Source: an optimization exercise on an open RTL-to-GDS flow (aim: small area, a short achievable clock period and few clock cycles per item). Production flows keep margins and buffers that such runs may drop.
Where RTL was checked, it was by simulation tests only, not by an equivalence proof against the original.
Some runs may be left out. An edit can pass the tests and still lose a function that they never use.
Only the layout flow was run in run 8; the RTL was not checked for function there.

===== constraint.sdc =====
create_clock -name core_clock -period 15.0 [get_ports {clock}]
set_input_delay 3.0000 -clock core_clock [delete_from_list [all_inputs] [get_ports {clock}]]
set_output_delay 3.0000 -clock core_clock [all_outputs]
set_load 0.01 [all_outputs]

===== run.sh =====
#!/bin/bash
# synth_recipe.tcl (not shown) runs the flow's synth.tcl, then flattens the netlist and writes it again
# the make line also repeats each setting of config.mk as NAME=value (left out here)
make -C /OpenROAD-flow-scripts/flow DESIGN_CONFIG=/design/flow/config.mk WORK_HOME=/design/flow/orfs CLKGATE_MAP_FILE= SYNTH_SCRIPT=/design/flow/synth_recipe.tcl finish

===== config.mk =====
export PLATFORM = sky130hd
export DESIGN_NAME = Det
export DESIGN_NICKNAME = Det
export VERILOG_FILES = /design/flow/design.v
export SDC_FILE = /design/flow/constraint.sdc
export NUM_CORES = 4
export LEC_CHECK = 0
export CAP_MARGIN = 20
export CORE_MARGIN = 2
export CORE_UTILIZATION = 40
export SLEW_MARGIN = 20

===== design.v =====
module Det (clock, reset,go,readAddress, writeAddress,
	    WE,readbus,writebus,overflow,finished);
	input clock;
	input reset;
	input go;
	input 	   [31:0] 	readbus;         
	output reg [31:0]	writebus;  	     
	output reg [6:0] 	readAddress; 	 
	output     [6:0]	writeAddress; 	 
	output reg WE;
	output     overflow; 	 
	output reg finished;	 
    localparam WRITE_ADDRESS_POSITION = 7'd14;
    localparam COUNTER_INIT_VALUE     = 3'd4;
    reg [2:0] counter;   
    reg signed  [15:0] A, B, C;
    wire signed [31:0] BC, subtrahend, minuend, diff;
    reg signed  [31:0] FnMinusOne, FnMinusTwo;
    reg [2:0]  state;
    localparam WAIT          = 0;
    localparam ODD_A         = 1;    
    localparam ODD_B         = 2;    
    localparam EVEN_A        = 3;    
    localparam EVEN_B        = 4;    
    localparam WRITE_TO_SRAM = 5;
    localparam DONE          = 6;
    assign writeAddress = WRITE_ADDRESS_POSITION;
    always@(posedge clock) begin
        if(!reset) begin
            state       <= WAIT;
            WE          <= 0;
            finished    <= 0;
            readAddress <= 0;
        end
        else begin
            case(state)
                WAIT, DONE: begin
                    WE          <= 0;
                    finished    <= 0;
                    readAddress <= 0;
                    A           <= 0;
                    B           <= 0;
                    C           <= 0;
                    FnMinusOne  <= 1;
                    FnMinusTwo  <= 0;
                    counter     <= COUNTER_INIT_VALUE;
                    if(go) state <= ODD_A;
                    else   state <= WAIT;
                end
                ODD_A: begin
                    A           <= readbus[31:16];
                    state       <= ODD_B;
                end
                ODD_B: begin
                    B           <= readbus[15:0];
                    FnMinusOne  <= diff;
                    FnMinusTwo  <= FnMinusOne;
                    readAddress <= readAddress + 1;
                    state       <= EVEN_A;
                end
                EVEN_A: begin
                    C           <= readbus[31:16];
                    A           <= readbus[15:0];
                    readAddress <= readAddress + 1;
                    state       <= EVEN_B;
                end
                EVEN_B: begin
                    B           <= readbus[31:16];
                    C           <= readbus[15:0];
                    FnMinusOne  <= diff;
                    FnMinusTwo  <= FnMinusOne;
                    readAddress <= readAddress + 1;
                    counter     <= counter - 1;
                    if (counter == 0) begin
                        writebus <= diff;
                        WE       <= 1;
                        state    <= WRITE_TO_SRAM;
                    end
                    else begin
                        state    <= ODD_A;
                    end
                end
                WRITE_TO_SRAM: begin
                    WE       <= 0;
                    finished <= 1;
                    state    <= DONE;
                end
                default: state <= WAIT;
            endcase
        end
    end
    assign BC           = B * C;
    assign minuend      = FnMinusOne * A;
    assign subtrahend   = BC * FnMinusTwo;
    assign diff         = minuend - subtrahend;
    assign overflow     = 0;
endmodule

Run 1, floorplan with the power grid:
Scale: 1.5 px per um. Pins as bars on the die edge. Tap cells in gray.
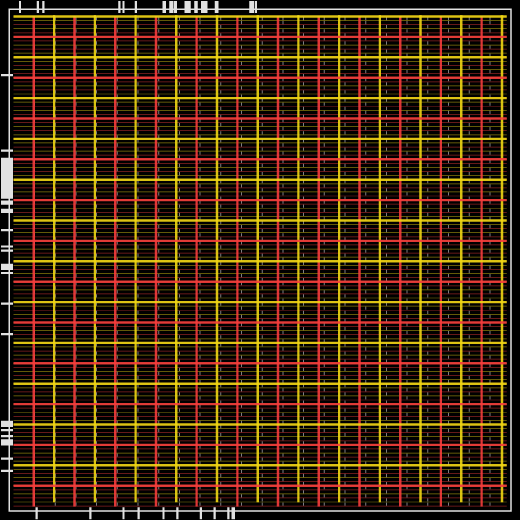
Key: VSS = red; VDD = yellow
121 met1 rails follow the rows. 24 straps on met4.

Run 1, the whole layout, all layers:
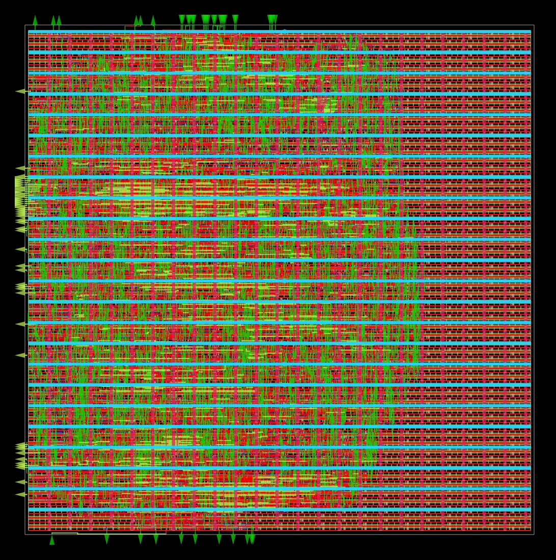
wirelength, routed: 118000 um
Die W: 333 um

Run 1, logic cells by family:
Scale: 2 px per um.
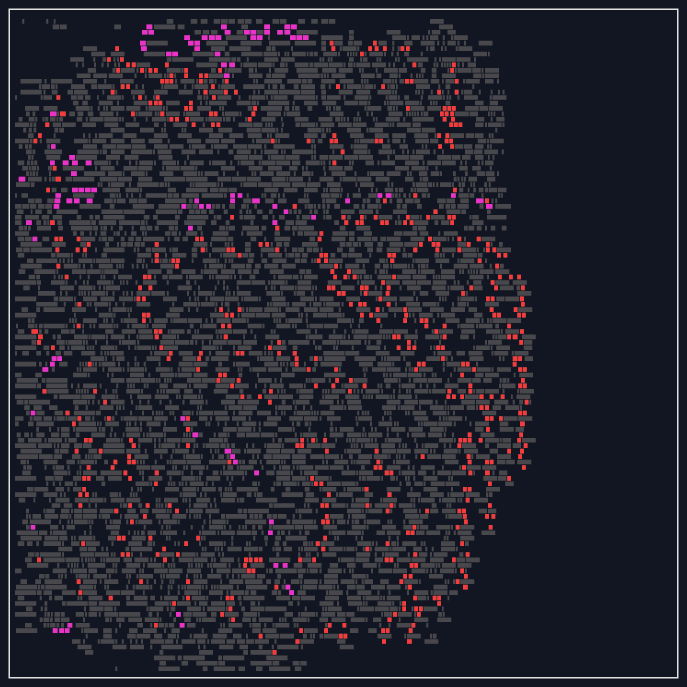
Key: AND and OR gates = red [cells 525]; AND-OR and OR-AND gates = magenta [cells 97]

==> impl_metrics.yaml, run 1 <==
routing:
  drt_iter0_markers: 1986
  route.detailed.drc: 0
  vias: 29800
  wl_per_cell_um: 20.0
  ant_nets: 0
  viasPerCell: 5.04
  first_pass_iters: 8
global_routing:
  grt_pass1_wl_um: 188000
  grt_pass1_vias: 31400
  grt_util_met2_pct: 34.3
  antenna_found_initial: 5
  grt.met1_usage_pct: 32.8
  gr-usage-all-layers_pct: 22.1
  grt_max_degree: 49
  met3_usage_pct: 3.59
  grt.busiest_layer: "met2"
  overflow: 0
critical_path:
  crit_start: "C[5]$_DFFE_PP_"
  start_kind: "flip-flop"
  end_kind: "flip-flop"
  required_ns: 15.26
  cp_slowest_cell: "fa_1"
  cpPeakStageDelay_ns: 0.59
  rr_startpoint: "C[5]$_DFFE_PP_"
  crit_top_cell: "fa_1"
  worstPathArrival_ns: 14.73
  critical_path_class: "flip-flop to flip-flop"
  cp_max_fo: 10
cells_and_area:
  syn_to_final_growth_pct: 7.90
  layout_common_cells: "1074 x inv_1, 1030 x fa_1, 635 x nand2_1"
  final_nets: 5840
  layout_commonest_cell: "inv_1"
  drive_gt1_share_pct: 4.33
  final_area_mm2: 0.0468
die:
  rows: 120
  dieArea_mm2: 0.111
  coreArea_mm2: 0.107
  io_pins: 84
placement:
  hpwlAfterDp_um: 98200
  gp_congestion: 0.891
  place_area_mm2: 0.0459
  numPortBuffers: 75
clock_network:
  cts_sinks: 159
  insertion_delay_ns: 0.52
  clockRootBuffer: "clkbuf_16"
  hold_buffers: 0
  cts.reportedPaths.clkPinSlew_ns: 0.08
  cts_buffer_depth: 2
  htree_levels: 4
  cts_buffers: 17
logic_synthesis:
  yosys_warnings: 1
  ys_ff_latch: 159
  synth_flop_cell: "edfxtp_1"
  syn_area_per_cell_um2: 9.70
  netlist_area_mm2: 0.0434
  ys_types: 65
  synth_edf_count: 147
  ys_async_sr_fraction_pct: 0
  synthCells: 4477
timing:
  finalHoldViolCount: 0
  max_freq_mhz: 69.1
  report.final.slew_viol_count: 0
  min_period_ns: 14.46
  finalCritPeriodShare_pct: 96.4
  worst_pin_slew_ns: 1.04
  setup_viol: 0
run_status:
  run_status: "timing/DRC/antenna clean"
min_path:
  worstHoldPathType: "flip-flop to flip-flop"
  holdCritStartpoint: "finished$_SDFFE_PN0P_"
job:
  maxCapViolCount: 0
Testbench counts for the RTL of run 1, summed over its fixed seeds: cycles 7,048, dets 320.
## run 1: repair_timing
action / CTS / global route
gates resized for setup: 0 / 12
endpoints found under the hold margin: 0 / 0
setup endpoints to repair: 0 / 2
buffers inserted: 0 / 39
## run 1: cell type report
| cell class | instances | area [um2] |
|---|---|---|
| fill | 10400 | 60500 |
| multi-input combinational | 3036 | 34000 |
| sequential | 159 | 4650 |
| inverter | 1075 | 4040 |
| timing repair buffer | 205 | 1760 |
| tap | 1403 | 1760 |
| clock buffer | 21 | 493 |
| clock inverter | 11 | 85.1 |
| antenna | 2 | 5.00 |
## run 1: metal layers
| layer | vias to the layer above | wire (um) |
|---|---|---|
| met4 | 0 | 1750 |
| met5 | - | 0 |
| met2 | 1005 | 53900 |
| met1 | 15700 | 53500 |
| li1 | 13100 | - |
| met3 | 72 | 8910 |
## run 1: stage by stage
stage          setup slack (ns)  std cells  hold WS [ns]  utilization [%]
4_1_cts                   0.270       5871         0.502             43.3
5_1_grt                 -0.0100       5910         0.525             43.6
3_5_place_dp              0.278       5839         0.487             42.7
3_3_place_gp              0.445       5839         0.482             42.7
6_report                  0.536       5912         0.499             43.6
2_1_floorplan              1.30       4483         0.500                -
## run 1: final timing paths
check                                                     to  slack, ns  cells past startpoint
worst max-delay path            FnMinusOne[31]$_SDFFCE_PN0P_       0.54                     47
worst min-delay path                   finished$_SDFFE_PN0P_       0.50                      2
worst max register to register  FnMinusOne[31]$_SDFFCE_PN0P_       0.54                     47
worst min register to register         finished$_SDFFE_PN0P_       0.50                      2
## run 1: state kept, by name, summed over array words and instances, names as in the netlist
register and cells:
A 16, B 16, C 16, FnMinusOne 32, FnMinusTwo 32, WE 1, counter 3, finished 1
readAddress 7, state 3, writebus 32
## run 1: critical path: cells and delay by family (launching register included)
| kind | cells | cell delay [ns] |
|---|---|---|
| AO/OA/AOI/OAI | 5 | 1.18 |
| buffers and inverters | 10 | 1.04 |
| AND/OR/NAND/NOR | 2 | 0.16 |
| flip-flops | 1 | 0.58 |
| XOR/XNOR | 14 | 3.42 |
| adder cells (fa/ha/maj) | 16 | 7.81 |
## run 1: cells in the mapped netlist (4+ instances only)
master | number | area (um2)
and3_1 | 38 | 238
a21o_1 | 32 | 240
xnor2_1 | 108 | 946
nand3_1 | 12 | 60.1
buf_4 | 10 | 75.1
and2_1 | 470 | 2940
dfxtp_1 | 12 | 240
xor2_1 | 30 | 263
nand2_1 | 636 | 2390
nor2b_1 | 90 | 563
and2b_1 | 6 | 45.0
o21a_1 | 7 | 52.6
o21ai_0 | 24 | 120
nand2b_1 | 32 | 200
a211oi_1 | 4 | 30.0
nor2_1 | 41 | 154
o31a_1 | 4 | 35.0
clkbuf_1 | 197 | 739
a22o_1 | 48 | 420
buf_1 | 5 | 18.8
nor3_1 | 11 | 55.1
a21oi_1 | 47 | 235
fa_1 | 1031 | 20600
edfxtp_1 | 147 | 4410
inv_1 | 1075 | 4040
o21bai_1 | 7 | 52.6
a31oi_1 | 7 | 43.8
or2_2 | 4 | 25.0
ha_1 | 280 | 3500
xnor3_1 | 7 | 158
## run 1: cells by family (layout without fill, tap and decap cells)
family          Yosys count  after routing  synth area share [%]
compound gates          212            212                  3.50
mux                       3              3                0.0692
simple gates           1354           1354                  15.6
fa+ha+maj              1312           1312                  55.6
flops                   159            159                  10.7
buf+inv                1288           1312                  11.2
other cells               2             10                0.0173
xor+xnor                147            147                  3.24
## Run 2: what changed since run 1
==> design.v (replaced) <==
module Det (clock, reset, go, readAddress, writeAddress,
            WE, readbus, writebus, overflow, finished);
    input clock;
    input reset;
    input go;
    input      [31:0] readbus;
    output     [31:0] writebus;
    output     [6:0]  readAddress;
    output     [6:0]  writeAddress;
    output reg WE;
    output     overflow;
    output reg finished;
    assign writeAddress = 7'd14;
    assign overflow     = 1'b0;
    reg  [3:0] cnt;
    reg        pA, pB, pC;           
    wire       start = (cnt == 4'd0) & go;
    wire       last  = (cnt == 4'd15);
    assign readAddress = {3'd0, cnt};
    always @(posedge clock) begin
        if (!reset) begin
            cnt      <= 4'd0;
            pA       <= 1'b0;
            pB       <= 1'b0;
            pC       <= 1'b0;
            WE       <= 1'b0;
            finished <= 1'b0;
        end else begin
            if (start || cnt != 4'd0) cnt <= cnt + 4'd1;
            pA       <= start | (pC & ~last);
            pB       <= pA;
            pC       <= pB;
            WE       <= last;
            finished <= last;
        end
    end
    reg [31:0] H;
    reg [15:0] G;
    reg [23:0] OP1, OP2;             
    function [23:0] benc;            
        input [15:0] y;
        input        ng;
        integer i;
        reg y0, y1, y2;
        begin
            for (i = 0; i < 8; i = i + 1) begin
                y2 = y[2*i+1];
                y1 = y[2*i];
                y0 = (i == 0) ? 1'b0 : y[2*i-1];
                benc[3*i]   = y1 ^ y0;
                benc[3*i+1] = (y2 & ~y1 & ~y0) | (~y2 & y1 & y0);
                benc[3*i+2] = y2 ^ ng;
            end
        end
    endfunction
    wire ldA = start | pC;           
    always @(posedge clock) begin
        if (!reset) begin
            H <= 32'd0;
        end else begin
            if (ldA) begin
                OP1 <= benc(H[31:16], 1'b0);         
                OP2 <= benc(readbus[15:0], 1'b0);    
                G   <= readbus[31:16];               
                if (last) H <= 32'd0;
            end
            if (pA) begin
                OP1 <= benc(H[15:0], 1'b1);          
                OP2 <= benc(G, 1'b0);                
                H   <= readbus;                      
            end
            if (pB) begin
                OP1 <= benc(H[31:16], 1'b1);         
                OP2 <= benc(H[15:0], 1'b0);          
                H   <= readbus;                      
            end
        end
    end
    reg [31:0] F1, F2, Xb;
    wire [31:0] s1, c1, s2, c2;
    boothtree u1 (.op(OP1), .x(F2), .s(s1), .c(c1));
    boothtree u2 (.op(OP2), .x(F1), .s(s2), .c(c2));
    wire        g   = ~pA;
    wire [31:0] t2s = s2 & {32{g}};
    wire [31:0] t2c = c2 & {32{g}};
    wire [31:0] ua  = s1 ^ c1 ^ t2s;
    wire [31:0] ub  = {((s1 & c1) | (s1 & t2s) | (c1 & t2s)), 1'b0};
    wire [31:0] va  = ua ^ ub ^ t2c;
    wire [31:0] vb  = {((ua & ub) | (ua & t2c) | (ub & t2c)), 1'b0};
    wire [31:0] R1  = va + vb;
    wire [31:0] R2  = s2 + c2;
    assign writebus = F1;
    always @(posedge clock) begin
        if (start) begin
            F1 <= 32'd1;
            F2 <= 32'd0;
        end else begin
            if (pA) begin
                F2 <= R1;
                Xb <= R2;
            end
            if (pB) begin
                F1 <= R1;
                F2 <= Xb;
            end
            if (pC) begin
                F1 <= R1;
                F2 <= F1;
            end
        end
    end
endmodule
module boothtree (op, x, s, c);
    input  [23:0] op;
    input  [31:0] x;
    output [31:0] s, c;
    wire [31:0] r [0:8];
    genvar i;
    generate
        for (i = 0; i < 8; i = i + 1) begin : rows
            wire one = op[3*i];
            wire two = op[3*i+1];
            wire neg = op[3*i+2];
            wire [31:0] m = ({32{one}} & x) | ({32{two}} & {x[30:0], 1'b0});
            wire [31:0] p = (m ^ {32{neg}}) << (2*i);
            if (i == 0) begin : r0
                assign r[0] = p;
            end else begin : rn
                assign r[i] = p | ({31'd0, op[3*(i-1)+2]} << (2*i-2));
            end
        end
    endgenerate
    assign r[8] = {31'd0, op[23]} << 14;
    function [63:0] csa;
        input [31:0] a, b, d;
        begin
            csa[31:0]  = a ^ b ^ d;
            csa[63:32] = {((a & b) | (a & d) | (b & d)), 1'b0};
        end
    endfunction
    wire [63:0] l1a = csa(r[0], r[1], r[2]);
    wire [63:0] l1b = csa(r[3], r[4], r[5]);
    wire [63:0] l1c = csa(r[6], r[7], r[8]);
    wire [63:0] l2a = csa(l1a[31:0], l1a[63:32], l1b[31:0]);
    wire [63:0] l2b = csa(l1b[63:32], l1c[31:0], l1c[63:32]);
    wire [63:0] l3  = csa(l2a[31:0], l2a[63:32], l2b[31:0]);
    wire [63:0] l4  = csa(l3[31:0], l3[63:32], l2b[63:32]);
    assign s = l4[31:0];
    assign c = l4[63:32];
endmodule
Run 2, the whole layout, all layers:
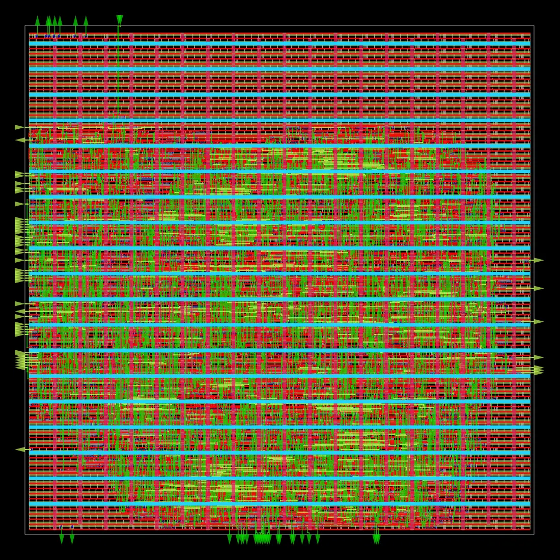
die height: 271 um
final instance area: 0.0301 mm2
Die W: 271 um
I/O pins: 84

Run 2, logic cells by family:
Scale: 2 px per um.
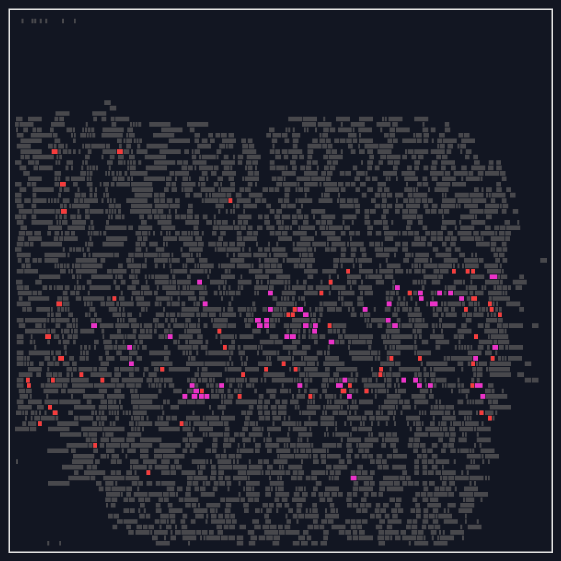
Key: AND-OR and OR-AND gates = magenta [cells 52]; AND and OR gates = red [cells 59]

==> run 2 against run 1 <==
- still clean
- critical path depth down 24
- global-route usage up 1.6 points
- register-to-register slack better by 7.0 ns
- clock-buffer cell count down 3
- hold slack worse by 0.019 ns
- synthesized cell count down 28%
- critical endpoint is now F2[31]$_SDFFE_PP0P_
- largest cell class unchanged
==> impl_metrics.yaml, run 2 <==
cells_and_area:
  final.fill_count: 6951
  final_nets: 3539
  diodes: 0
  drive_gt1_share_pct: 4.55
  syn_to_final_growth_pct: 5.94
  layout_common_cells: "450 x inv_1, 417 x a22oi_1, 407 x xnor2_1"
  fin_util_pct: 42.9
  layout_commonest_cell: "inv_1"
critical_path:
  required_ns: 15.39
  cp_slowest_cell: "edfxtp_1"
  crit_start: "OP2[13]$_DFFE_PP_"
  rr_startpoint: "OP2[13]$_DFFE_PP_"
  rr_worst_depth: 23
  end_kind: "flip-flop"
  start_kind: "flip-flop"
  crit_top_cell: "fa_1"
  critical_path_class: "flip-flop to flip-flop"
  ff2ff_setup_slack_ns: 7.56
  timing.rr.end: "F2[31]$_SDFFE_PP0P_"
  worstPathCellList: "a22oi_1 -> xnor2_1 -> fa_1 -> inv_1 -> fa_1 -> inv_1 -> fa_1 -> inv_1 -> fa_1 -> or2_2 -> fa_1 -> inv_1 -> fa_1 -> ha_1 -> a211o_1 -> a21oi_1 -> o31a_1 -> o211ai_1 -> o21a_1 -> a311oi_2 -> xnor2_1 -> o31ai_1 -> o2bb2ai_1"
  worstPathArrival_ns: 7.83
  cpPeakStageDelay_ns: 1.08
  cp_max_fo: 23
logic_synthesis:
  synth_edf_count: 96
  yosysTopAreaCell: "fa_1"
  syn_area_per_cell_um2: 8.87
  synthCells: 3208
  ys_types: 69
  netlist_area_mm2: 0.0285
  ys_ff_latch: 200
  synth-seq-area-share_pct: 17.4
  synth_commonest_cells: "451 x inv_1, 417 x a22oi_1, 407 x xnor2_1"
  yosys_warnings: 2
  yosysMostFrequentCell: "inv_1"
  synth_top_cell_area_share_pct: 22.4
  synthTopCellsByArea: "fa_1 22%, xnor2_1 13%, a22oi_1 11%"
  ys_async_sr_fraction_pct: 0
  synth_flop_cell: "dfxtp_1"
global_routing:
  gr-usage-all-layers_pct: 23.7
  grt_max_degree: 76
  grt_pass1_wl_um: 136000
  overflow: 0
  antenna_found_initial: 0
  grt_pass1_vias: 22500
timing:
  fin_skew_ns: 0.0172
  worst_pin_slew_ns: 1.11
  fin_tns_setup_ns: 0
  min_period_ns: 7.44
  worst_slack_ns: 7.56
  timing.slew.headroom_pct: 26.1
  timing.hold.ws_ns: 0.481
  finalCritPeriodShare_pct: 49.6
  grt_setup_unrepaired: "no"
  max_freq_mhz: 134
  setup_viol: 0
  finalHoldViolCount: 0
  report.final.slew_viol_count: 0
die:
  coreArea_mm2: 0.0703
  rows: 97
  start_util_pct: 40.5
  dieArea_mm2: 0.0733
clock_network:
  insertion_delay_ns: 0.47
  cts_resized: 0
  cts_setup_buffers: 0
  cts.reportedPaths.clkPinSlew_ns: 0.09
  hold_buffers: 0
  htree_levels: 4
  cts_buffer_depth: 2
  cts_sinks: 200
  clockRootBuffer: "clkbuf_16"
  cts_buffers: 17
  cts_tree: "built"
routing:
  viasPerCell: 5.63
  routed_wl_um: 87200
  drt_iter0_markers: 2252
  first_pass_iters: 7
  wl_per_cell_um: 21.8
  ant_nets: 0
  route.detailed.drc: 0
  vias: 22500
placement:
  hpwlAfterDp_um: 63400
  gp_congestion: 0.878
  numPortBuffers: 72
  pre_cts_slack_ns: 7.71
min_path:
  hold_path_end: "F1[9]$_SDFFE_PP0P_"
  worstHoldPathType: "flip-flop to flip-flop"
  holdCritStartpoint: "F1[9]$_SDFFE_PP0P_"
  holdPathStages: 2
run_status:
  run_status: "timing/DRC/antenna clean"
job:
  maxCapViolCount: 0
Testbench counts for the RTL of run 2, summed over its fixed seeds: cycles 5,128, dets 320.
==> run 2: cell types whose count changed in the layout (fill, tap and decap cells not counted), sizes merged, moves of 61 or more <==
cell	change
a22oi	+418
inv	-628
ha	-139
dfxtp	+92
nand2	-435
buf	-77
o21ai	+61
xor2	+61
and2	-458
xnor2	+298
nor2	+63
fa	-712
==> run 2: worst max path at each step <==
stage | slack (ns) | cells after the start | endpoint
2_1_floorplan | 8.21 | 25 | F2[31]$_SDFFE_PP0P_
3_3_place_gp | 7.76 | 23 | F2[30]$_SDFFE_PP0P_
3_5_place_dp | 7.71 | 23 | F1[26]$_SDFFE_PP0P_
4_1_cts | 7.64 | 23 | F2[31]$_SDFFE_PP0P_
5_1_grt | 7.26 | 23 | F1[26]$_SDFFE_PP0P_
6_report | 7.56 | 23 | F2[31]$_SDFFE_PP0P_
==> run 2: kinds of logic after synthesis <==
group                      synth area share, %
muxes                                     1.21
adders and majority gates                 28.6
other                                   0.0264
DFF                                       17.4
and+or+nand+nor                           8.15
xor gates and xnor gates                  15.6
AOI/OAI and AO/OA                         18.4
buffers and inverters                     10.5
==> run 2: layout make-up <==
type                            count  area (um2)  area share [%]
Clock inverter                     14         179           0.594
Tap cell                          940        1180            3.90
Sequential cell                   200        4970            16.5
Timing Repair Buffer              124        1130            3.74
Inverter                          453        1700            5.64
Multi-Input combinational cell   2248       20600            68.2
Clock buffer                       18         429            1.42
==> run 2: worst max-delay path: cells and delay by family (launching register included) <==
kind,cells,cell delay [ns]
adder cells (fa/ha/maj),7,3.35
AO/OA/AOI/OAI,9,2.03
flip-flops,1,1.08
XOR/XNOR,2,0.35
AND/OR/NAND/NOR,1,0.31
buffers and inverters,4,0.22
==> run 2: stage by stage <==
| step | instance area, um2 | std cells |
|---|---|---|
| final | 30100 | 3997 |
| after detailed placement | 29500 | 3963 |
| after CTS | 30100 | 3995 |
| after global routing | 30100 | 3997 |
| after global placement | 29500 | 3963 |
| after floorplan | 28500 | 3217 |
==> run 2: metal layers <==
metal | vias to the layer above | track usage (%) | wire (um)
met5 | - | 0 | 0
met2 | 975 | 39.0 | 40900
li1 | 10200 | - | -
met4 | 0 | 6.51 | 2310
met1 | 11200 | 32.8 | 37700
met3 | 124 | 3.13 | 6320
Run 2, sequential cells colored by netlist name:
Scale: 1.5 px per um. Other sequential cells in the stronger gray, the rest of the logic in the fainter gray.
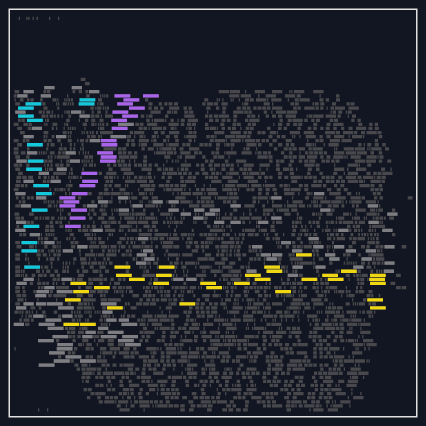

--- run 3: outline of the changes from run 2 ---
design.v: 150 -> 1950 lines; modules unchanged: 0
  Det: edited, 112 -> 1938 lines
  fa: new, 6 lines
  ha: new, 6 lines
  removed: boothtree
==> module ha as of run 3 <==
module ha (a, b, s, co);
    input  a, b;
    output s, co;
    assign s  = a ^ b;
    assign co = a & b;
endmodule
==> module fa as of run 3 <==
module fa (a, b, c, s, co);
    input  a, b, c;
    output s, co;
    assign s  = a ^ b ^ c;
    assign co = (a & b) | (a & c) | (b & c);
endmodule
--- a/config.mk
+++ b/config.mk
@@ -10,2 +10,3 @@
 export CORE_UTILIZATION = 40
 export SLEW_MARGIN = 20
+export SYNTH_HIERARCHICAL = 1
Run 3, sequential cells colored by netlist name:
Scale: 2 px per um. Other sequential cells in the stronger gray, the rest of the logic in the fainter gray.
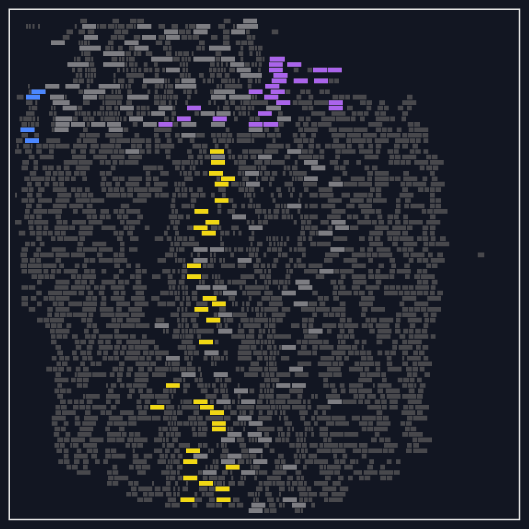
Key: `OP1` = purple [placed flops 24, where north]; `cnt` = blue [placed flops 4, where north-west]; `Xb` = yellow [placed flops 32]
Another 124 sequential cells are not colored.

Run 3, the whole layout, all layers:
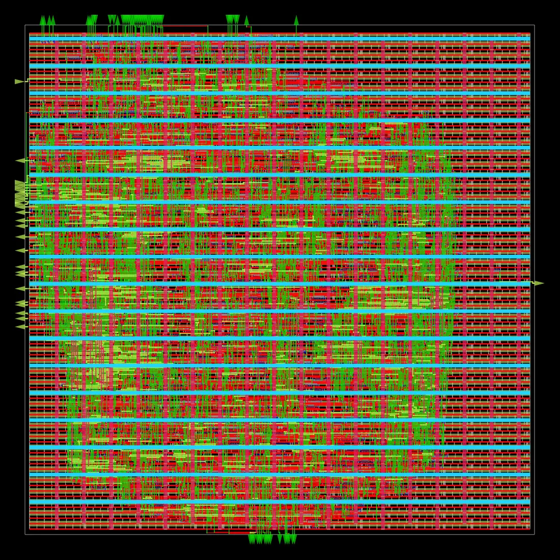
Die W: 254 um
final core occ: 43.3%
wirelength, routed: 81700 um
final instance area: 0.0268 mm2
count of non-filler cells in the finished layout: 3329

==> run 3 against run 2 <==
- still clean
- flip-flop and latch count fell by 16
- critical path depth fell by 4
- non-clock buffer count rose by 3
- maximum frequency rose by 5.3%
- final cell count fell by 17%
- via count fell by 9.7%
- synthesized cell count fell by 18%
- wire length fell by 6.3%
- sequential share of layout area fell by 2.1 points
- largest cell class unchanged
==> impl_metrics.yaml, run 3 <==
critical_path:
  cp_num_buf_inv: 0
  cp_max_fo: 19
  ff2ff_setup_slack_ns: 7.94
  crit_family: "adder cells"
  start_kind: "flip-flop"
  rr_startpoint: "F1[16]$_SDFFE_PP0N_"
  crit_start: "F1[16]$_SDFFE_PP0N_"
  cp_slowest_cell: "dfxtp_1"
  timing.rr.end: "F2[31]$_DFF_P_"
  critical_path_class: "flip-flop to flip-flop"
  cpPeakStageDelay_ns: 1.02
  crit_end: "F2[31]$_DFF_P_"
  crit_top_cell: "fa_1"
  rr_worst_depth: 19
  path_depth: 19
  end_kind: "flip-flop"
  worstPathCellList: "a22oi_1 -> xnor2_1 -> fa_1 -> fa_1 -> fa_1 -> fa_1 -> ha_1 -> nor2b_1 -> fa_1 -> fa_1 -> ha_1 -> a21o_1 -> a21o_1 -> a21o_1 -> a31o_2 -> or4b_1 -> o21bai_1 -> xnor2_1 -> o21ai_1"
timing:
  grt_setup_unrepaired: "no"
  report.final.slew_viol_count: 0
  setup_viol: 0
  fin_tns_setup_ns: 0
  max_freq_mhz: 142
  finalHoldViolCount: 0
  fin_skew_ns: 0.0187
  min_period_ns: 7.06
  timing.slew.headroom_pct: 29.9
  finalCritPeriodShare_pct: 47.1
  worst_pin_slew_ns: 1.05
placement:
  numPortBuffers: 72
  hpwlAfterDp_um: 59200
  gp_congestion: 0.942
job:
  maxCapViolCount: 0
logic_synthesis:
  synthCells: 2622
  yosysTopAreaCell: "fa_1"
  syn_area_per_cell_um2: 9.56
  synth_top_family_by_area: "adder cells"
  synth_top_cell_area_share_pct: 26.9
  synth_flop_cell: "dfxtp_1"
  synth-seq-area-share_pct: 15.3
  synth_edf_count: 16
  synth-xor-area-share_pct: 16.9
  synth_mux_area_share_pct: 1.78
  synth_commonest_cells: "454 x xnor2_1, 385 x a22oi_1, 337 x fa_1"
  ys_types: 64
  synth_compound_area_share_pct: 19.6
  yosys_warnings: 7
  netlist_area_mm2: 0.0251
  yosysMostFrequentCell: "xnor2_1"
  synth-simple-area-share_pct: 8.21
  synth_fa_ha_area_share_pct: 33.2
  ys_async_sr_fraction_pct: 0
clock_network:
  cts_tree: "built"
  insertion_delay_ns: 0.46
  clockRootBuffer: "clkbuf_16"
  htree_levels: 4
  cts_setup_buffers: 0
  hold_buffers: 0
  cts_sinks: 184
  cts.reportedPaths.clkPinSlew_ns: 0.08
  cts_resized: 0
  cts_buffers: 17
global_routing:
  grt.met1_usage_pct: 37.1
  gr-usage-all-layers_pct: 25.4
  antenna_found_initial: 1
  grt_max_degree: 82
  overflow: 0
  grt.busiest_layer: "met2"
  met3_usage_pct: 3.69
  grt_pass1_vias: 21100
routing:
  ant_nets: 0
  viasPerCell: 6.10
  vias: 20300
  first_pass_iters: 6
  wl_per_cell_um: 24.5
  route.detailed.drc: 0
cells_and_area:
  layout_common_cells: "454 x xnor2_1, 385 x a22oi_1, 337 x fa_1"
  syn_to_final_growth_pct: 6.70
  diodes: 0
  final.fill_count: 5925
  drive_gt1_share_pct: 4.65
  layout_commonest_cell: "xnor2_1"
  final_nets: 2977
die:
  dieArea_mm2: 0.0647
  coreArea_mm2: 0.0618
  start_util_pct: 40.6
min_path:
  worstHoldPathType: "flip-flop to flip-flop"
run_status:
  run_status: "timing/DRC/antenna clean"
Testbench counts for the RTL of run 3, summed over its fixed seeds: cycles 5,128, dets 320.
run 3: cell types whose count changed in the layout (fill, tap and decap cells not counted), moves of 32 or more:
cell,before,now
dfxtp_1,102,160
nand2_1,200,148
nor2b_1,55,89
inv_1,450,18
xor2_1,91,29
nor2_1,102,63
a22oi_1,417,385
edfxtp_1,96,16
xnor2_1,407,454
run 3: stage by stage:
step	instances	setup slack, ns	hold WS [ns]	area, um2
global route	3329	7.73	0.492	26800
global placement	3297	8.18	0.439	26100
detailed placement	3297	8.06	0.449	26100
floorplan	2631	8.41	0.428	25100
finish	3329	7.94	0.460	26800
CTS	3329	8.05	0.469	26800
run 3: kinds of logic (layout without fill, tap and decap cells):
group,Yosys count,after routing
buffers and inverters,316,177
adder cells (fa/ha/maj),463,463
other,2,11
multiplexers,44,44
flip-flops,184,184
AND/OR/NAND/NOR,411,411
AO/OA/AOI/OAI,719,719
XOR/XNOR,483,483
run 3: how the worst min path moves through the flow:
stage          slack [ns]             end  depth (start not counted)     startpoint
6_report             0.46   pA$_SDFF_PN0_                          2  pC$_SDFF_PN0_
5_1_grt              0.49   pA$_SDFF_PN0_                          2  pC$_SDFF_PN0_
3_3_place_gp         0.44   pA$_SDFF_PN0_                          2  pC$_SDFF_PN0_
2_1_floorplan        0.43  OP2[0]$_DFF_P_                          2  P[16]$_DFF_P_
4_1_cts              0.47   pA$_SDFF_PN0_                          2  pC$_SDFF_PN0_
3_5_place_dp         0.45   pA$_SDFF_PN0_                          2  pC$_SDFF_PN0_
run 3: area by class of cell:
cell class	instances	area (um2)	share of cell area (%)
sequential	184	3860	14.4
tap	837	1050	3.91
timing repair buffer	127	1130	4.24
clock buffer	17	425	1.59
clock inverter	15	194	0.725
inverter	18	67.6	0.253
multi-input combinational	2131	20000	74.9
run 3: metal layers:
| metal | routed length (um) | share of wire [%] | up-vias |
|---|---|---|---|
| li1 | - | - | 8785 |
| met1 | 37400 | 46 | 10300 |
| met2 | 36500 | 45 | 1088 |
| met3 | 6270 | 7.7 | 133 |
| met4 | 1530 | 1.9 | 0 |
| met5 | 0 | 0 | - |
run 3: worst register-to-register path, stage by stage (launching register included):
cell      delay [ns]
dfxtp_1         1.02
a22oi_1         0.27
xnor2_1         0.28
fa_1            0.49
fa_1            0.42
fa_1            0.52
fa_1            0.43
ha_1            0.24
nor2b_1         0.16
fa_1            0.53
fa_1            0.43
ha_1            0.37
a21o_1          0.22
a21o_1          0.17
a21o_1          0.21
a31o_2          0.27
or4b_1          0.50
o21bai_1        0.20
xnor2_1         0.14
o21ai_1         0.07
run 3: modules after synthesis, one instance, submodules excluded:
module  cells  flops+latches
ha          1              0
Det      2224            184
fa          1              0
## Run 4: what changed since run 3
--- a/config.mk
+++ b/config.mk
@@ -6,4 +6,5 @@
 export NUM_CORES = 4
 export LEC_CHECK = 0
+export ABC_CLOCK_PERIOD_IN_PS = 5000
 export CAP_MARGIN = 20
 export CORE_MARGIN = 2
Run 4, placement by cell class:
Scale: 2 px per um.
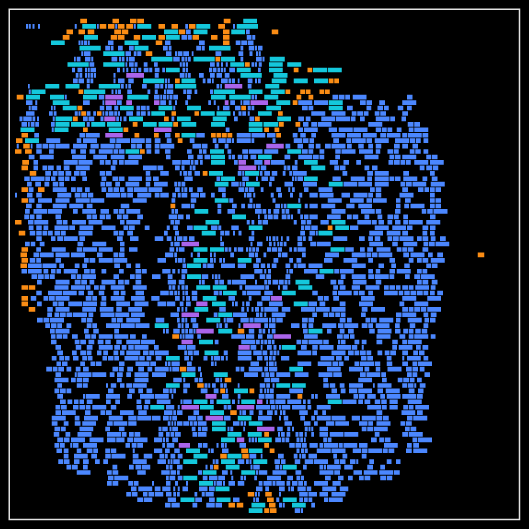
Key: other buffers and delay cells = orange [cells 127]; clock drivers and dummy loads = purple [cells 32]; all other logic = blue [cells 2149]; flip-flops = cyan [cells 184]

==> run 4 against run 3 <==
- synthesized cell count unchanged
- critical path depth unchanged
- hold slack unchanged
- non-clock buffer count unchanged
- maximum frequency unchanged
- via count unchanged
- worst setup slack unchanged
- register-to-register slack about the same
- critical path type unchanged
- critical endpoint unchanged
==> impl_metrics.yaml, run 4 <==
logic_synthesis:
  ys_async_sr_fraction_pct: 0
  synth_edf_count: 16
  yosysTopAreaCell: "fa_1"
  yosysMostFrequentCell: "xnor2_1"
  ys_ff_latch: 184
  synth_top_cell_area_share_pct: 26.9
  netlist_area_mm2: 0.0251
  syn_area_per_cell_um2: 9.56
  yosys_warnings: 7
  synthCells: 2622
  synth_flop_cell: "dfxtp_1"
die:
  io_pins: 84
  die_x_um: 254
  coreArea_mm2: 0.0618
  dieArea_mm2: 0.0647
  die_y_um: 254
  rows: 91
critical_path:
  critical_path_class: "flip-flop to flip-flop"
  start_kind: "flip-flop"
  ff2ff_setup_slack_ns: 7.94
  cpPeakStageDelay_ns: 1.02
  worstPathCellList: "a22oi_1 -> xnor2_1 -> fa_1 -> fa_1 -> fa_1 -> fa_1 -> ha_1 -> nor2b_1 -> fa_1 -> fa_1 -> ha_1 -> a21o_1 -> a21o_1 -> a21o_1 -> a31o_2 -> or4b_1 -> o21bai_1 -> xnor2_1 -> o21ai_1"
  timing.rr.end: "F2[31]$_DFF_P_"
  required_ns: 15.33
  cp_slowest_cell: "dfxtp_1"
  crit_top_cell: "fa_1"
  end_kind: "flip-flop"
placement:
  numPortBuffers: 72
  place_inst: 3297
  hpwlAfterDp_um: 59200
  gp_congestion: 0.942
timing:
  fin_skew_ns: 0.0187
  finalCritPeriodShare_pct: 47.1
  fin_tns_setup_ns: 0
  grt_setup_unrepaired: "no"
  setup_viol: 0
  min_period_ns: 7.06
  timing.slew.headroom_pct: 29.9
global_routing:
  overflow: 0
  grt_max_degree: 82
  grt_pass1_vias: 21100
  gr-usage-all-layers_pct: 25.4
job:
  maxCapViolCount: 0
clock_network:
  cts_buffers: 17
  cts_resized: 0
  cts_tree: "built"
  cts_sinks: 184
  clockRootBuffer: "clkbuf_16"
  cts_buffer_depth: 2
  insertion_delay_ns: 0.46
  cts.reportedPaths.clkPinSlew_ns: 0.08
routing:
  vias: 20300
  first_pass_iters: 6
  routed_wl_um: 81700
  drt_iter0_markers: 2249
  wl_per_cell_um: 24.5
  viasPerCell: 6.10
  ant_nets: 0
  route.detailed.drc: 0
min_path:
  worstHoldPathType: "flip-flop to flip-flop"
  holdPathStages: 2
cells_and_area:
  fin_cells: 3329
  diodes: 0
  final_nets: 2977
run_status:
  run_status: "timing/DRC/antenna clean"
Run 4, logic cells by family:
Scale: 3 px per um.
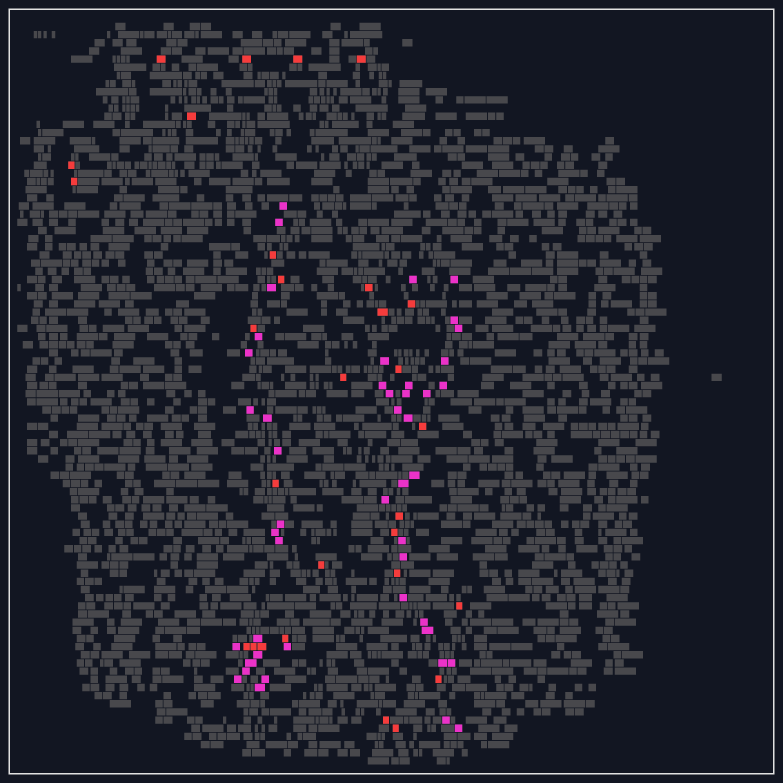
Key: AND and OR gates = red [cells 29]; AND-OR and OR-AND gates = magenta [cells 46]

[run 4: cell counts after synthesis]
Identical to the previous run, type by type.
[run 4: cells by family (layout without fill, tap and decap cells)]
logic type                 after synthesis  count (layout)  share of synthesized area [%]
other                                    2              11                         0.0299
muxes                                   44              44                           1.78
xor gates and xnor gates               483             483                           16.9
buffers and inverters                  316             177                           4.93
adders and majority gates              463             463                           33.2
DFF                                    184             184                           15.3
AOI/OAI and AO/OA                      719             719                           19.6
and+or+nand+nor                        411             411                           8.21
[run 4: per-module statistics from Yosys (local to each module, per instance)]
module	cells	area, um2	flops+latches
ha	1	12.5	0
fa	1	20.0	0
Det	2224	17600	184
[run 4: metrics by stage]
stage / cell area [um2] / setup WS, ns
4_1_cts: 26800 / 8.05
6_report: 26800 / 7.94
2_1_floorplan: 25100 / 8.41
3_3_place_gp: 26100 / 8.18
5_1_grt: 26800 / 7.73
3_5_place_dp: 26100 / 8.06
[run 4: worst max path at each step]
stage	from	endpoint	cells past startpoint
after detailed placement	F1[13]$_SDFFE_PP0N_	F2[26]$_DFF_P_	17
after global routing	OP1[10]$_DFF_P_	F1[29]$_SDFFE_PP0N_	18
after CTS	F1[13]$_SDFFE_PP0N_	F2[26]$_DFF_P_	17
after global placement	F1[13]$_SDFFE_PP0N_	F1[31]$_SDFFE_PP0N_	19
after floorplan	OP2[5]$_DFF_P_	F1[31]$_SDFFE_PP0N_	20
final	F1[16]$_SDFFE_PP0N_	F2[31]$_DFF_P_	19
[run 4: worst max-delay path, delay by kind of cell (launching register included)]
| family | cells | cell delay, ns |
|---|---|---|
| fa+ha+maj | 8 | 3.43 |
| xor+xnor | 2 | 0.42 |
| flops | 1 | 1.02 |
| compound gates | 7 | 1.39 |
| simple gates | 2 | 0.66 |
[run 4: cell type report]
| type | count | area (um2) |
|---|---|---|
| inverter | 18 | 67.6 |
| clock inverter | 15 | 194 |
| tap | 837 | 1050 |
| fill | 5925 | 35100 |
| multi-input combinational | 2131 | 20000 |
| timing repair buffer | 127 | 1130 |
| clock buffer | 17 | 425 |
| sequential | 184 | 3860 |
[run 4: per-layer routing]
layer / vias to the layer above / GRT usage (%) / share of wire, %
li1: 8785 / - / -
met1: 10300 / 37.1 / 46
met2: 1088 / 38.9 / 45
met3: 133 / 3.69 / 7.7
met4: 0 / 7.41 / 1.9
met5: - / 0 / 0
## Run 5: what changed since run 4
==> flow/run.sh (new file) <==
#!/bin/bash
# Standard ORFS layout, with repair_timing aiming for extra setup slack
# (the clock period and constraints are the design's own).
set -euo pipefail
export SETUP_SLACK_MARGIN=${FLOW_SETUP_MARGIN:-10}
bash standard.sh > standard.log 2>&1
==> standard.sh (new file) <==
#!/bin/bash
# synth_recipe.tcl (not shown) runs the flow's synth.tcl, then flattens the netlist and writes it again
# the make line also repeats each setting of config.mk as NAME=value (left out here)
make -C /OpenROAD-flow-scripts/flow DESIGN_CONFIG=/design/flow/config.mk WORK_HOME=/design/flow/orfs CLKGATE_MAP_FILE= SYNTH_SCRIPT=/design/flow/synth_recipe.tcl "${@:-finish}"
--- a/config.mk
+++ b/config.mk
@@ -6,5 +6,4 @@
 export NUM_CORES = 4
 export LEC_CHECK = 0
-export ABC_CLOCK_PERIOD_IN_PS = 5000
 export CAP_MARGIN = 20
 export CORE_MARGIN = 2
removed: run.sh
Run 5, sequential cells colored by netlist name:
Scale: 2 px per um. Other sequential cells in the stronger gray, the rest of the logic in the fainter gray.
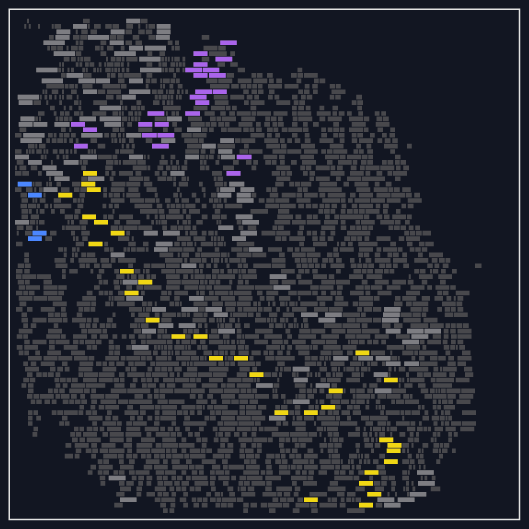
Key: `cnt` = blue [placed flops 4, where west]; `Xb` = yellow [placed flops 32]; `OP1` = purple [placed flops 24]
Another 124 sequential cells are not colored.

==> run 5 against run 4 <==
- still clean on timing, DRC and antenna
- register-to-register slack better by 0.81 ns
- global-route usage grew 3.3 points
- worst setup slack improved by 0.81 ns
- flip-flop and latch count stayed put
- clock skew rose by 0.0030 ns
- wire length rose by 14%
==> impl_metrics.yaml, run 5 <==
run_status:
  run_status: "timing/DRC/antenna clean"
logic_synthesis:
  synth_top_cell_area_share_pct: 26.9
  yosysMostFrequentCell: "xnor2_1"
  yosysTopAreaCell: "fa_1"
  ys_types: 64
  ys_ff_latch: 184
  netlist_area_mm2: 0.0251
timing:
  min_period_ns: 6.25
  fin_skew_ns: 0.0217
  finalCritPeriodShare_pct: 41.7
  setup_viol: 0
  max_freq_mhz: 160
  report.final.slew_viol_count: 0
  finalHoldViolCount: 0
  fin_tns_setup_ns: 0
cells_and_area:
  layout_common_cells: "433 x xnor2_1, 340 x a22oi_1, 296 x fa_1"
  syn_to_final_growth_pct: 23.4
  final_nets: 3129
  drive_gt1_share_pct: 23.8
  diodes: 0
clock_network:
  cts_tree: "built"
  cts_sinks: 184
  cts_buffer_depth: 2
  hold_buffers: 0
  insertion_delay_ns: 0.50
  htree_levels: 4
global_routing:
  gr-usage-all-layers_pct: 28.7
  grt_pass1_wl_um: 139000
critical_path:
  start_kind: "flip-flop"
  worstPathArrival_ns: 6.61
  required_ns: 15.36
job:
  maxCapViolCount: 0
routing:
  wl_per_cell_um: 26.8
  ant_nets: 0
die:
  io_pins: 84
  die_x_um: 254
placement:
  pre_cts_slack_ns: 8.00
  gp_congestion: 0.975
Run 5, the whole layout, all layers:
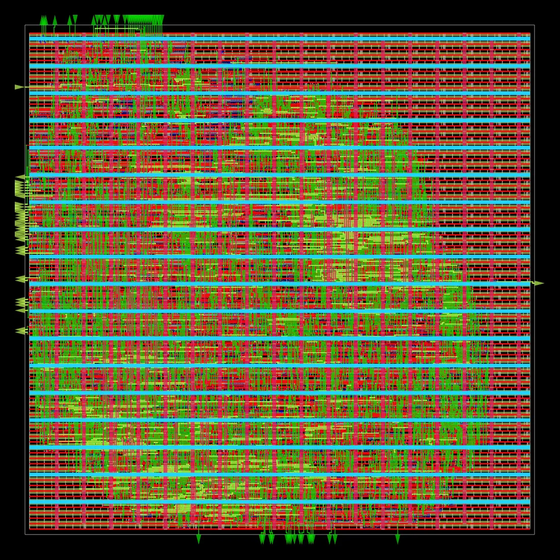
row cnt: 91
die area: 0.0647 mm2
wirelength, routed: 93200 um
final instance area: 0.0309 mm2
die height: 254 um

[run 5: cell counts after synthesis]
Identical to the previous run, type by type.
[run 5: timing repair]
| action | CTS | global route |
|---|---|---|
| gates cloned | 12 | 1 |
| gates resized for setup | 430 | 127 |
| endpoints found under the setup margin | 81 | 56 |
| buffers inserted | 99 | 50 |
| pin swaps | 115 | 112 |
[run 5: area by class of cell]
class / count / area, um2 / area share, %
multi-input combinational: 2131 / 21900 / 70.8
sequential: 184 / 4070 / 13.2
timing repair buffer: 279 / 3180 / 10.3
tap: 837 / 1050 / 3.38
clock buffer: 17 / 425 / 1.37
clock inverter: 15 / 236 / 0.764
inverter: 18 / 67.6 / 0.218
[run 5: metrics by stage]
step / utilization (%) / cell area (um2) / hold WS (ns) / cells
5_1_grt: 50.0 / 30900 / 0.524 / 3481
3_5_place_dp: 42.5 / 26300 / 0.473 / 3287
2_1_floorplan: - / 25800 / 0.428 / 2631
6_report: 50.0 / 30900 / 0.508 / 3481
3_3_place_gp: 42.5 / 26300 / 0.454 / 3286
4_1_cts: 48.3 / 29900 / 0.503 / 3430
[run 5: critical path, delay by kind of cell, from the launching register on]
family / cells / cell delay, ns
AO/OA/AOI/OAI: 7 / 1.24
XOR/XNOR: 2 / 0.29
buffers and inverters: 1 / 0.17
flip-flops: 1 / 0.40
AND/OR/NAND/NOR: 2 / 0.60
adder cells (fa/ha/maj): 8 / 3.39
[run 5: cells by family (layout without fill, tap and decap cells)]
kind of cell | after synthesis | count (layout) | share of synthesized area [%]
DFF | 184 | 184 | 15.3
AOI/OAI and AO/OA | 719 | 719 | 19.6
xor gates and xnor gates | 483 | 483 | 16.9
other | 2 | 11 | 0.0299
and+or+nand+nor | 411 | 411 | 8.21
adders and majority gates | 463 | 463 | 33.2
muxes | 44 | 44 | 1.78
buffers and inverters | 316 | 329 | 4.93
[run 5: metal layers]
layer | vias to the layer above | wire length [um] | GRT usage, %
li1 | 9121 | - | -
met1 | 10900 | 37400 | 37.1
met2 | 1168 | 43600 | 46.0
met3 | 235 | 7520 | 5.53
met4 | 0 | 4770 | 14.1
met5 | - | 0 | 0
[run 5: final timing paths]
| path | start | endpoint | slack [ns] | cells past startpoint |
|---|---|---|---|---|
| min reg2reg | P[16]$_DFF_P_ | OP2[0]$_DFF_P_ | 0.51 | 2 |
| max reg2reg | F1[8]$_SDFFE_PP0N_ | F2[31]$_DFF_P_ | 8.75 | 20 |
| min | P[16]$_DFF_P_ | OP2[0]$_DFF_P_ | 0.51 | 2 |
| max | F1[8]$_SDFFE_PP0N_ | F2[31]$_DFF_P_ | 8.75 | 20 |
[run 5: per-module statistics from Yosys (local to each module, per instance)]
module  cell area, um2  copies in the design
Det              17600                     1
fa                20.0                   336
ha                12.5                    62
## Run 6: what changed since run 5
==> flow/run.sh (replaced) <==
#!/bin/bash
# Standard ORFS layout, with repair_timing aiming for extra setup slack
# (the clock period and constraints are the design's own).
set -euo pipefail
export SETUP_SLACK_MARGIN=${FLOW_SETUP_MARGIN:-9.5}
bash standard.sh > standard.log 2>&1
Run 6, the whole layout, all layers:
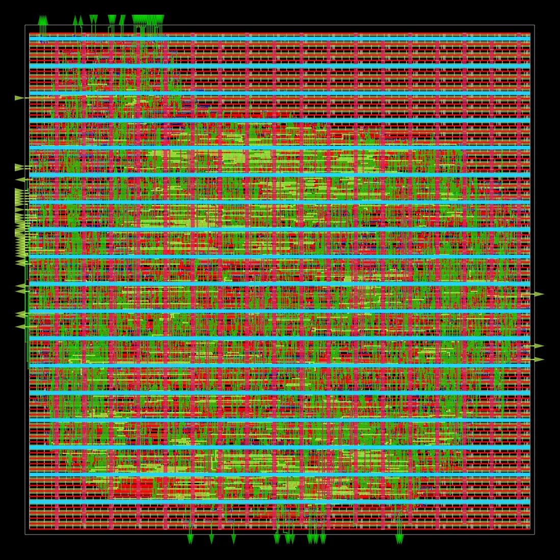
count of non-filler cells in the finished layout: 3416
wirelength, routed: 88500 um
final instance area: 0.0294 mm2
final core occ: 47.5%

==> run 6 against run 5 <==
- final cell count down 1.9%
- worst setup slack lost 0.0020 ns
- die area unchanged
- area after synthesis unchanged
- utilization fell by 2.6 points
- still clean
- critical path depth is the same
==> impl_metrics.yaml, run 6 <==
clock_network:
  cts_sinks: 184
  htree_levels: 4
  cts_buffer_depth: 2
  cts_tree: "built"
  cts_buffers: 17
  cts.reportedPaths.clkPinSlew_ns: 0.07
  clockRootBuffer: "clkbuf_16"
  insertion_delay_ns: 0.48
run_status:
  run_status: "timing/DRC/antenna clean"
placement:
  numPortBuffers: 72
logic_synthesis:
  ys_async_sr_fraction_pct: 0
  synth_compound_area_share_pct: 19.6
  synth-xor-area-share_pct: 16.9
  synth_commonest_cells: "454 x xnor2_1, 385 x a22oi_1, 337 x fa_1"
  ys_types: 64
  synth_flop_cell: "dfxtp_1"
  netlist_area_mm2: 0.0251
  yosysTopAreaCell: "fa_1"
  synth_top_cell_area_share_pct: 26.9
  ys_ff_latch: 184
cells_and_area:
  drive_gt1_share_pct: 17.8
  multi_input_area_mm2: 0.0212
  final.fill_count: 5720
critical_path:
  crit_family: "adder cells"
  critical_path_class: "flip-flop to flip-flop"
  required_ns: 15.35
  cpPeakStageDelay_ns: 0.55
  cp_num_buf_inv: 1
  ff2ff_setup_slack_ns: 8.75
  worstPathArrival_ns: 6.60
  timing.rr.end: "F2[31]$_DFF_P_"
  cp_max_fo: 10
routing:
  first_pass_iters: 6
  drt_iter0_markers: 2102
  viasPerCell: 6.14
  ant_nets: 0
timing:
  max_freq_mhz: 160
  worst_slack_ns: 8.75
  setup_viol: 0
  report.final.slew_viol_count: 0
  worst_pin_slew_ns: 0.827
die:
  start_util_pct: 40.6
  die_y_um: 254
  dieArea_mm2: 0.0647
min_path:
  hold_path_end: "OP2[0]$_DFF_P_"
  holdCritStartpoint: "P[16]$_DFF_P_"
global_routing:
  grt_max_degree: 181
  grt_pass1_wl_um: 134000
  grt_pass1_vias: 21800
  gr-usage-all-layers_pct: 27.4
  overflow: 0
Run 6, logic cells by family:
Scale: 3 px per um.
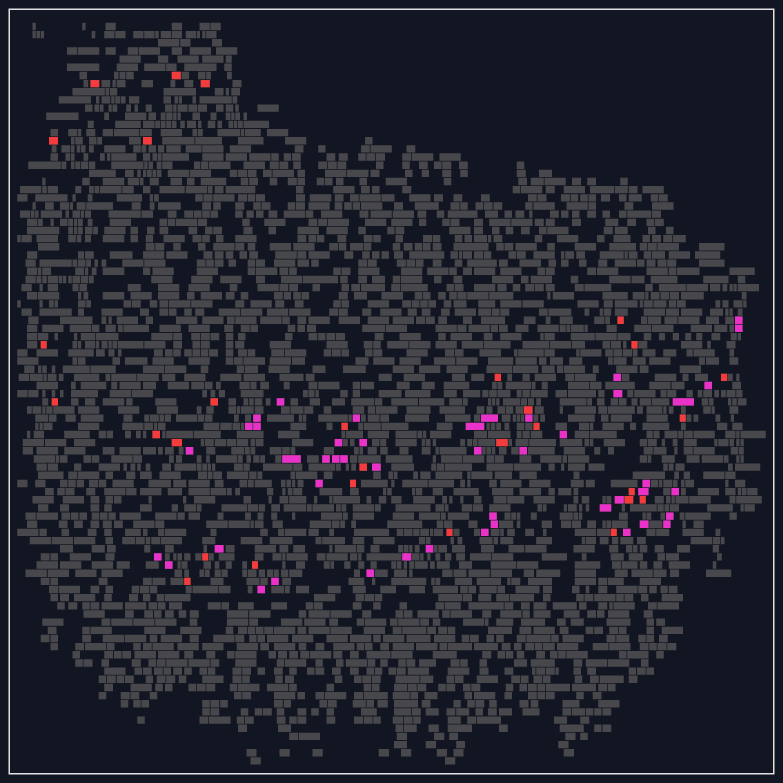
Key: AND-OR and OR-AND gates = magenta [cells 46]; AND and OR gates = red [cells 29]

-- run 6: cell counts after synthesis --
Identical to the previous run, type by type.
-- run 6: through the flow --
| stage | hold WS, ns | utilization [%] | cell area [um2] |
|---|---|---|---|
| 2_1_floorplan | 0.428 | - | 25600 |
| 3_3_place_gp | 0.446 | 42.4 | 26200 |
| 3_5_place_dp | 0.451 | 42.4 | 26200 |
| 4_1_cts | 0.466 | 46.4 | 28700 |
| 5_1_grt | 0.502 | 47.5 | 29400 |
| 6_report | 0.469 | 47.5 | 29400 |
-- run 6: worst max-delay path by stage --
stage	startpoint	endpoint	slack, ns	cells past startpoint
final	OP2[3]$_DFF_P_	F2[31]$_DFF_P_	8.75	20
after global routing	OP2[0]$_DFF_P_	F2[27]$_DFF_P_	8.52	22
after CTS	OP2[0]$_DFF_P_	F2[31]$_DFF_P_	8.81	20
after floorplan	F1[17]$_SDFFE_PP0N_	F2[31]$_DFF_P_	8.97	21
after detailed placement	OP1[12]$_DFF_P_	F2[27]$_DFF_P_	8.06	18
after global placement	OP1[12]$_DFF_P_	F2[27]$_DFF_P_	8.09	18
-- run 6: area by class of cell --
cell class | instances | share of cell area, %
Clock buffer | 19 | 1.54
Clock inverter | 13 | 0.460
Antenna cell | 1 | 0.00852
Timing Repair Buffer | 213 | 8.31
Tap cell | 837 | 3.57
Multi-Input combinational cell | 2131 | 72.1
Inverter | 18 | 0.230
Sequential cell | 184 | 13.8
-- run 6: kinds of logic after synthesis --
| family | after synthesis |
|---|---|
| compound gates | 719 |
| xor+xnor | 483 |
| fa+ha+maj | 463 |
| buf+inv | 316 |
| flops | 184 |
| mux | 44 |
| other cells | 2 |
| simple gates | 411 |
-- run 6: modules after synthesis, one instance, submodules excluded --
module | area [um2] | flops+latches | cells inside | copies in the design
Det | 17600 | 184 | 2224 | 1
ha | 12.5 | 0 | 1 | 62
fa | 20.0 | 0 | 1 | 336
-- run 6: worst register-to-register path: cells and delay by family, from the launching register on --
family,cells,cell delay (ns)
buf+inv,1,0.16
xor+xnor,2,0.30
flops,1,0.39
compound gates,7,1.34
fa+ha+maj,8,3.26
simple gates,2,0.69
-- run 6: repair_timing --
action,CTS,global route
cloned,11,0
gates resized for setup,310,107
setup endpoints to repair,53,47
buffers inserted,55,25
pin swaps,66,53
-- run 6: layer usage --
layer / track usage, % / vias up / wire length (um) / share of wire, %
met3: 5.30 / 220 / 7270 / 8.2
met4: 11.5 / 0 / 3780 / 4.3
met2: 45.4 / 1105 / 42500 / 48
met5: 0 / - / 0 / 0
met1: 35.1 / 10700 / 35000 / 40
li1: - / 8990 / - / -
Run 6, placement by cell class:
Scale: 2 px per um.
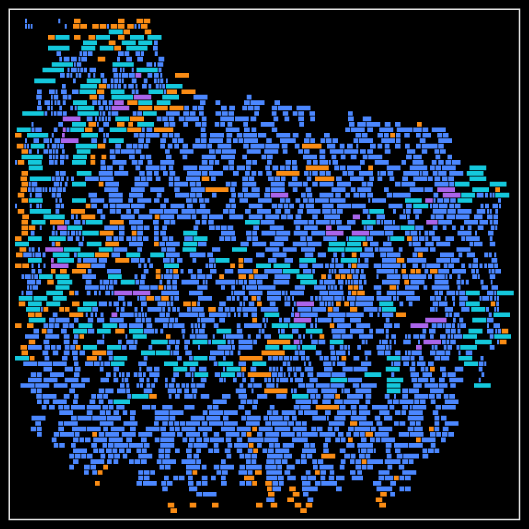

## Run 7: what changed since run 6
==> flow/run.sh (replaced) <==
#!/bin/bash
# Standard ORFS layout, with repair_timing aiming for extra setup slack
# (the clock period and constraints are the design's own).
set -euo pipefail
export SETUP_SLACK_MARGIN=${FLOW_SETUP_MARGIN:-8.5}
bash standard.sh > standard.log 2>&1
Run 7, placement by cell class:
Scale: 2 px per um.
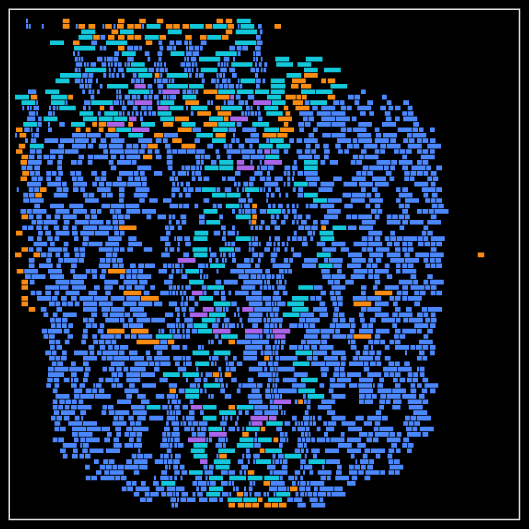
Key: all other logic = blue [cells 2149]; other buffers and delay cells = orange [cells 141]; flip-flops = cyan [cells 184]; clock drivers and dummy loads = purple [cells 32]

Run 7, the whole layout, all layers:
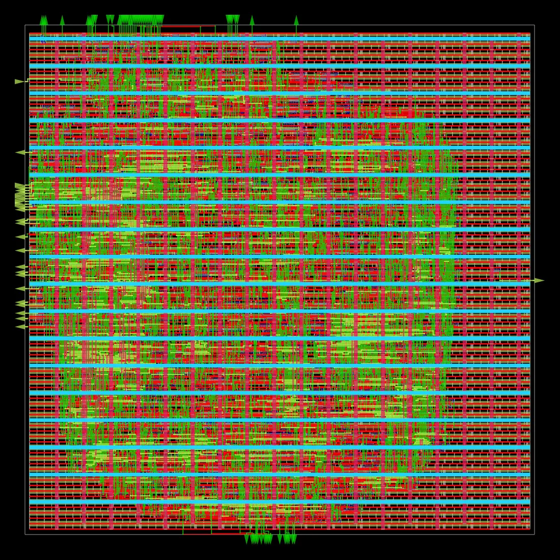
final instance area: 0.0278 mm2
count of non-filler cells in the finished layout: 3345
wirelength, routed: 86000 um
final core occ: 44.9%

==> run 7 against run 6 <==
- clock skew decreased by 0.0084 ns
- wire length decreased by 2.9%
- register-to-register slack got worse by 0.18 ns
- hold slack got worse by 0.013 ns
- maximum frequency decreased by 2.8%
- utilization decreased by 2.5 points
- synthesized cell count unchanged
- global-route usage decreased by 2.0 points
- flip-flop and latch count unchanged
- first-iteration DRC count increased by 24%
==> impl_metrics.yaml, run 7 <==
run_status:
  run_status: "timing/DRC/antenna clean"
timing:
  fin_skew_ns: 0.0122
  worst_pin_slew_ns: 0.847
  grt_setup_unrepaired: "yes"
  worst_slack_ns: 8.57
  timing.slew.headroom_pct: 43.4
  finalHoldViolCount: 0
  fin_tns_setup_ns: 0
placement:
  place_area_mm2: 0.0261
  hpwlAfterDp_um: 59200
  numPortBuffers: 72
  gp_congestion: 0.927
  place_inst: 3297
global_routing:
  grt_max_degree: 118
  antenna_found_initial: 5
  grt_pass1_vias: 21300
  grt_util_met2_pct: 39.1
  gr-usage-all-layers_pct: 25.4
  grt.met1_usage_pct: 36.9
cells_and_area:
  layout_commonest_cell: "xnor2_1"
  final_nets: 2991
  syn_to_final_growth_pct: 10.8
  drive_gt1_share_pct: 9.62
logic_synthesis:
  synth_edf_count: 16
  yosysMostFrequentCell: "xnor2_1"
  synth_flop_cell: "dfxtp_1"
  synthCells: 2622
  synth-seq-area-share_pct: 15.3
  netlist_area_mm2: 0.0251
  syn_area_per_cell_um2: 9.56
  yosys_warnings: 7
  ys_ff_latch: 184
critical_path:
  cp_slowest_cell: "fa_1"
  path_depth: 20
  required_ns: 15.33
  cpPeakStageDelay_ns: 0.57
  worstPathCellList: "buf_12 -> a22oi_1 -> xnor2_1 -> fa_1 -> fa_1 -> fa_1 -> fa_1 -> ha_1 -> nor2b_2 -> fa_1 -> fa_1 -> ha_2 -> a21o_1 -> a21o_1 -> a21o_1 -> a31o_2 -> or4b_1 -> o21bai_1 -> xnor2_1 -> o21ai_1"
  rr_worst_depth: 20
  cp_num_buf_inv: 1
  crit_top_cell: "fa_1"
die:
  rows: 91
  start_util_pct: 40.6
  io_pins: 84
clock_network:
  cts.reportedPaths.clkPinSlew_ns: 0.08
routing:
  vias: 20800
  first_pass_iters: 7
  ant_nets: 0
  drt_iter0_markers: 2600
min_path:
  worstHoldPathType: "flip-flop to flip-flop"
## run 7: logic make-up after synthesis
kind of cell,count (synthesis),synth area share (%)
other,2,0.0299
XOR/XNOR,483,16.9
AO/OA/AOI/OAI,719,19.6
adder cells (fa/ha/maj),463,33.2
buffers and inverters,316,4.93
flip-flops,184,15.3
AND/OR/NAND/NOR,411,8.21
multiplexers,44,1.78
## run 7: repair_timing
action	in CTS	in global routing
gates cloned	1	9
pin swaps	1	12
resized for setup	112	125
endpoints found under the setup margin	21	16
setup buffers	1	3
hold buffers	0	0
## run 7: modules after synthesis (local to each module, per instance)
module / flip-flops and latches / copies in the design / area (um2) / cells inside
Det: 184 / 1 / 17600 / 2224
ha: 0 / 62 / 12.5 / 1
fa: 0 / 336 / 20.0 / 1
## run 7: per-layer routing
metal / wire [um] / share of wire, %
met1: 37200 / 43
met3: 8150 / 9.5
met4: 2220 / 2.6
met5: 0 / 0
met2: 38500 / 45
## run 7: area by class of cell
class                           instances  area, um2
Clock inverter                         15        196
Sequential cell                       184       4040
Timing Repair Buffer                  141       1710
Multi-Input combinational cell       2131      20300
Clock buffer                           17        425
Fill cell                            5807      34000
Inverter                               18       67.6
Tap cell                              837       1050
Antenna cell                            2       5.00
## run 7: worst reg2reg max path: stages, from the launching register on
cell and delay (ns):
dfxtp_4 0.39, buf_12 0.17, a22oi_1 0.27, xnor2_1 0.13
fa_1 0.47, fa_1 0.42, fa_1 0.57, fa_1 0.43
ha_1 0.24, nor2b_2 0.17, fa_1 0.46, fa_1 0.50
ha_2 0.31, a21o_1 0.22, a21o_1 0.18, a21o_1 0.21
a31o_2 0.28, or4b_1 0.51, o21bai_1 0.20, xnor2_1 0.14
o21ai_1 0.07
## run 7: path summary, 6_finish.rpt
check | from | end | slack, ns
hold / removal | pC$_SDFF_PN0_ | pA$_SDFF_PN0_ | 0.46
hold reg to reg | pC$_SDFF_PN0_ | pA$_SDFF_PN0_ | 0.46
setup reg to reg | OP2[0]$_DFF_P_ | F2[31]$_DFF_P_ | 8.57
setup / recovery | OP2[0]$_DFF_P_ | F2[31]$_DFF_P_ | 8.57
## run 7: stage by stage
| step | hold slack (ns) | util, % |
|---|---|---|
| floorplan | 0.428 | - |
| CTS | 0.454 | 43.8 |
| global placement | 0.439 | 42.3 |
| finish | 0.456 | 44.9 |
| detailed placement | 0.440 | 42.3 |
| global route | 0.483 | 44.9 |
==> run 8: too many edits to list; what changed since run 7 <==
design.v: 1950 -> 2402 lines; modules unchanged: 2
  Det: edited, 1938 -> 2368 lines
  pk_n: new, 6 lines
  pk_p: new, 6 lines
  gk_n: new, 5 lines
  gk_p: new, 5 lines
==> module pk_n as of run 8 <==
module pk_n (gh, ph, gl, pl, go, po);
    input  gh, ph, gl, pl;
    output go, po;
    assign go = ~(gh | (ph & gl));
    assign po = ~(ph & pl);
endmodule
==> module pk_p as of run 8 <==
module pk_p (gh, ph, gl, pl, go, po);
    input  gh, ph, gl, pl;
    output go, po;
    assign go = ~(gh & (ph | gl));
    assign po = ~(ph | pl);
endmodule
==> module gk_p as of run 8 <==
module gk_p (gh, ph, gl, go);
    input  gh, ph, gl;
    output go;
    assign go = ~(gh & (ph | gl));
endmodule
==> module gk_n as of run 8 <==
module gk_n (gh, ph, gl, go);
    input  gh, ph, gl;
    output go;
    assign go = ~(gh | (ph & gl));
endmodule
==> run 8 against run 7 <==
- worst setup slack improved by 0.17 ns
- still clean on timing, DRC and antenna
- flip-flop and latch count unchanged
- sequential share of layout area decreased by 0.25 points
- area after synthesis increased by 2.5%
==> impl_metrics.yaml, run 8 <==
timing:
  timing.slew.headroom_pct: 32.8
  finalCritPeriodShare_pct: 41.8
  worst_pin_slew_ns: 1.01
  grt_setup_unrepaired: "yes"
  report.final.slew_viol_count: 0
  setup_viol: 0
  fin_tns_setup_ns: 0
  min_period_ns: 6.27
  max_freq_mhz: 160
routing:
  wl_per_cell_um: 25.3
  viasPerCell: 6.05
  routed_wl_um: 86600
logic_synthesis:
  yosysMostFrequentCell: "xnor2_1"
  ys_ff_latch: 184
  synthTopCellsByArea: "fa_1 26%, xnor2_1 15%, dfxtp_1 13%"
  synth_flop_cell: "dfxtp_1"
  synthCells: 2702
  synth-seq-area-share_pct: 14.9
  synth_commonest_cells: "450 x xnor2_1, 383 x a22oi_1, 336 x fa_1"
  syn_area_per_cell_um2: 9.52
cells_and_area:
  syn_to_final_growth_pct: 7.17
  fin_util_pct: 43.5
  fin_cells: 3424
  drive_gt1_share_pct: 10.9
die:
  die_x_um: 258
  die_y_um: 258
  start_util_pct: 40.6
  rows: 92
job:
  maxCapViolCount: 0
global_routing:
  antenna_found_initial: 3
  gr-usage-all-layers_pct: 26.1
  grt_max_degree: 100
  grt_pass1_wl_um: 134000
critical_path:
  cp_max_fo: 19
  required_ns: 15.33
  crit_top_cell: "fa_1"
  critical_path_class: "flip-flop to flip-flop"
  worstPathArrival_ns: 6.60
  worstPathCellList: "a22oi_1 -> xnor2_1 -> fa_1 -> fa_1 -> fa_1 -> fa_1 -> ha_1 -> nor2b_1 -> fa_1 -> fa_1 -> ha_1 -> nand2_1 -> nor2_1 -> nand2_1 -> nor2_1 -> a21oi_2 -> xnor2_2 -> nand2_1 -> o21ai_0"
  start_kind: "flip-flop"
clock_network:
  cts_sinks: 184
  cts_buffers: 17
  cts_buffer_depth: 2
  clockRootBuffer: "clkbuf_16"
  cts_setup_buffers: 0
  cts_resized: 36
min_path:
  worstHoldPathType: "flip-flop to flip-flop"
placement:
  gp_congestion: 0.903
  numPortBuffers: 72
run_status:
  run_status: "timing/DRC/antenna clean"
## run 8: cell count changes in the layout (fill, tap and decap cells not counted), moves of 18 or more
| cell | before | now |
|---|---|---|
| a21oi_2 | 2 | 73 |
| nand2b_1 | 5 | 23 |
| nor2_1 | 62 | 95 |
| nand2_1 | 147 | 181 |
| nand3_1 | 25 | 7 |
| o21ai_2 | 0 | 42 |
| dfxtp_2 | 19 | 41 |
| a21oi_1 | 117 | 89 |
| dfxtp_4 | 45 | 10 |
## run 8: worst register-to-register path: cells and delay by family (launching register included)
kind	cells	cell delay [ns]
compound gates	3	0.48
xor+xnor	2	0.54
fa+ha+maj	8	3.43
flops	1	0.62
simple gates	6	1.07
## run 8: routing by layer
layer  up-vias  wire length (um)  global-route usage [%]
met3       132              6830                    3.89
met5         -                 8                       0
met1     10500             39800                    38.8
met2      1073             38100                    39.7
li1       9025                 -                       -
met4         2              1900                    6.31
## run 8: area by class of cell
| class | count | area [um2] |
|---|---|---|
| clock inverter | 14 | 173 |
| antenna | 1 | 2.50 |
| inverter | 24 | 90.1 |
| fill | 6117 | 35800 |
| multi-input combinational | 2213 | 20700 |
| clock buffer | 18 | 439 |
| tap | 846 | 1060 |
| sequential | 184 | 3930 |
| timing repair buffer | 124 | 1180 |
## run 8: through the flow
stage	hold WS, ns	worst slack (ns)
floorplan	0.428	9.13
global placement	0.450	8.12
detailed placement	0.451	8.17
CTS	0.466	8.50
global route	0.496	8.50
finish	0.459	8.73
## run 8: per-module statistics from Yosys, one instance, submodules excluded
module,cells,cell area (um2),flip-flops and latches,copies in the design
Det,2054,16400,184,1
fa,1,20.0,0,336
ha,1,12.5,0,94
pk_n,2,12.5,0,52
pk_p,2,12.5,0,42
gk_n,1,8.76,0,20
gk_p,1,5.00,0,10
## run 8: final timing paths
kind                            start              to  slack, ns  cells past startpoint
setup / recovery  F1[12]$_SDFFE_PP0N_  F2[27]$_DFF_P_       8.73                     19
hold / removal          pC$_SDFF_PN0_   pA$_SDFF_PN0_       0.46                      2
setup reg to reg  F1[12]$_SDFFE_PP0N_  F2[27]$_DFF_P_       8.73                     19
hold reg to reg         pC$_SDFF_PN0_   pA$_SDFF_PN0_       0.46                      2
## run 8: kinds of logic after synthesis
logic type | count (synthesis) | synth area share (%)
AOI/OAI and AO/OA | 758 | 21.2
and+or+nand+nor | 457 | 8.47
xor gates and xnor gates | 481 | 16.4
adders and majority gates | 463 | 32.3
DFF | 184 | 14.9
buffers and inverters | 314 | 4.91
other | 2 | 0.0292
muxes | 43 | 1.67
Run 8, sequential cells colored by netlist name:
Scale: 2 px per um. Other sequential cells in the stronger gray, the rest of the logic in the fainter gray.
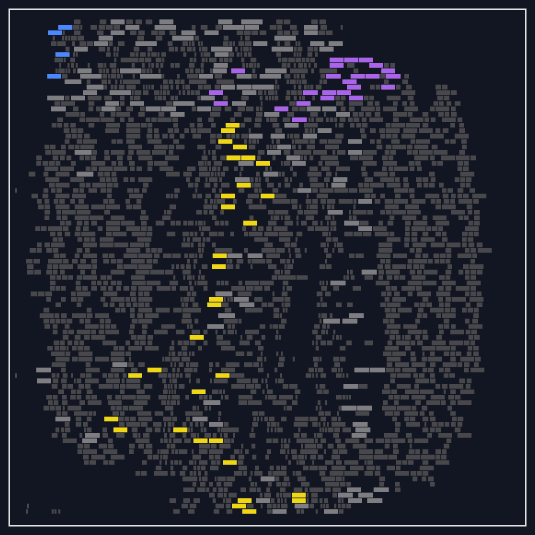
Key: `OP1` = purple [placed flops 24]; `Xb` = yellow [placed flops 32, where a vertical strip down the middle]; `cnt` = blue [placed flops 4, where north-west]
Another 124 sequential cells are not colored.

Run 8, floorplan with the power grid:
Scale: 2 px per um. Pins as bars on the die edge. Tap cells in gray.
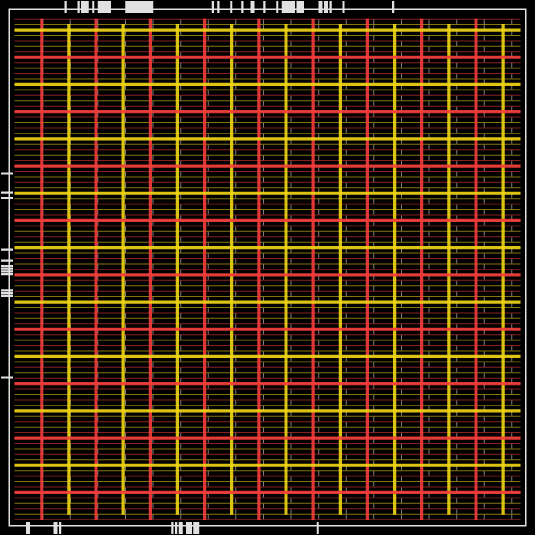
Key: VDD = yellow; VSS = red
93 met1 rails follow the rows. 846 tap cells. 84 signal pins sit on the boundary. 18 straps on met5. 18 straps on met4.

## Run 9: large edit since run 8, in outline
design.v: 2402 -> 2281 lines; modules unchanged: 6
  Det: edited, 2368 -> 2247 lines
==> flow/run.sh (replaced) <==
#!/bin/bash
# Standard ORFS layout, with repair_timing aiming for extra setup slack
# (the clock period and constraints are the design's own).
set -euo pipefail
export SETUP_SLACK_MARGIN=${FLOW_SETUP_MARGIN:-9}
bash standard.sh > standard.log 2>&1
==> run 9 against run 8 <==
- non-clock buffer count decreased by 20
- flip-flop and latch count unchanged
- final cell count decreased by 8.8%
- critical endpoint is now M[31]$_DFF_P_
==> impl_metrics.yaml, run 9 <==
critical_path:
  cp_max_fo: 18
  required_ns: 15.37
  end_kind: "flip-flop"
  worstPathArrival_ns: 6.23
  start_kind: "flip-flop"
  critical_path_class: "flip-flop to flip-flop"
clock_network:
  cts_tree: "built"
  cts_buffer_depth: 2
  htree_levels: 4
  cts_buffers: 17
  hold_buffers: 0
logic_synthesis:
  netlist_area_mm2: 0.0243
  syn_area_per_cell_um2: 9.84
  ys_types: 58
  synthCells: 2468
  synth-seq-area-share_pct: 15.8
  synth_flop_cell: "dfxtp_1"
  ys_ff_latch: 184
  synth_top_cell_area_share_pct: 27.9
  synth_edf_count: 16
global_routing:
  grt_pass1_wl_um: 120000
  antenna_found_initial: 0
  overflow: 0
routing:
  wl_per_cell_um: 24.6
  viasPerCell: 6.05
  first_pass_iters: 6
die:
  die_y_um: 250
  die_x_um: 250
  rows: 90
cells_and_area:
  fin_util_pct: 43.2
  fin_cells: 3123
  layout_common_cells: "462 x xnor2_1, 384 x a22oi_1, 338 x fa_1"
  layout_commonest_cell: "xnor2_1"
job:
  maxCapViolCount: 0
placement:
  numPortBuffers: 72
timing:
  worst_pin_slew_ns: 1.14
  setup_viol: 0
  min_period_ns: 5.86
run_status:
  run_status: "timing/DRC/antenna clean"
min_path:
  worstHoldPathType: "flip-flop to flip-flop"
Testbench counts for the RTL of run 9, summed over its fixed seeds: cycles 5,128, dets 320.
[run 9: modules after synthesis (local to each module, per instance)]
module | flops+latches | times used
gk_n | 0 | 20
pk_p | 0 | 42
ha | 0 | 63
Det | 184 | 1
pk_n | 0 | 52
fa | 0 | 338
gk_p | 0 | 10
[run 9: layout make-up]
cell class | instances | area, um2
tap | 782 | 978
timing repair buffer | 104 | 1010
clock inverter | 15 | 225
fill | 5656 | 34200
multi-input combinational | 2000 | 19300
inverter | 21 | 78.8
sequential | 184 | 3950
clock buffer | 17 | 425
[run 9: layer usage]
metal	wire length [um]	vias to the layer above	track usage, %	share of wire, %
li1	-	8160	-	-
met2	35900	938	39.8	47
met1	32500	9620	32.9	42
met3	6050	169	4.67	7.9
met5	0	-	0	0
met4	2480	0	9.55	3.2
[run 9: logic make-up after synthesis]
logic type | synth area share (%)
AO/OA/AOI/OAI | 20.3
XOR/XNOR | 17.8
adder cells (fa/ha/maj) | 32.8
AND/OR/NAND/NOR | 6.94
buffers and inverters | 4.77
flip-flops | 15.8
multiplexers | 1.57
other | 0.0309
[run 9: final timing paths]
path	from	endpoint	slack [ns]	cells after the start
worst max-delay path	M[3]$_DFF_P_	M[31]$_DFF_P_	9.14	17
worst min-delay path	P[16]$_DFF_P_	OPn[1]$_SDFF_PP0_	0.42	1
worst max register to register	M[3]$_DFF_P_	M[31]$_DFF_P_	9.14	17
worst min register to register	P[16]$_DFF_P_	OPn[1]$_SDFF_PP0_	0.42	1
[run 9: what timing repair did]
item	CTS	global route
pin swaps	0	0
endpoints found under the hold margin	0	0
resized for setup	30	46
endpoints found under the setup margin	16	16
[run 9: per-stage QoR]
step | cell area (um2)
final | 26000
after global routing | 26000
after CTS | 25900
after detailed placement | 25200
after global placement | 25200
after floorplan | 24300
[run 9: worst max-delay path: stages, from the launching register on]
cell	delay (ns)
dfxtp_2	0.66
a22oi_1	0.16
xnor2_1	0.30
fa_1	0.49
fa_1	0.51
fa_1	0.41
ha_1	0.19
ha_1	0.24
nor2b_1	0.17
fa_1	0.54
fa_1	0.42
ha_1	0.42
nand2_1	0.15
nor2_1	0.31
nand2_1	0.16
o21ai_1	0.34
a21oi_2	0.10
xnor2_1	0.14
Run 9, placement by cell class:
Scale: 2 px per um.
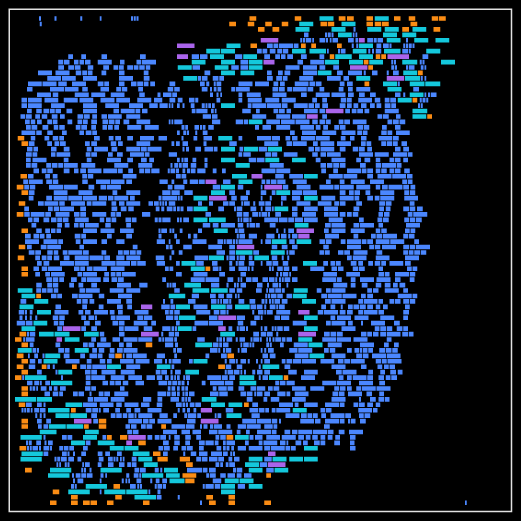
Key: other buffers and delay cells = orange [cells 104]; flip-flops = cyan [cells 184]; all other logic = blue [cells 2021]; clock drivers and dummy loads = purple [cells 32]

Run 9, floorplan with the power grid:
Scale: 2 px per um. Pins as bars on the die edge. Tap cells in gray.
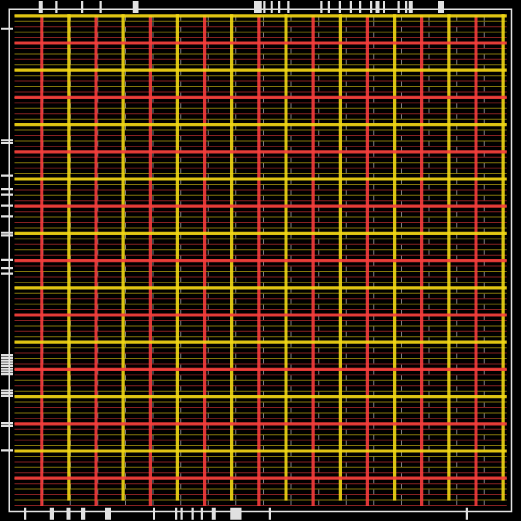
Key: VDD = yellow; VSS = red
18 straps on met4. 84 signal pins sit on the boundary. 18 straps on met5. 782 tap cells. The core has 90 rows.

## Run 10: what changed since run 9
--- a/config.mk
+++ b/config.mk
@@ -6,4 +6,5 @@
 export NUM_CORES = 4
 export LEC_CHECK = 0
+export ABC_AREA = 1
 export CAP_MARGIN = 20
 export CORE_MARGIN = 2
Run 10, the whole layout, all layers:
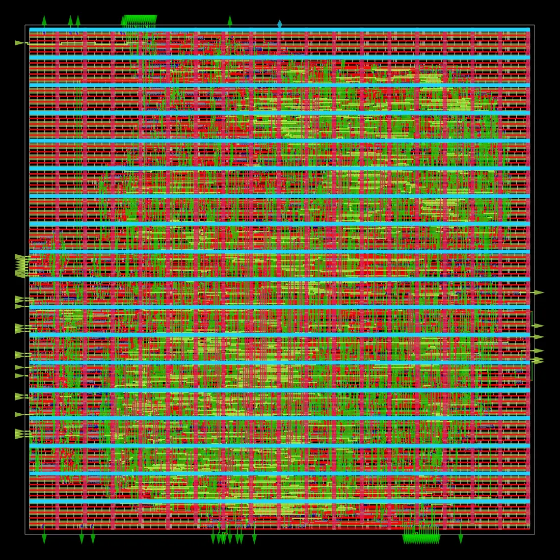
die area: 0.0624 mm2
row cnt: 90
final core occ: 45.1%
wirelength, routed: 93300 um
Die W: 250 um

==> run 10 against run 9 <==
- still clean on timing, DRC and antenna
- register-to-register slack got worse by 0.12 ns
- final cell count up 12%
- via count grew 12%
- wire length increased by 21%
- non-clock buffer count grew 45
- clock-buffer cell count stayed put
==> impl_metrics.yaml, run 10 <==
critical_path:
  worstPathArrival_ns: 6.37
  ff2ff_setup_slack_ns: 9.03
  cp_max_fo: 6
  end_kind: "flip-flop"
cells_and_area:
  syn_to_final_growth_pct: 12.1
  diodes: 0
  final.fill_count: 5775
  final_nets: 3183
  drive_gt1_share_pct: 15.1
  layout_common_cells: "408 x xor2_1, 381 x o22ai_1, 332 x fa_1"
placement:
  gp_congestion: 1.01
  numPortBuffers: 72
  pre_cts_slack_ns: 8.18
logic_synthesis:
  yosys_warnings: 7
  ys_ff_latch: 184
  synth_edf_count: 16
  netlist_area_mm2: 0.0242
  ys_async_sr_fraction_pct: 0
  synth_flop_cell: "dfxtp_1"
  syn_area_per_cell_um2: 8.88
  ys_types: 46
  synthCells: 2722
timing:
  timing.hold.ws_ns: 0.434
  min_period_ns: 5.97
  finalHoldViolCount: 0
  report.final.slew_viol_count: 0
  finalCritPeriodShare_pct: 39.8
  timing.slew.headroom_pct: 24.1
  fin_skew_ns: 0.0250
  worst_pin_slew_ns: 1.14
clock_network:
  hold_buffers: 0
  cts.reportedPaths.clkPinSlew_ns: 0.09
  clockRootBuffer: "clkbuf_16"
  cts_buffers: 17
routing:
  drt_iter0_markers: 2499
  viasPerCell: 6.02
  first_pass_iters: 7
  route.detailed.drc: 0
global_routing:
  grt_max_degree: 67
  gr-usage-all-layers_pct: 29.4
  overflow: 0
  antenna_found_initial: 1
run_status:
  run_status: "timing/DRC/antenna clean"
job:
  maxCapViolCount: 0
die:
  start_util_pct: 40.3
Run 10, floorplan with the power grid:
Scale: 2 px per um. Pins as bars on the die edge. Tap cells in gray.
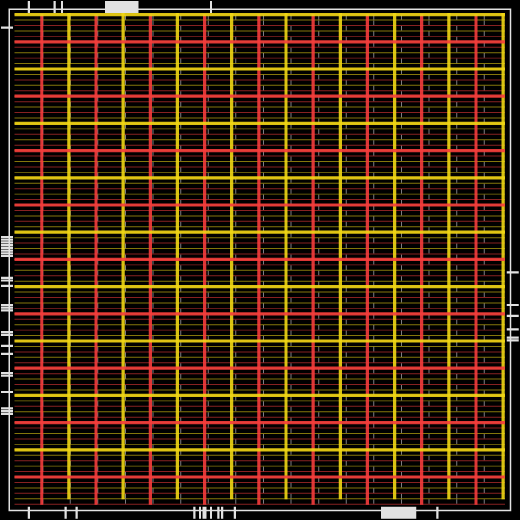
Key: VSS = red; VDD = yellow
782 tap cells. 18 straps on met5. The core has 90 rows. 91 met1 rails follow the rows. 84 signal pins sit on the boundary.

[run 10: through the flow]
| step | cells | area [um2] |
|---|---|---|
| 2_1_floorplan | 2731 | 24200 |
| 3_3_place_gp | 3417 | 25200 |
| 3_5_place_dp | 3417 | 25200 |
| 4_1_cts | 3485 | 26400 |
| 5_1_grt | 3509 | 27100 |
| 6_report | 3509 | 27100 |
[run 10: timing repair]
action	CTS	global route
gates resized for setup	89	121
gates cloned	5	2
pin swaps	1	6
setup buffers	31	22
endpoints found under the setup margin	21	20
[run 10: kinds of logic after synthesis]
family,Yosys count,synth area share [%]
buffers and inverters,437,7.32
xor gates and xnor gates,454,16.4
AOI/OAI and AO/OA,681,18.3
other,2,0.0311
adders and majority gates,434,33.0
DFF,184,15.9
and+or+nand+nor,530,9.02
[run 10: final timing paths]
kind | start | endpoint | cells after the start
setup / recovery | M[17]$_DFF_P_ | M[26]$_DFF_P_ | 20
setup reg to reg | M[17]$_DFF_P_ | M[26]$_DFF_P_ | 20
hold / removal | Xb[26]$_DFF_P_ | N[26]$_DFF_P_ | 2
hold reg to reg | Xb[26]$_DFF_P_ | N[26]$_DFF_P_ | 2
[run 10: layout make-up]
cell class | instances | area, um2 | share of cell area (%)
tap | 782 | 978 | 3.61
timing repair buffer | 149 | 1410 | 5.20
inverter | 245 | 1070 | 3.96
timing repair inverter | 7 | 50.0 | 0.185
multi-input combinational | 2110 | 19100 | 70.5
clock inverter | 15 | 175 | 0.647
clock buffer | 17 | 425 | 1.57
sequential | 184 | 3900 | 14.4
[run 10: worst max-delay path, cell delays in order (launching register included)]
cell and delay, ns:
dfxtp_4 0.42, clkinvlp_4 0.16, buf_4 0.18, o22ai_1 0.18
xor2_1 0.25, fa_1 0.48, fa_1 0.43, fa_1 0.47
fa_2 0.61, ha_2 0.26, inv_1 0.11, nor2_1 0.14
fa_1 0.44, fa_1 0.50, ha_4 0.35, nand2_2 0.12
nor2_4 0.15, nand2_1 0.12, nor2_2 0.17, a21oi_4 0.09
xnor2_2 0.22
[run 10: per-layer routing]
metal  share of wire, %  vias to the layer above  wire, um  global-route usage, %
met3                8.9                      262      8330                   5.30
met5                  0                        -         0                      0
met4                5.4                        0      5050                   13.3
li1                   -                     9057         -                      -
met2                 46                     1339     42500                   46.6
met1                 40                    10500     37500                   39.1
[run 10: modules after synthesis (local to each module, per instance)]
module	cell area [um2]	flops+latches	cells
gk_n	8.76	0	1
Det	15200	184	2103
pk_p	12.5	0	2
ha	12.5	0	1
pk_n	12.5	0	2
fa	20.0	0	1
gk_p	5.00	0	1
Run 10, sequential cells colored by netlist name:
Scale: 2 px per um. Other sequential cells in the stronger gray, the rest of the logic in the fainter gray.
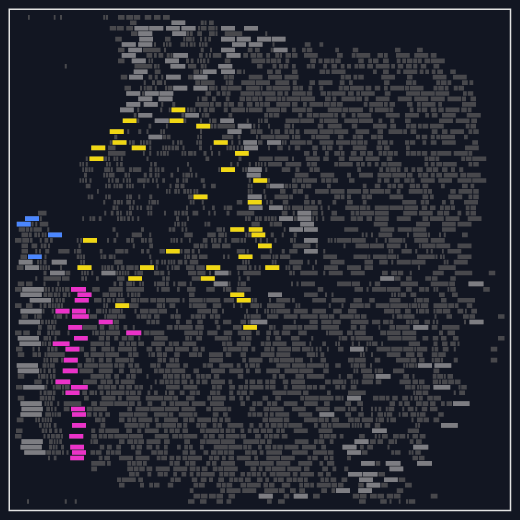

## Run 11: what changed since run 10
==> flow/run.sh (replaced) <==
#!/bin/bash
# Standard ORFS layout, with repair_timing aiming for extra setup slack
# (the clock period and constraints are the design's own).
set -euo pipefail
export SETUP_SLACK_MARGIN=${FLOW_SETUP_MARGIN:-10}
bash standard.sh > standard.log 2>&1
--- a/config.mk
+++ b/config.mk
@@ -6,5 +6,4 @@
 export NUM_CORES = 4
 export LEC_CHECK = 0
-export ABC_AREA = 1
 export CAP_MARGIN = 20
 export CORE_MARGIN = 2
Run 11, sequential cells colored by netlist name:
Scale: 2 px per um. Other sequential cells in the stronger gray, the rest of the logic in the fainter gray.
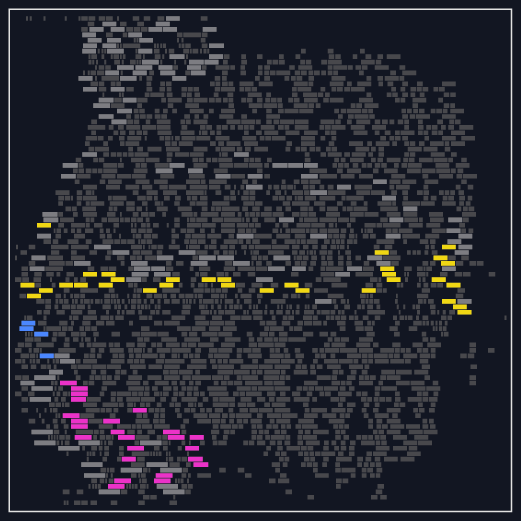
Key: `Xb` = yellow [placed flops 32, where a band across the middle]; `cnt` = blue [placed flops 4]; `OPm` = magenta [placed flops 24, where south-west]

Run 11, placement by cell class:
Scale: 2 px per um.
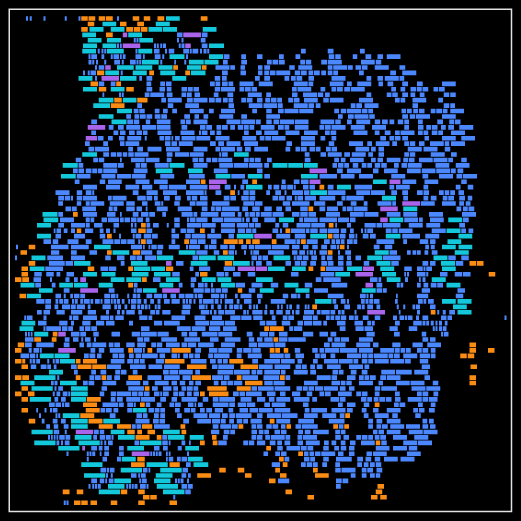
Key: clock drivers and dummy loads = purple [cells 32]; other buffers and delay cells = orange [cells 192]; flip-flops = cyan [cells 184]; all other logic = blue [cells 2021]

==> run 11 against run 10 <==
- worst setup slack better by 0.47 ns
- synthesized cell count is 9.3% lower
- non-clock buffer count is 43 higher
- highest routed layer unchanged
- flip-flop and latch count stayed put
- via count is 7.2% lower
- wire length is 11% lower
- register-to-register slack better by 0.47 ns
- final cell count is 8.5% lower
==> impl_metrics.yaml, run 11 <==
placement:
  place_inst: 3089
  hpwlAfterDp_um: 57000
  gp_congestion: 0.946
  place_area_mm2: 0.0257
cells_and_area:
  layout_commonest_cell: "xnor2_1"
  layout_common_cells: "451 x xnor2_1, 344 x a22oi_1, 287 x fa_1"
  drive_gt1_share_pct: 26.3
  multi_input_area_mm2: 0.0208
  register_area_mm2: 0.00405
  final_nets: 2885
  final.fill_count: 5401
min_path:
  hold_path_end: "N[29]$_DFF_P_"
  worstHoldPathType: "flip-flop to flip-flop"
  holdCritStartpoint: "Xb[29]$_DFF_P_"
critical_path:
  end_kind: "flip-flop"
  crit_top_cell: "fa_1"
  cp_max_fo: 8
  critical_path_class: "flip-flop to flip-flop"
  timing.rr.end: "M[18]$_DFF_P_"
  rr_worst_depth: 18
  cp_num_buf_inv: 1
  cpPeakStageDelay_ns: 0.55
  crit_family: "adder cells"
  start_kind: "flip-flop"
  worstPathArrival_ns: 5.90
  required_ns: 15.40
logic_synthesis:
  synth_edf_count: 16
  synthCells: 2468
  netlist_area_mm2: 0.0243
  yosysTopAreaCell: "fa_1"
  yosysMostFrequentCell: "xnor2_1"
  synth_commonest_cells: "462 x xnor2_1, 384 x a22oi_1, 338 x fa_1"
routing:
  drt_iter0_markers: 1911
  route.detailed.drc: 0
  wl_per_cell_um: 26.0
  viasPerCell: 6.11
  routed_wl_um: 83300
timing:
  timing.hold.ws_ns: 0.455
  finalHoldViolCount: 0
  finalCritPeriodShare_pct: 36.7
  fin_skew_ns: 0.0124
die:
  start_util_pct: 40.3
  die_y_um: 250
  die_x_um: 250
  rows: 90
  coreArea_mm2: 0.0602
job:
  maxCapViolCount: 0
clock_network:
  cts_buffers: 17
  hold_buffers: 0
  insertion_delay_ns: 0.49
  cts_buffer_depth: 2
  cts_sinks: 184
run_status:
  run_status: "timing/DRC/antenna clean"
global_routing:
  gr-usage-all-layers_pct: 26.1
  overflow: 0
  antenna_found_initial: 0
==> run 11: cell count changes after synthesis, moves of 95 or more <==
cell / before / now
a22oi_1: 0 / 384
xnor2_1: 44 / 462
inv_1: 207 / 21
xor2_1: 410 / 31
nand2_1: 261 / 112
o22ai_1: 382 / 0
clkbuf_1: 107 / 202
==> run 11: metal layers <==
metal | share of wire, % | global-route usage [%]
met5 | 0 | 0
met4 | 4.1 | 10.8
met3 | 8.9 | 5.06
met2 | 46 | 41.1
met1 | 41 | 35.3
==> run 11: worst max-delay path by stage <==
stage	startpoint	endpoint	slack (ns)	depth (start not counted)
floorplan	go	M[31]$_DFF_P_	9.87	10
global placement	OPm[9]$_SDFF_PP0_	M[31]$_DFF_P_	8.84	17
detailed placement	OPm[9]$_SDFF_PP0_	M[31]$_DFF_P_	8.77	17
CTS	OPm[6]$_SDFF_PP0_	M[31]$_DFF_P_	9.55	18
global route	OPm[0]$_SDFF_PP0_	M[31]$_DFF_P_	9.39	18
finish	OPm[0]$_SDFF_PP0_	M[18]$_DFF_P_	9.50	18
==> run 11: worst reg2reg max path: cells and delay by family, from the launching register on <==
family | cells | cell delay, ns
adders and majority gates | 8 | 3.37
DFF | 1 | 0.44
and+or+nand+nor | 1 | 0.18
xor gates and xnor gates | 2 | 0.33
buffers and inverters | 1 | 0.18
AOI/OAI and AO/OA | 6 | 0.92
==> run 11: cell type report <==
type                    instances  area share [%]
clock buffers                  17            1.48
clock inverters                15           0.625
inverters                      21           0.275
multi-input cells            2000            72.7
flip-flops and latches        184            14.2
well taps                     782            3.42
repair buffers                192            7.33
==> run 11: modules after synthesis (local to each module, per instance) <==
module | flops+latches | cells
gk_p | 0 | 1
fa | 0 | 1
Det | 184 | 1849
pk_n | 0 | 2
gk_n | 0 | 1
pk_p | 0 | 2
ha | 0 | 1
==> run 11: what timing repair did <==
item	in CTS	in global routing
setup endpoints to repair	72	36
pin swaps	34	56
gates resized for setup	228	167
gates cloned	6	2
setup buffers	51	31
==> run 11: logic make-up (layout without fill, tap and decap cells) <==
family	count (synthesis)	after routing	synth area share [%]
muxes	34	34	1.57
other	2	11	0.0309
and+or+nand+nor	370	370	6.94
AOI/OAI and AO/OA	658	658	20.3
buffers and inverters	293	245	4.77
xor gates and xnor gates	493	493	17.8
DFF	184	184	15.8
adders and majority gates	434	434	32.8
==> run 11: stage by stage <==
| step | setup WS [ns] |
|---|---|
| floorplan | 9.87 |
| global placement | 8.84 |
| detailed placement | 8.77 |
| CTS | 9.55 |
| global route | 9.39 |
| finish | 9.50 |
## Run 12: what changed since run 11
==> flow/run.sh (replaced) <==
#!/bin/bash
# Standard ORFS layout, with repair_timing aiming for extra setup slack
# (the clock period and constraints are the design's own), the smallest
# buffer on each port, and ABC sizing cells for a 1 fF output load.
set -euo pipefail
export SETUP_SLACK_MARGIN=${FLOW_SETUP_MARGIN:-9}
export BUFFER_PORTS_ARGS="-buffer_cell sky130_fd_sc_hd__buf_1"
bash standard.sh ABC_LOAD_IN_FF=1 finish > standard.log 2>&1
--- a/config.mk
+++ b/config.mk
@@ -8,5 +8,5 @@
 export CAP_MARGIN = 20
 export CORE_MARGIN = 2
-export CORE_UTILIZATION = 40
+export CORE_UTILIZATION = 65
 export SLEW_MARGIN = 20
 export SYNTH_HIERARCHICAL = 1
==> run 12 against run 11 <==
- utilization grew 21 points
- synthesized cell count is the same
- non-clock buffer count shrank 78
- clock-buffer cell count is the same
- clock skew grew 0.0080 ns
- die area shrank 39%
- wire length shrank 12%
- design area shrank 13%
- sequential share of layout area grew 1.7 points
- critical path type unchanged
==> impl_metrics.yaml, run 12 <==
logic_synthesis:
  synth_flop_cell: "dfxtp_1"
  synthCells: 2468
  yosys_warnings: 7
  synth_edf_count: 16
  yosysTopAreaCell: "fa_1"
  ys_async_sr_fraction_pct: 0
  netlist_area_mm2: 0.0239
  synth_top_cell_area_share_pct: 28.3
  synth_commonest_cells: "462 x xnor2_1, 384 x a22oi_1, 338 x fa_1"
  yosysMostFrequentCell: "xnor2_1"
  synth-seq-area-share_pct: 16.1
  ys_ff_latch: 184
  synthTopCellsByArea: "fa_1 28%, xnor2_1 17%, dfxtp_1 14%"
  ys_types: 57
  syn_area_per_cell_um2: 9.67
timing:
  finalHoldViolCount: 0
  timing.slew.headroom_pct: 38.6
  max_freq_mhz: 169
  fin_tns_setup_ns: 0
  finalCritPeriodShare_pct: 39.4
  report.final.slew_viol_count: 0
  worst_pin_slew_ns: 0.921
  setup_viol: 0
  min_period_ns: 5.91
  grt_setup_unrepaired: "no"
  fin_skew_ns: 0.0203
cells_and_area:
  layout_common_cells: "462 x xnor2_1, 384 x a22oi_1, 338 x fa_1"
  multi_input_area_mm2: 0.0189
  register_area_mm2: 0.00393
  layout_commonest_cell: "xnor2_1"
  syn_to_final_growth_pct: 3.85
  diodes: 0
  drive_gt1_share_pct: 6.98
  final_nets: 2807
  final.fill_count: 2935
routing:
  drt_iter0_markers: 2263
  route.detailed.drc: 0
  first_pass_iters: 9
  viasPerCell: 6.86
  vias: 19300
  ant_nets: 0
  wl_per_cell_um: 26.0
global_routing:
  gr-usage-all-layers_pct: 38.8
  grt_pass1_vias: 20000
  overflow: 0
  antenna_found_initial: 1
  grt_max_degree: 82
  grt_pass1_wl_um: 114000
clock_network:
  htree_levels: 4
  insertion_delay_ns: 0.47
  cts.reportedPaths.clkPinSlew_ns: 0.09
  cts_buffers: 17
  hold_buffers: 0
  clockRootBuffer: "clkbuf_16"
  cts_sinks: 184
  cts_buffer_depth: 2
  cts_tree: "built"
die:
  start_util_pct: 65.7
  coreArea_mm2: 0.0363
  rows: 70
  io_pins: 84
critical_path:
  required_ns: 15.39
  rr_startpoint: "M[7]$_DFF_P_"
  timing.rr.end: "M[30]$_DFF_P_"
  critical_path_class: "flip-flop to flip-flop"
  ff2ff_setup_slack_ns: 9.09
  start_kind: "flip-flop"
  rr_worst_depth: 16
  end_kind: "flip-flop"
  worstPathArrival_ns: 6.30
  cp_max_fo: 18
min_path:
  worstHoldPathType: "flip-flop to flip-flop"
  holdCritStartpoint: "P[16]$_DFF_P_"
  holdPathStages: 1
  hold_path_end: "OPn[1]$_SDFF_PP0_"
placement:
  numPortBuffers: 72
  hpwlAfterDp_um: 53000
  gp_congestion: 1.02
job:
  maxCapViolCount: 0
run_status:
  run_status: "timing/DRC/antenna clean"
-- run 12: logic make-up after synthesis --
| logic type | share of synthesized area, % |
|---|---|
| DFF | 16.1 |
| adders and majority gates | 33.4 |
| muxes | 1.59 |
| AOI/OAI and AO/OA | 18.8 |
| xor gates and xnor gates | 18.1 |
| and+or+nand+nor | 7.06 |
| buffers and inverters | 4.91 |
| other | 0.0315 |
-- run 12: cell type report --
cell class                 instances  area share, %
inverter                          21          0.318
clock inverter                    15          0.802
clock buffer                      17           1.72
timing repair buffer             114           2.61
sequential                       184           15.9
tap                              468           2.36
multi-input combinational       2000           76.3
-- run 12: worst max-delay path: stages, from the launching register on --
cell     delay (ns)
dfxtp_2        0.67
a22oi_1        0.19
xnor2_1        0.17
fa_1           0.40
fa_1           0.43
fa_1           0.47
fa_1           0.60
nor2b_1        0.24
fa_1           0.46
fa_1           0.45
ha_1           0.40
a21oi_1        0.26
o21ai_1        0.14
a21oi_1        0.28
o21ai_1        0.19
a21oi_2        0.29
xnor2_1        0.18
-- run 12: stage by stage --
step | utilization, % | cells | worst slack [ns] | cell area [um2] | hold slack [ns]
finish | 68.2 | 2819 | 9.09 | 24800 | 0.440
CTS | 67.9 | 2818 | 9.06 | 24700 | 0.442
detailed placement | 66.0 | 2786 | 8.60 | 24000 | 0.428
global placement | 66.0 | 2786 | 8.61 | 24000 | 0.427
global route | 68.2 | 2819 | 8.99 | 24800 | 0.467
floorplan | - | 2477 | 9.38 | 23900 | 0.398
-- run 12: Yosys stat by module (local to each module, per instance) --
module | cell area [um2] | times used | cells
pk_n | 8.76 | 52 | 2
gk_p | 5.00 | 10 | 1
fa | 20.0 | 338 | 1
Det | 15300 | 1 | 1849
pk_p | 8.76 | 42 | 2
ha | 12.5 | 63 | 1
gk_n | 5.00 | 20 | 1
-- run 12: metal layers --
layer	wire length, um	GRT usage [%]	vias up
li1	-	-	8185
met1	28000	51.0	9630
met2	34800	63.1	1266
met3	6640	5.91	252
met4	3960	19.7	0
met5	0	0	-
-- run 12: how the worst max path moves through the flow --
stage                      startpoint       endpoint
detailed placement  OPm[9]$_SDFF_PP0_  M[28]$_DFF_P_
finish                   M[7]$_DFF_P_  M[30]$_DFF_P_
floorplan                          go  M[24]$_DFF_P_
CTS                     M[17]$_DFF_P_  M[30]$_DFF_P_
global route        OPm[0]$_SDFF_PP0_  M[31]$_DFF_P_
global placement        M[18]$_DFF_P_  M[28]$_DFF_P_
-- run 12: what timing repair did --
item                                    in CTS  in global routing
hold endpoints to repair                     0                  0
resized for setup                           37                 33
setup buffers                                0                  1
endpoints found under the setup margin      13                 13
Run 12, sequential cells colored by netlist name:
Scale: 2 px per um. Other sequential cells in the stronger gray, the rest of the logic in the fainter gray.
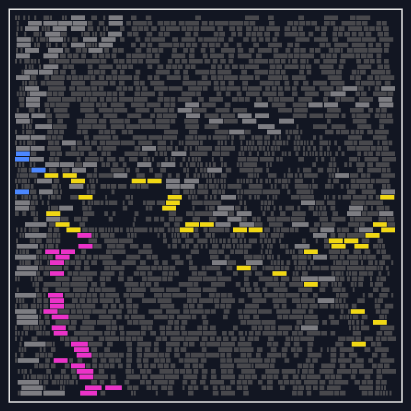
Key: `OPm` = magenta [placed flops 24, where south-west]; `cnt` = blue [placed flops 4, where west]; `Xb` = yellow [placed flops 32]
Another 124 sequential cells are not colored.

Run 12, the whole layout, all layers:
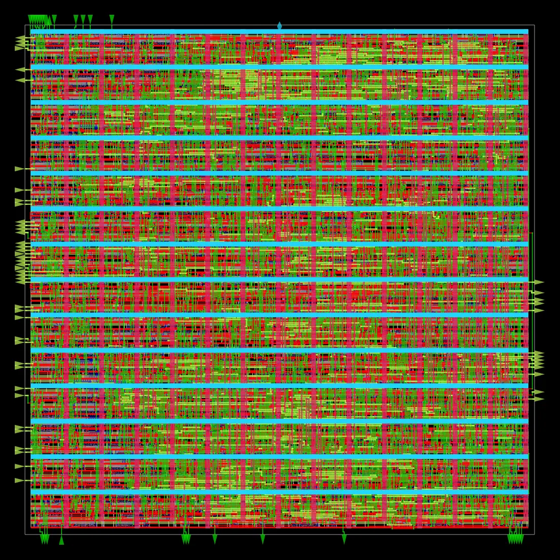
wirelength, routed: 73400 um
final instance area: 0.0248 mm2
Die W: 196 um
final core occ: 68.2%
die area: 0.0383 mm2

## Run 13: what changed since run 12
--- a/flow/run.sh
+++ b/flow/run.sh
@@ -4,5 +4,5 @@
 # buffer on each port, and ABC sizing cells for a 1 fF output load.
 set -euo pipefail
-export SETUP_SLACK_MARGIN=${FLOW_SETUP_MARGIN:-9}
+export SETUP_SLACK_MARGIN=${FLOW_SETUP_MARGIN:-9.5}
 export BUFFER_PORTS_ARGS="-buffer_cell sky130_fd_sc_hd__buf_1"
 bash standard.sh ABC_LOAD_IN_FF=1 finish > standard.log 2>&1
Run 13, sequential cells colored by netlist name:
Scale: 2 px per um. Other sequential cells in the stronger gray, the rest of the logic in the fainter gray.
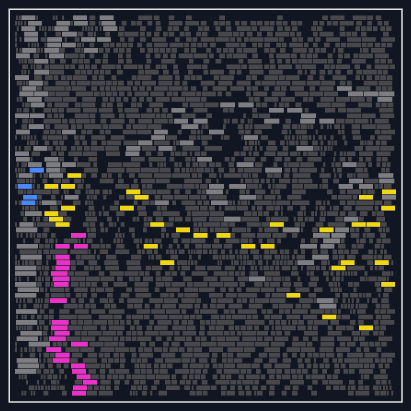
Key: `OPm` = magenta [placed flops 24, where south-west]; `Xb` = yellow [placed flops 32, where a band across the middle]; `cnt` = blue [placed flops 4, where west]
Another 124 sequential cells are not colored.

Run 13, floorplan with the power grid:
Scale: 2 px per um. Pins as bars on the die edge. Tap cells in gray.
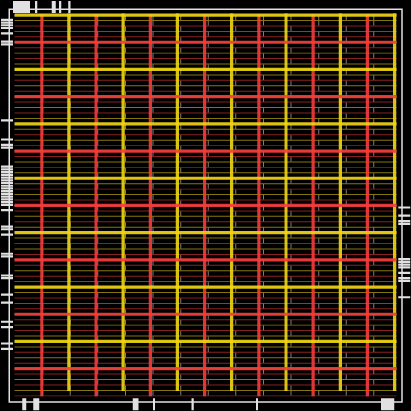
Key: VDD = yellow; VSS = red
14 straps on met5. The core has 70 rows. 468 tap cells. 84 signal pins sit on the boundary. 71 met1 rails follow the rows.

==> run 13 against run 12 <==
- flip-flop and latch count is the same
- wire length increased by 4.4%
- critical path type unchanged
- clock skew grew 0.00081 ns
==> impl_metrics.yaml, run 13 <==
routing:
  wl_per_cell_um: 26.8
  ant_nets: 0
  first_pass_iters: 9
  route.detailed.drc: 0
  vias: 19800
  viasPerCell: 6.91
  routed_wl_um: 76600
  drt_iter0_markers: 2243
die:
  die_x_um: 196
  dieArea_mm2: 0.0383
  io_pins: 84
  start_util_pct: 65.7
  rows: 70
  coreArea_mm2: 0.0363
  die_y_um: 196
clock_network:
  cts_sinks: 184
  htree_levels: 4
  insertion_delay_ns: 0.46
  cts.reportedPaths.clkPinSlew_ns: 0.08
  cts_tree: "built"
  clockRootBuffer: "clkbuf_16"
  cts_buffer_depth: 2
  cts_buffers: 17
critical_path:
  required_ns: 15.34
  cpPeakStageDelay_ns: 0.59
  crit_top_cell: "fa_1"
  worstPathArrival_ns: 5.82
  rr_worst_depth: 18
  cp_max_fo: 7
  path_depth: 18
  start_kind: "flip-flop"
  worstPathCellList: "buf_12 -> a22oi_1 -> xnor2_1 -> fa_1 -> fa_1 -> fa_1 -> fa_1 -> ha_2 -> nor2b_2 -> fa_1 -> fa_2 -> ha_4 -> nand2_2 -> nor2_4 -> nand2_1 -> o21ai_1 -> a21oi_2 -> xnor2_1"
  cp_slowest_cell: "fa_1"
  crit_family: "adder cells"
  critical_path_class: "flip-flop to flip-flop"
  cp_num_buf_inv: 1
  end_kind: "flip-flop"
timing:
  timing.hold.ws_ns: 0.432
  grt_setup_unrepaired: "yes"
  finalHoldViolCount: 0
  finalCritPeriodShare_pct: 36.6
  max_freq_mhz: 182
  fin_skew_ns: 0.0211
  worst_pin_slew_ns: 0.959
  setup_viol: 0
  timing.slew.headroom_pct: 36.0
  report.final.slew_viol_count: 0
  min_period_ns: 5.48
  fin_tns_setup_ns: 0
logic_synthesis:
  synth_edf_count: 16
  yosysTopAreaCell: "fa_1"
  yosysMostFrequentCell: "xnor2_1"
  synthCells: 2468
  synthTopCellsByArea: "fa_1 28%, xnor2_1 17%, dfxtp_1 14%"
  synth_flop_cell: "dfxtp_1"
  ys_ff_latch: 184
  synth-seq-area-share_pct: 16.1
  synth_commonest_cells: "462 x xnor2_1, 384 x a22oi_1, 338 x fa_1"
  netlist_area_mm2: 0.0239
  yosys_warnings: 7
  synth_top_cell_area_share_pct: 28.3
  ys_async_sr_fraction_pct: 0
  ys_types: 57
  syn_area_per_cell_um2: 9.67
placement:
  numPortBuffers: 72
  place_area_mm2: 0.0240
  hpwlAfterDp_um: 53000
  gp_congestion: 1.01
  place_inst: 2792
global_routing:
  grt_pass1_vias: 20300
  grt_pass1_wl_um: 115000
  met3_usage_pct: 8.17
  gr-usage-all-layers_pct: 39.5
  grt.busiest_layer: "met2"
  antenna_found_initial: 2
  grt.met1_usage_pct: 50.9
  grt_max_degree: 82
  overflow: 0
  grt_util_met2_pct: 62.7
cells_and_area:
  drive_gt1_share_pct: 19.0
  final_area_mm2: 0.0267
  diodes: 0
  final_nets: 2847
  final.fill_count: 2619
  syn_to_final_growth_pct: 11.8
  layout_common_cells: "452 x xnor2_1, 345 x a22oi_1, 316 x fa_1"
  layout_commonest_cell: "xnor2_1"
  fin_util_pct: 73.4
  fin_cells: 2859
run_status:
  run_status: "timing/DRC/antenna clean"
min_path:
  holdPathStages: 1
  worstHoldPathType: "flip-flop to flip-flop"
job:
  maxCapViolCount: 0
==> run 13: cell counts after synthesis <==
No cell type changed its count.
==> run 13: worst register-to-register path, delay by kind of cell, from the launching register on <==
kind,cells,cell delay (ns)
fa+ha+maj,8,3.52
xor+xnor,2,0.26
compound gates,3,0.47
flops,1,0.40
simple gates,4,0.58
buf+inv,1,0.16
==> run 13: final cells by class <==
class,count,area [um2],area share [%]
Clock inverter,14,173,0.647
Inverter,21,78.8,0.295
Clock buffer,18,450,1.69
Sequential cell,184,3980,14.9
Tap cell,468,586,2.19
Timing Repair Buffer,154,1250,4.69
Multi-Input combinational cell,2000,20200,75.6
==> run 13: what timing repair did <==
| action | CTS | global route |
|---|---|---|
| endpoints found under the hold margin | 0 | 0 |
| buffers inserted | 2 | 26 |
| gates resized for setup | 130 | 284 |
| pin swaps | 2 | 64 |
| cloned | 3 | 4 |
| endpoints found under the setup margin | 31 | 23 |
| hold buffers | 0 | 0 |
==> run 13: cells by family after synthesis <==
group	count (synthesis)	share of synthesized area, %
xor gates and xnor gates	493	18.1
buffers and inverters	293	4.91
muxes	34	1.59
and+or+nand+nor	370	7.06
AOI/OAI and AO/OA	658	18.8
other	2	0.0315
DFF	184	16.1
adders and majority gates	434	33.4
==> run 13: worst paths after layout <==
| path | slack (ns) | to | startpoint |
|---|---|---|---|
| setup / recovery | 9.52 | M[26]$_DFF_P_ | OPm[6]$_SDFF_PP0_ |
| hold / removal | 0.43 | OPn[1]$_SDFF_PP0_ | P[16]$_DFF_P_ |
| setup reg to reg | 9.52 | M[26]$_DFF_P_ | OPm[6]$_SDFF_PP0_ |
| hold reg to reg | 0.43 | OPn[1]$_SDFF_PP0_ | P[16]$_DFF_P_ |
==> run 13: Yosys stat by module, one instance, submodules excluded <==
module,cells,flops+latches,cell area [um2]
Det,1849,184,15300
fa,1,0,20.0
gk_n,1,0,5.00
gk_p,1,0,5.00
ha,1,0,12.5
pk_n,2,0,8.76
pk_p,2,0,8.76
==> run 13: routing by layer <==
layer	up-vias	wire [um]	part of all wire [%]
li1	8273	-	-
met1	9791	28200	37
met2	1369	35600	47
met3	325	7740	10
met4	2	4980	6.5
met5	-	9	0.012
==> run 13: through the flow <==
stage          worst slack (ns)
2_1_floorplan              9.51
3_3_place_gp               8.51
3_5_place_dp               8.38
4_1_cts                    9.49
5_1_grt                    9.39
6_report                   9.52

==> layout pictures side by side <==
Floorplan with the power grid.
shot_01.png
Scale: 1.5 px per um. Pins as bars on the die edge. Tap cells in gray.
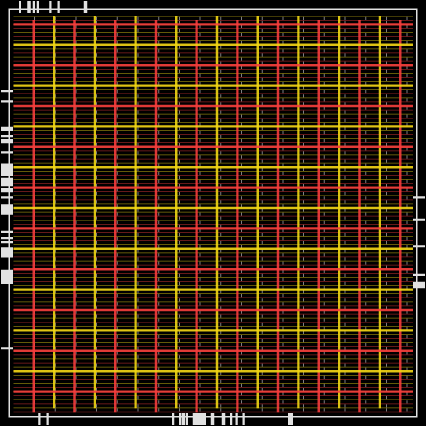
shot_02.png
Scale: 2 px per um. Pins as bars on the die edge. Tap cells in gray.
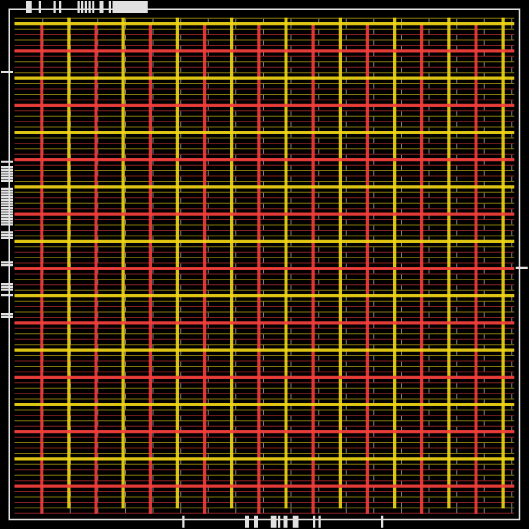
shot_03.png
Scale: 2 px per um. Pins as bars on the die edge. Tap cells in gray.
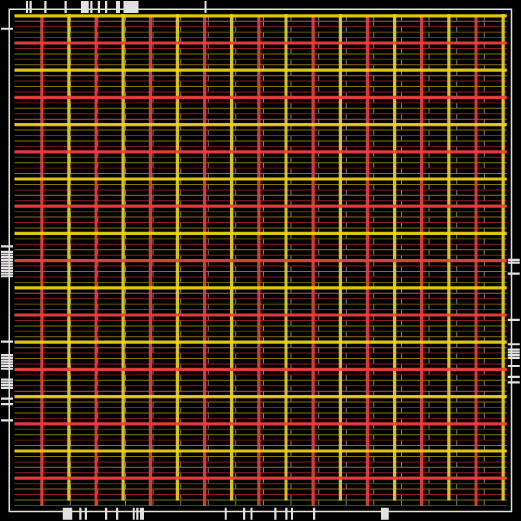
shot_04.png
Scale: 2 px per um. Pins as bars on the die edge. Tap cells in gray.
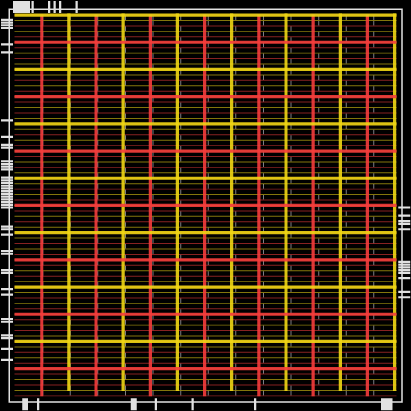
- shot_04.png = run 12
- shot_01.png = run 2
- shot_02.png = run 5
- shot_03.png = run 11
The one with the smallest die is shot_04.png.


==> screenshots <==
Sequential cells colored by netlist name.
image #1
Scale: 2 px per um. Other sequential cells in the stronger gray, the rest of the logic in the fainter gray.
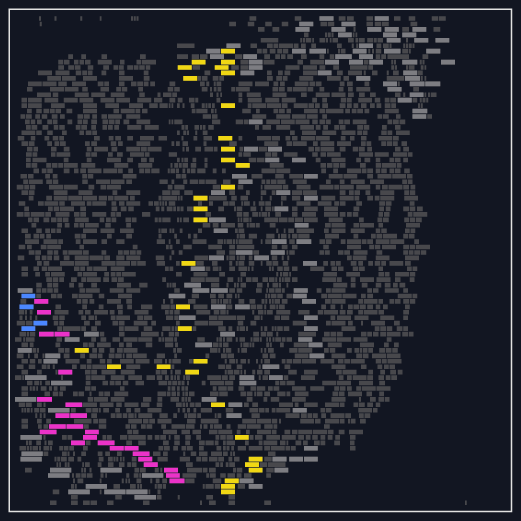
image #2
Scale: 1.5 px per um. Other sequential cells in the stronger gray, the rest of the logic in the fainter gray.
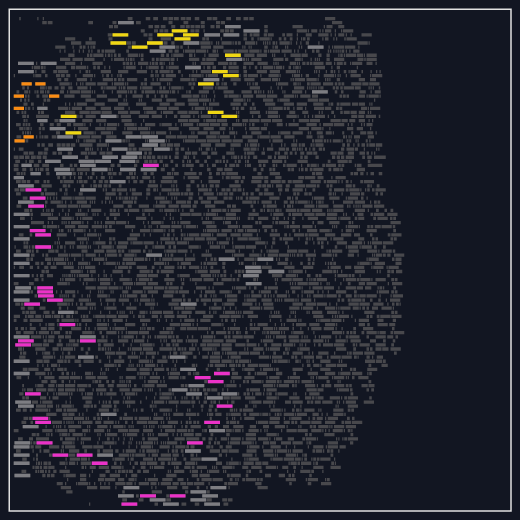
image #3
Scale: 2 px per um. Other sequential cells in the stronger gray, the rest of the logic in the fainter gray.
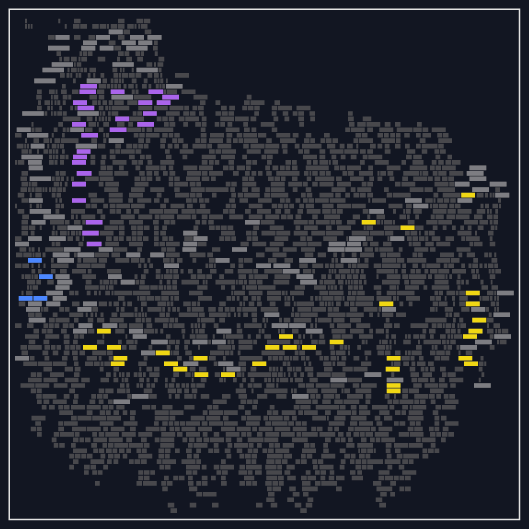
image #4
Scale: 2 px per um. Other sequential cells in the stronger gray, the rest of the logic in the fainter gray.
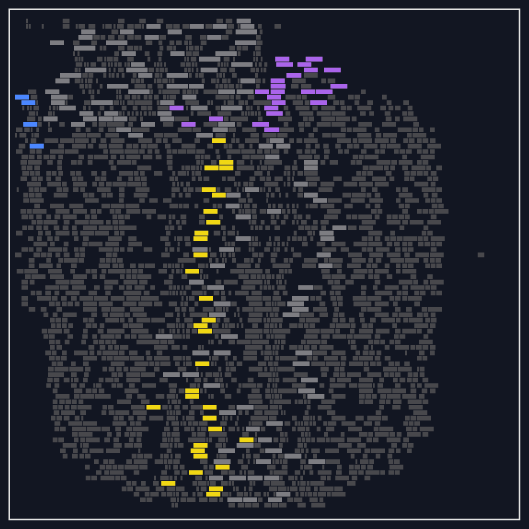
image #4 -> run 7
image #1 -> run 9
image #3 -> run 6
image #2 -> run 1
The one with the largest die is image #2.
The one with the most cells is image #2.

Key to image #1:
Key: `cnt` = blue [placed flops 4, where west]; `OPm` = magenta [placed flops 24, where south-west]; `Xb` = yellow [placed flops 32, where a vertical strip down the middle]
Another 124 sequential cells are not colored.

## separate check: timing with driven ports
No port has a modelled driver above. Below, the same layouts with a new extraction and two added sets of constraints. Step 1 sets driving cells, clkbuf_16 on the clock port and buf_2 on the other inputs (assumed; they add their load-dependent delay and slew). Step 2 moves the port delays by t, midway between the first and last clock arrival at a register: inputs arrive t later, outputs are due t later. That takes back most of the time a late clock gives input paths. a / b / c = ideal / step 1 / step 2; a / b = the first two.
| run | t (ns) | setup slack, ns | clock arrival spread, ns |
|---|---|---|---|
| run 1 | 0.564 | 0.536 / 0.536 / 0.536 | 0.028 / 0.029 |
| run 2 | 0.522 | 7.564 / 7.564 / 7.564 | 0.018 / 0.017 |
| run 3 | 0.506 | 7.935 / 7.935 / 7.935 | 0.019 / 0.018 |
| run 4 | 0.506 | 7.935 / 7.935 / 7.935 | 0.019 / 0.018 |
| run 5 | 0.550 | 8.748 / 8.748 / 8.748 | 0.022 / 0.022 |
| run 6 | 0.526 | 8.746 / 8.746 / 8.746 | 0.020 / 0.021 |
| run 7 | 0.508 | 8.565 / 8.565 / 8.565 | 0.013 / 0.013 |
| run 8 | 0.516 | 8.731 / 8.731 / 8.731 | 0.023 / 0.023 |
| run 9 | 0.544 | 9.144 / 9.144 / 8.722 | 0.021 / 0.021 |
| run 10 | 0.552 | 9.025 / 9.025 / 8.556 | 0.025 / 0.025 |
| run 11 | 0.544 | 9.499 / 9.499 / 9.449 | 0.014 / 0.014 |
| run 12 | 0.516 | 9.089 / 9.089 / 8.615 | 0.021 / 0.021 |
| run 13 | 0.510 | 9.516 / 9.516 / 9.075 | 0.021 / 0.022 |
After both steps setup and hold are still met in every run listed. For run 12, which loses most, drivers alone change the setup slack by 0.000 ns; drivers and shift together by -0.474 ns.
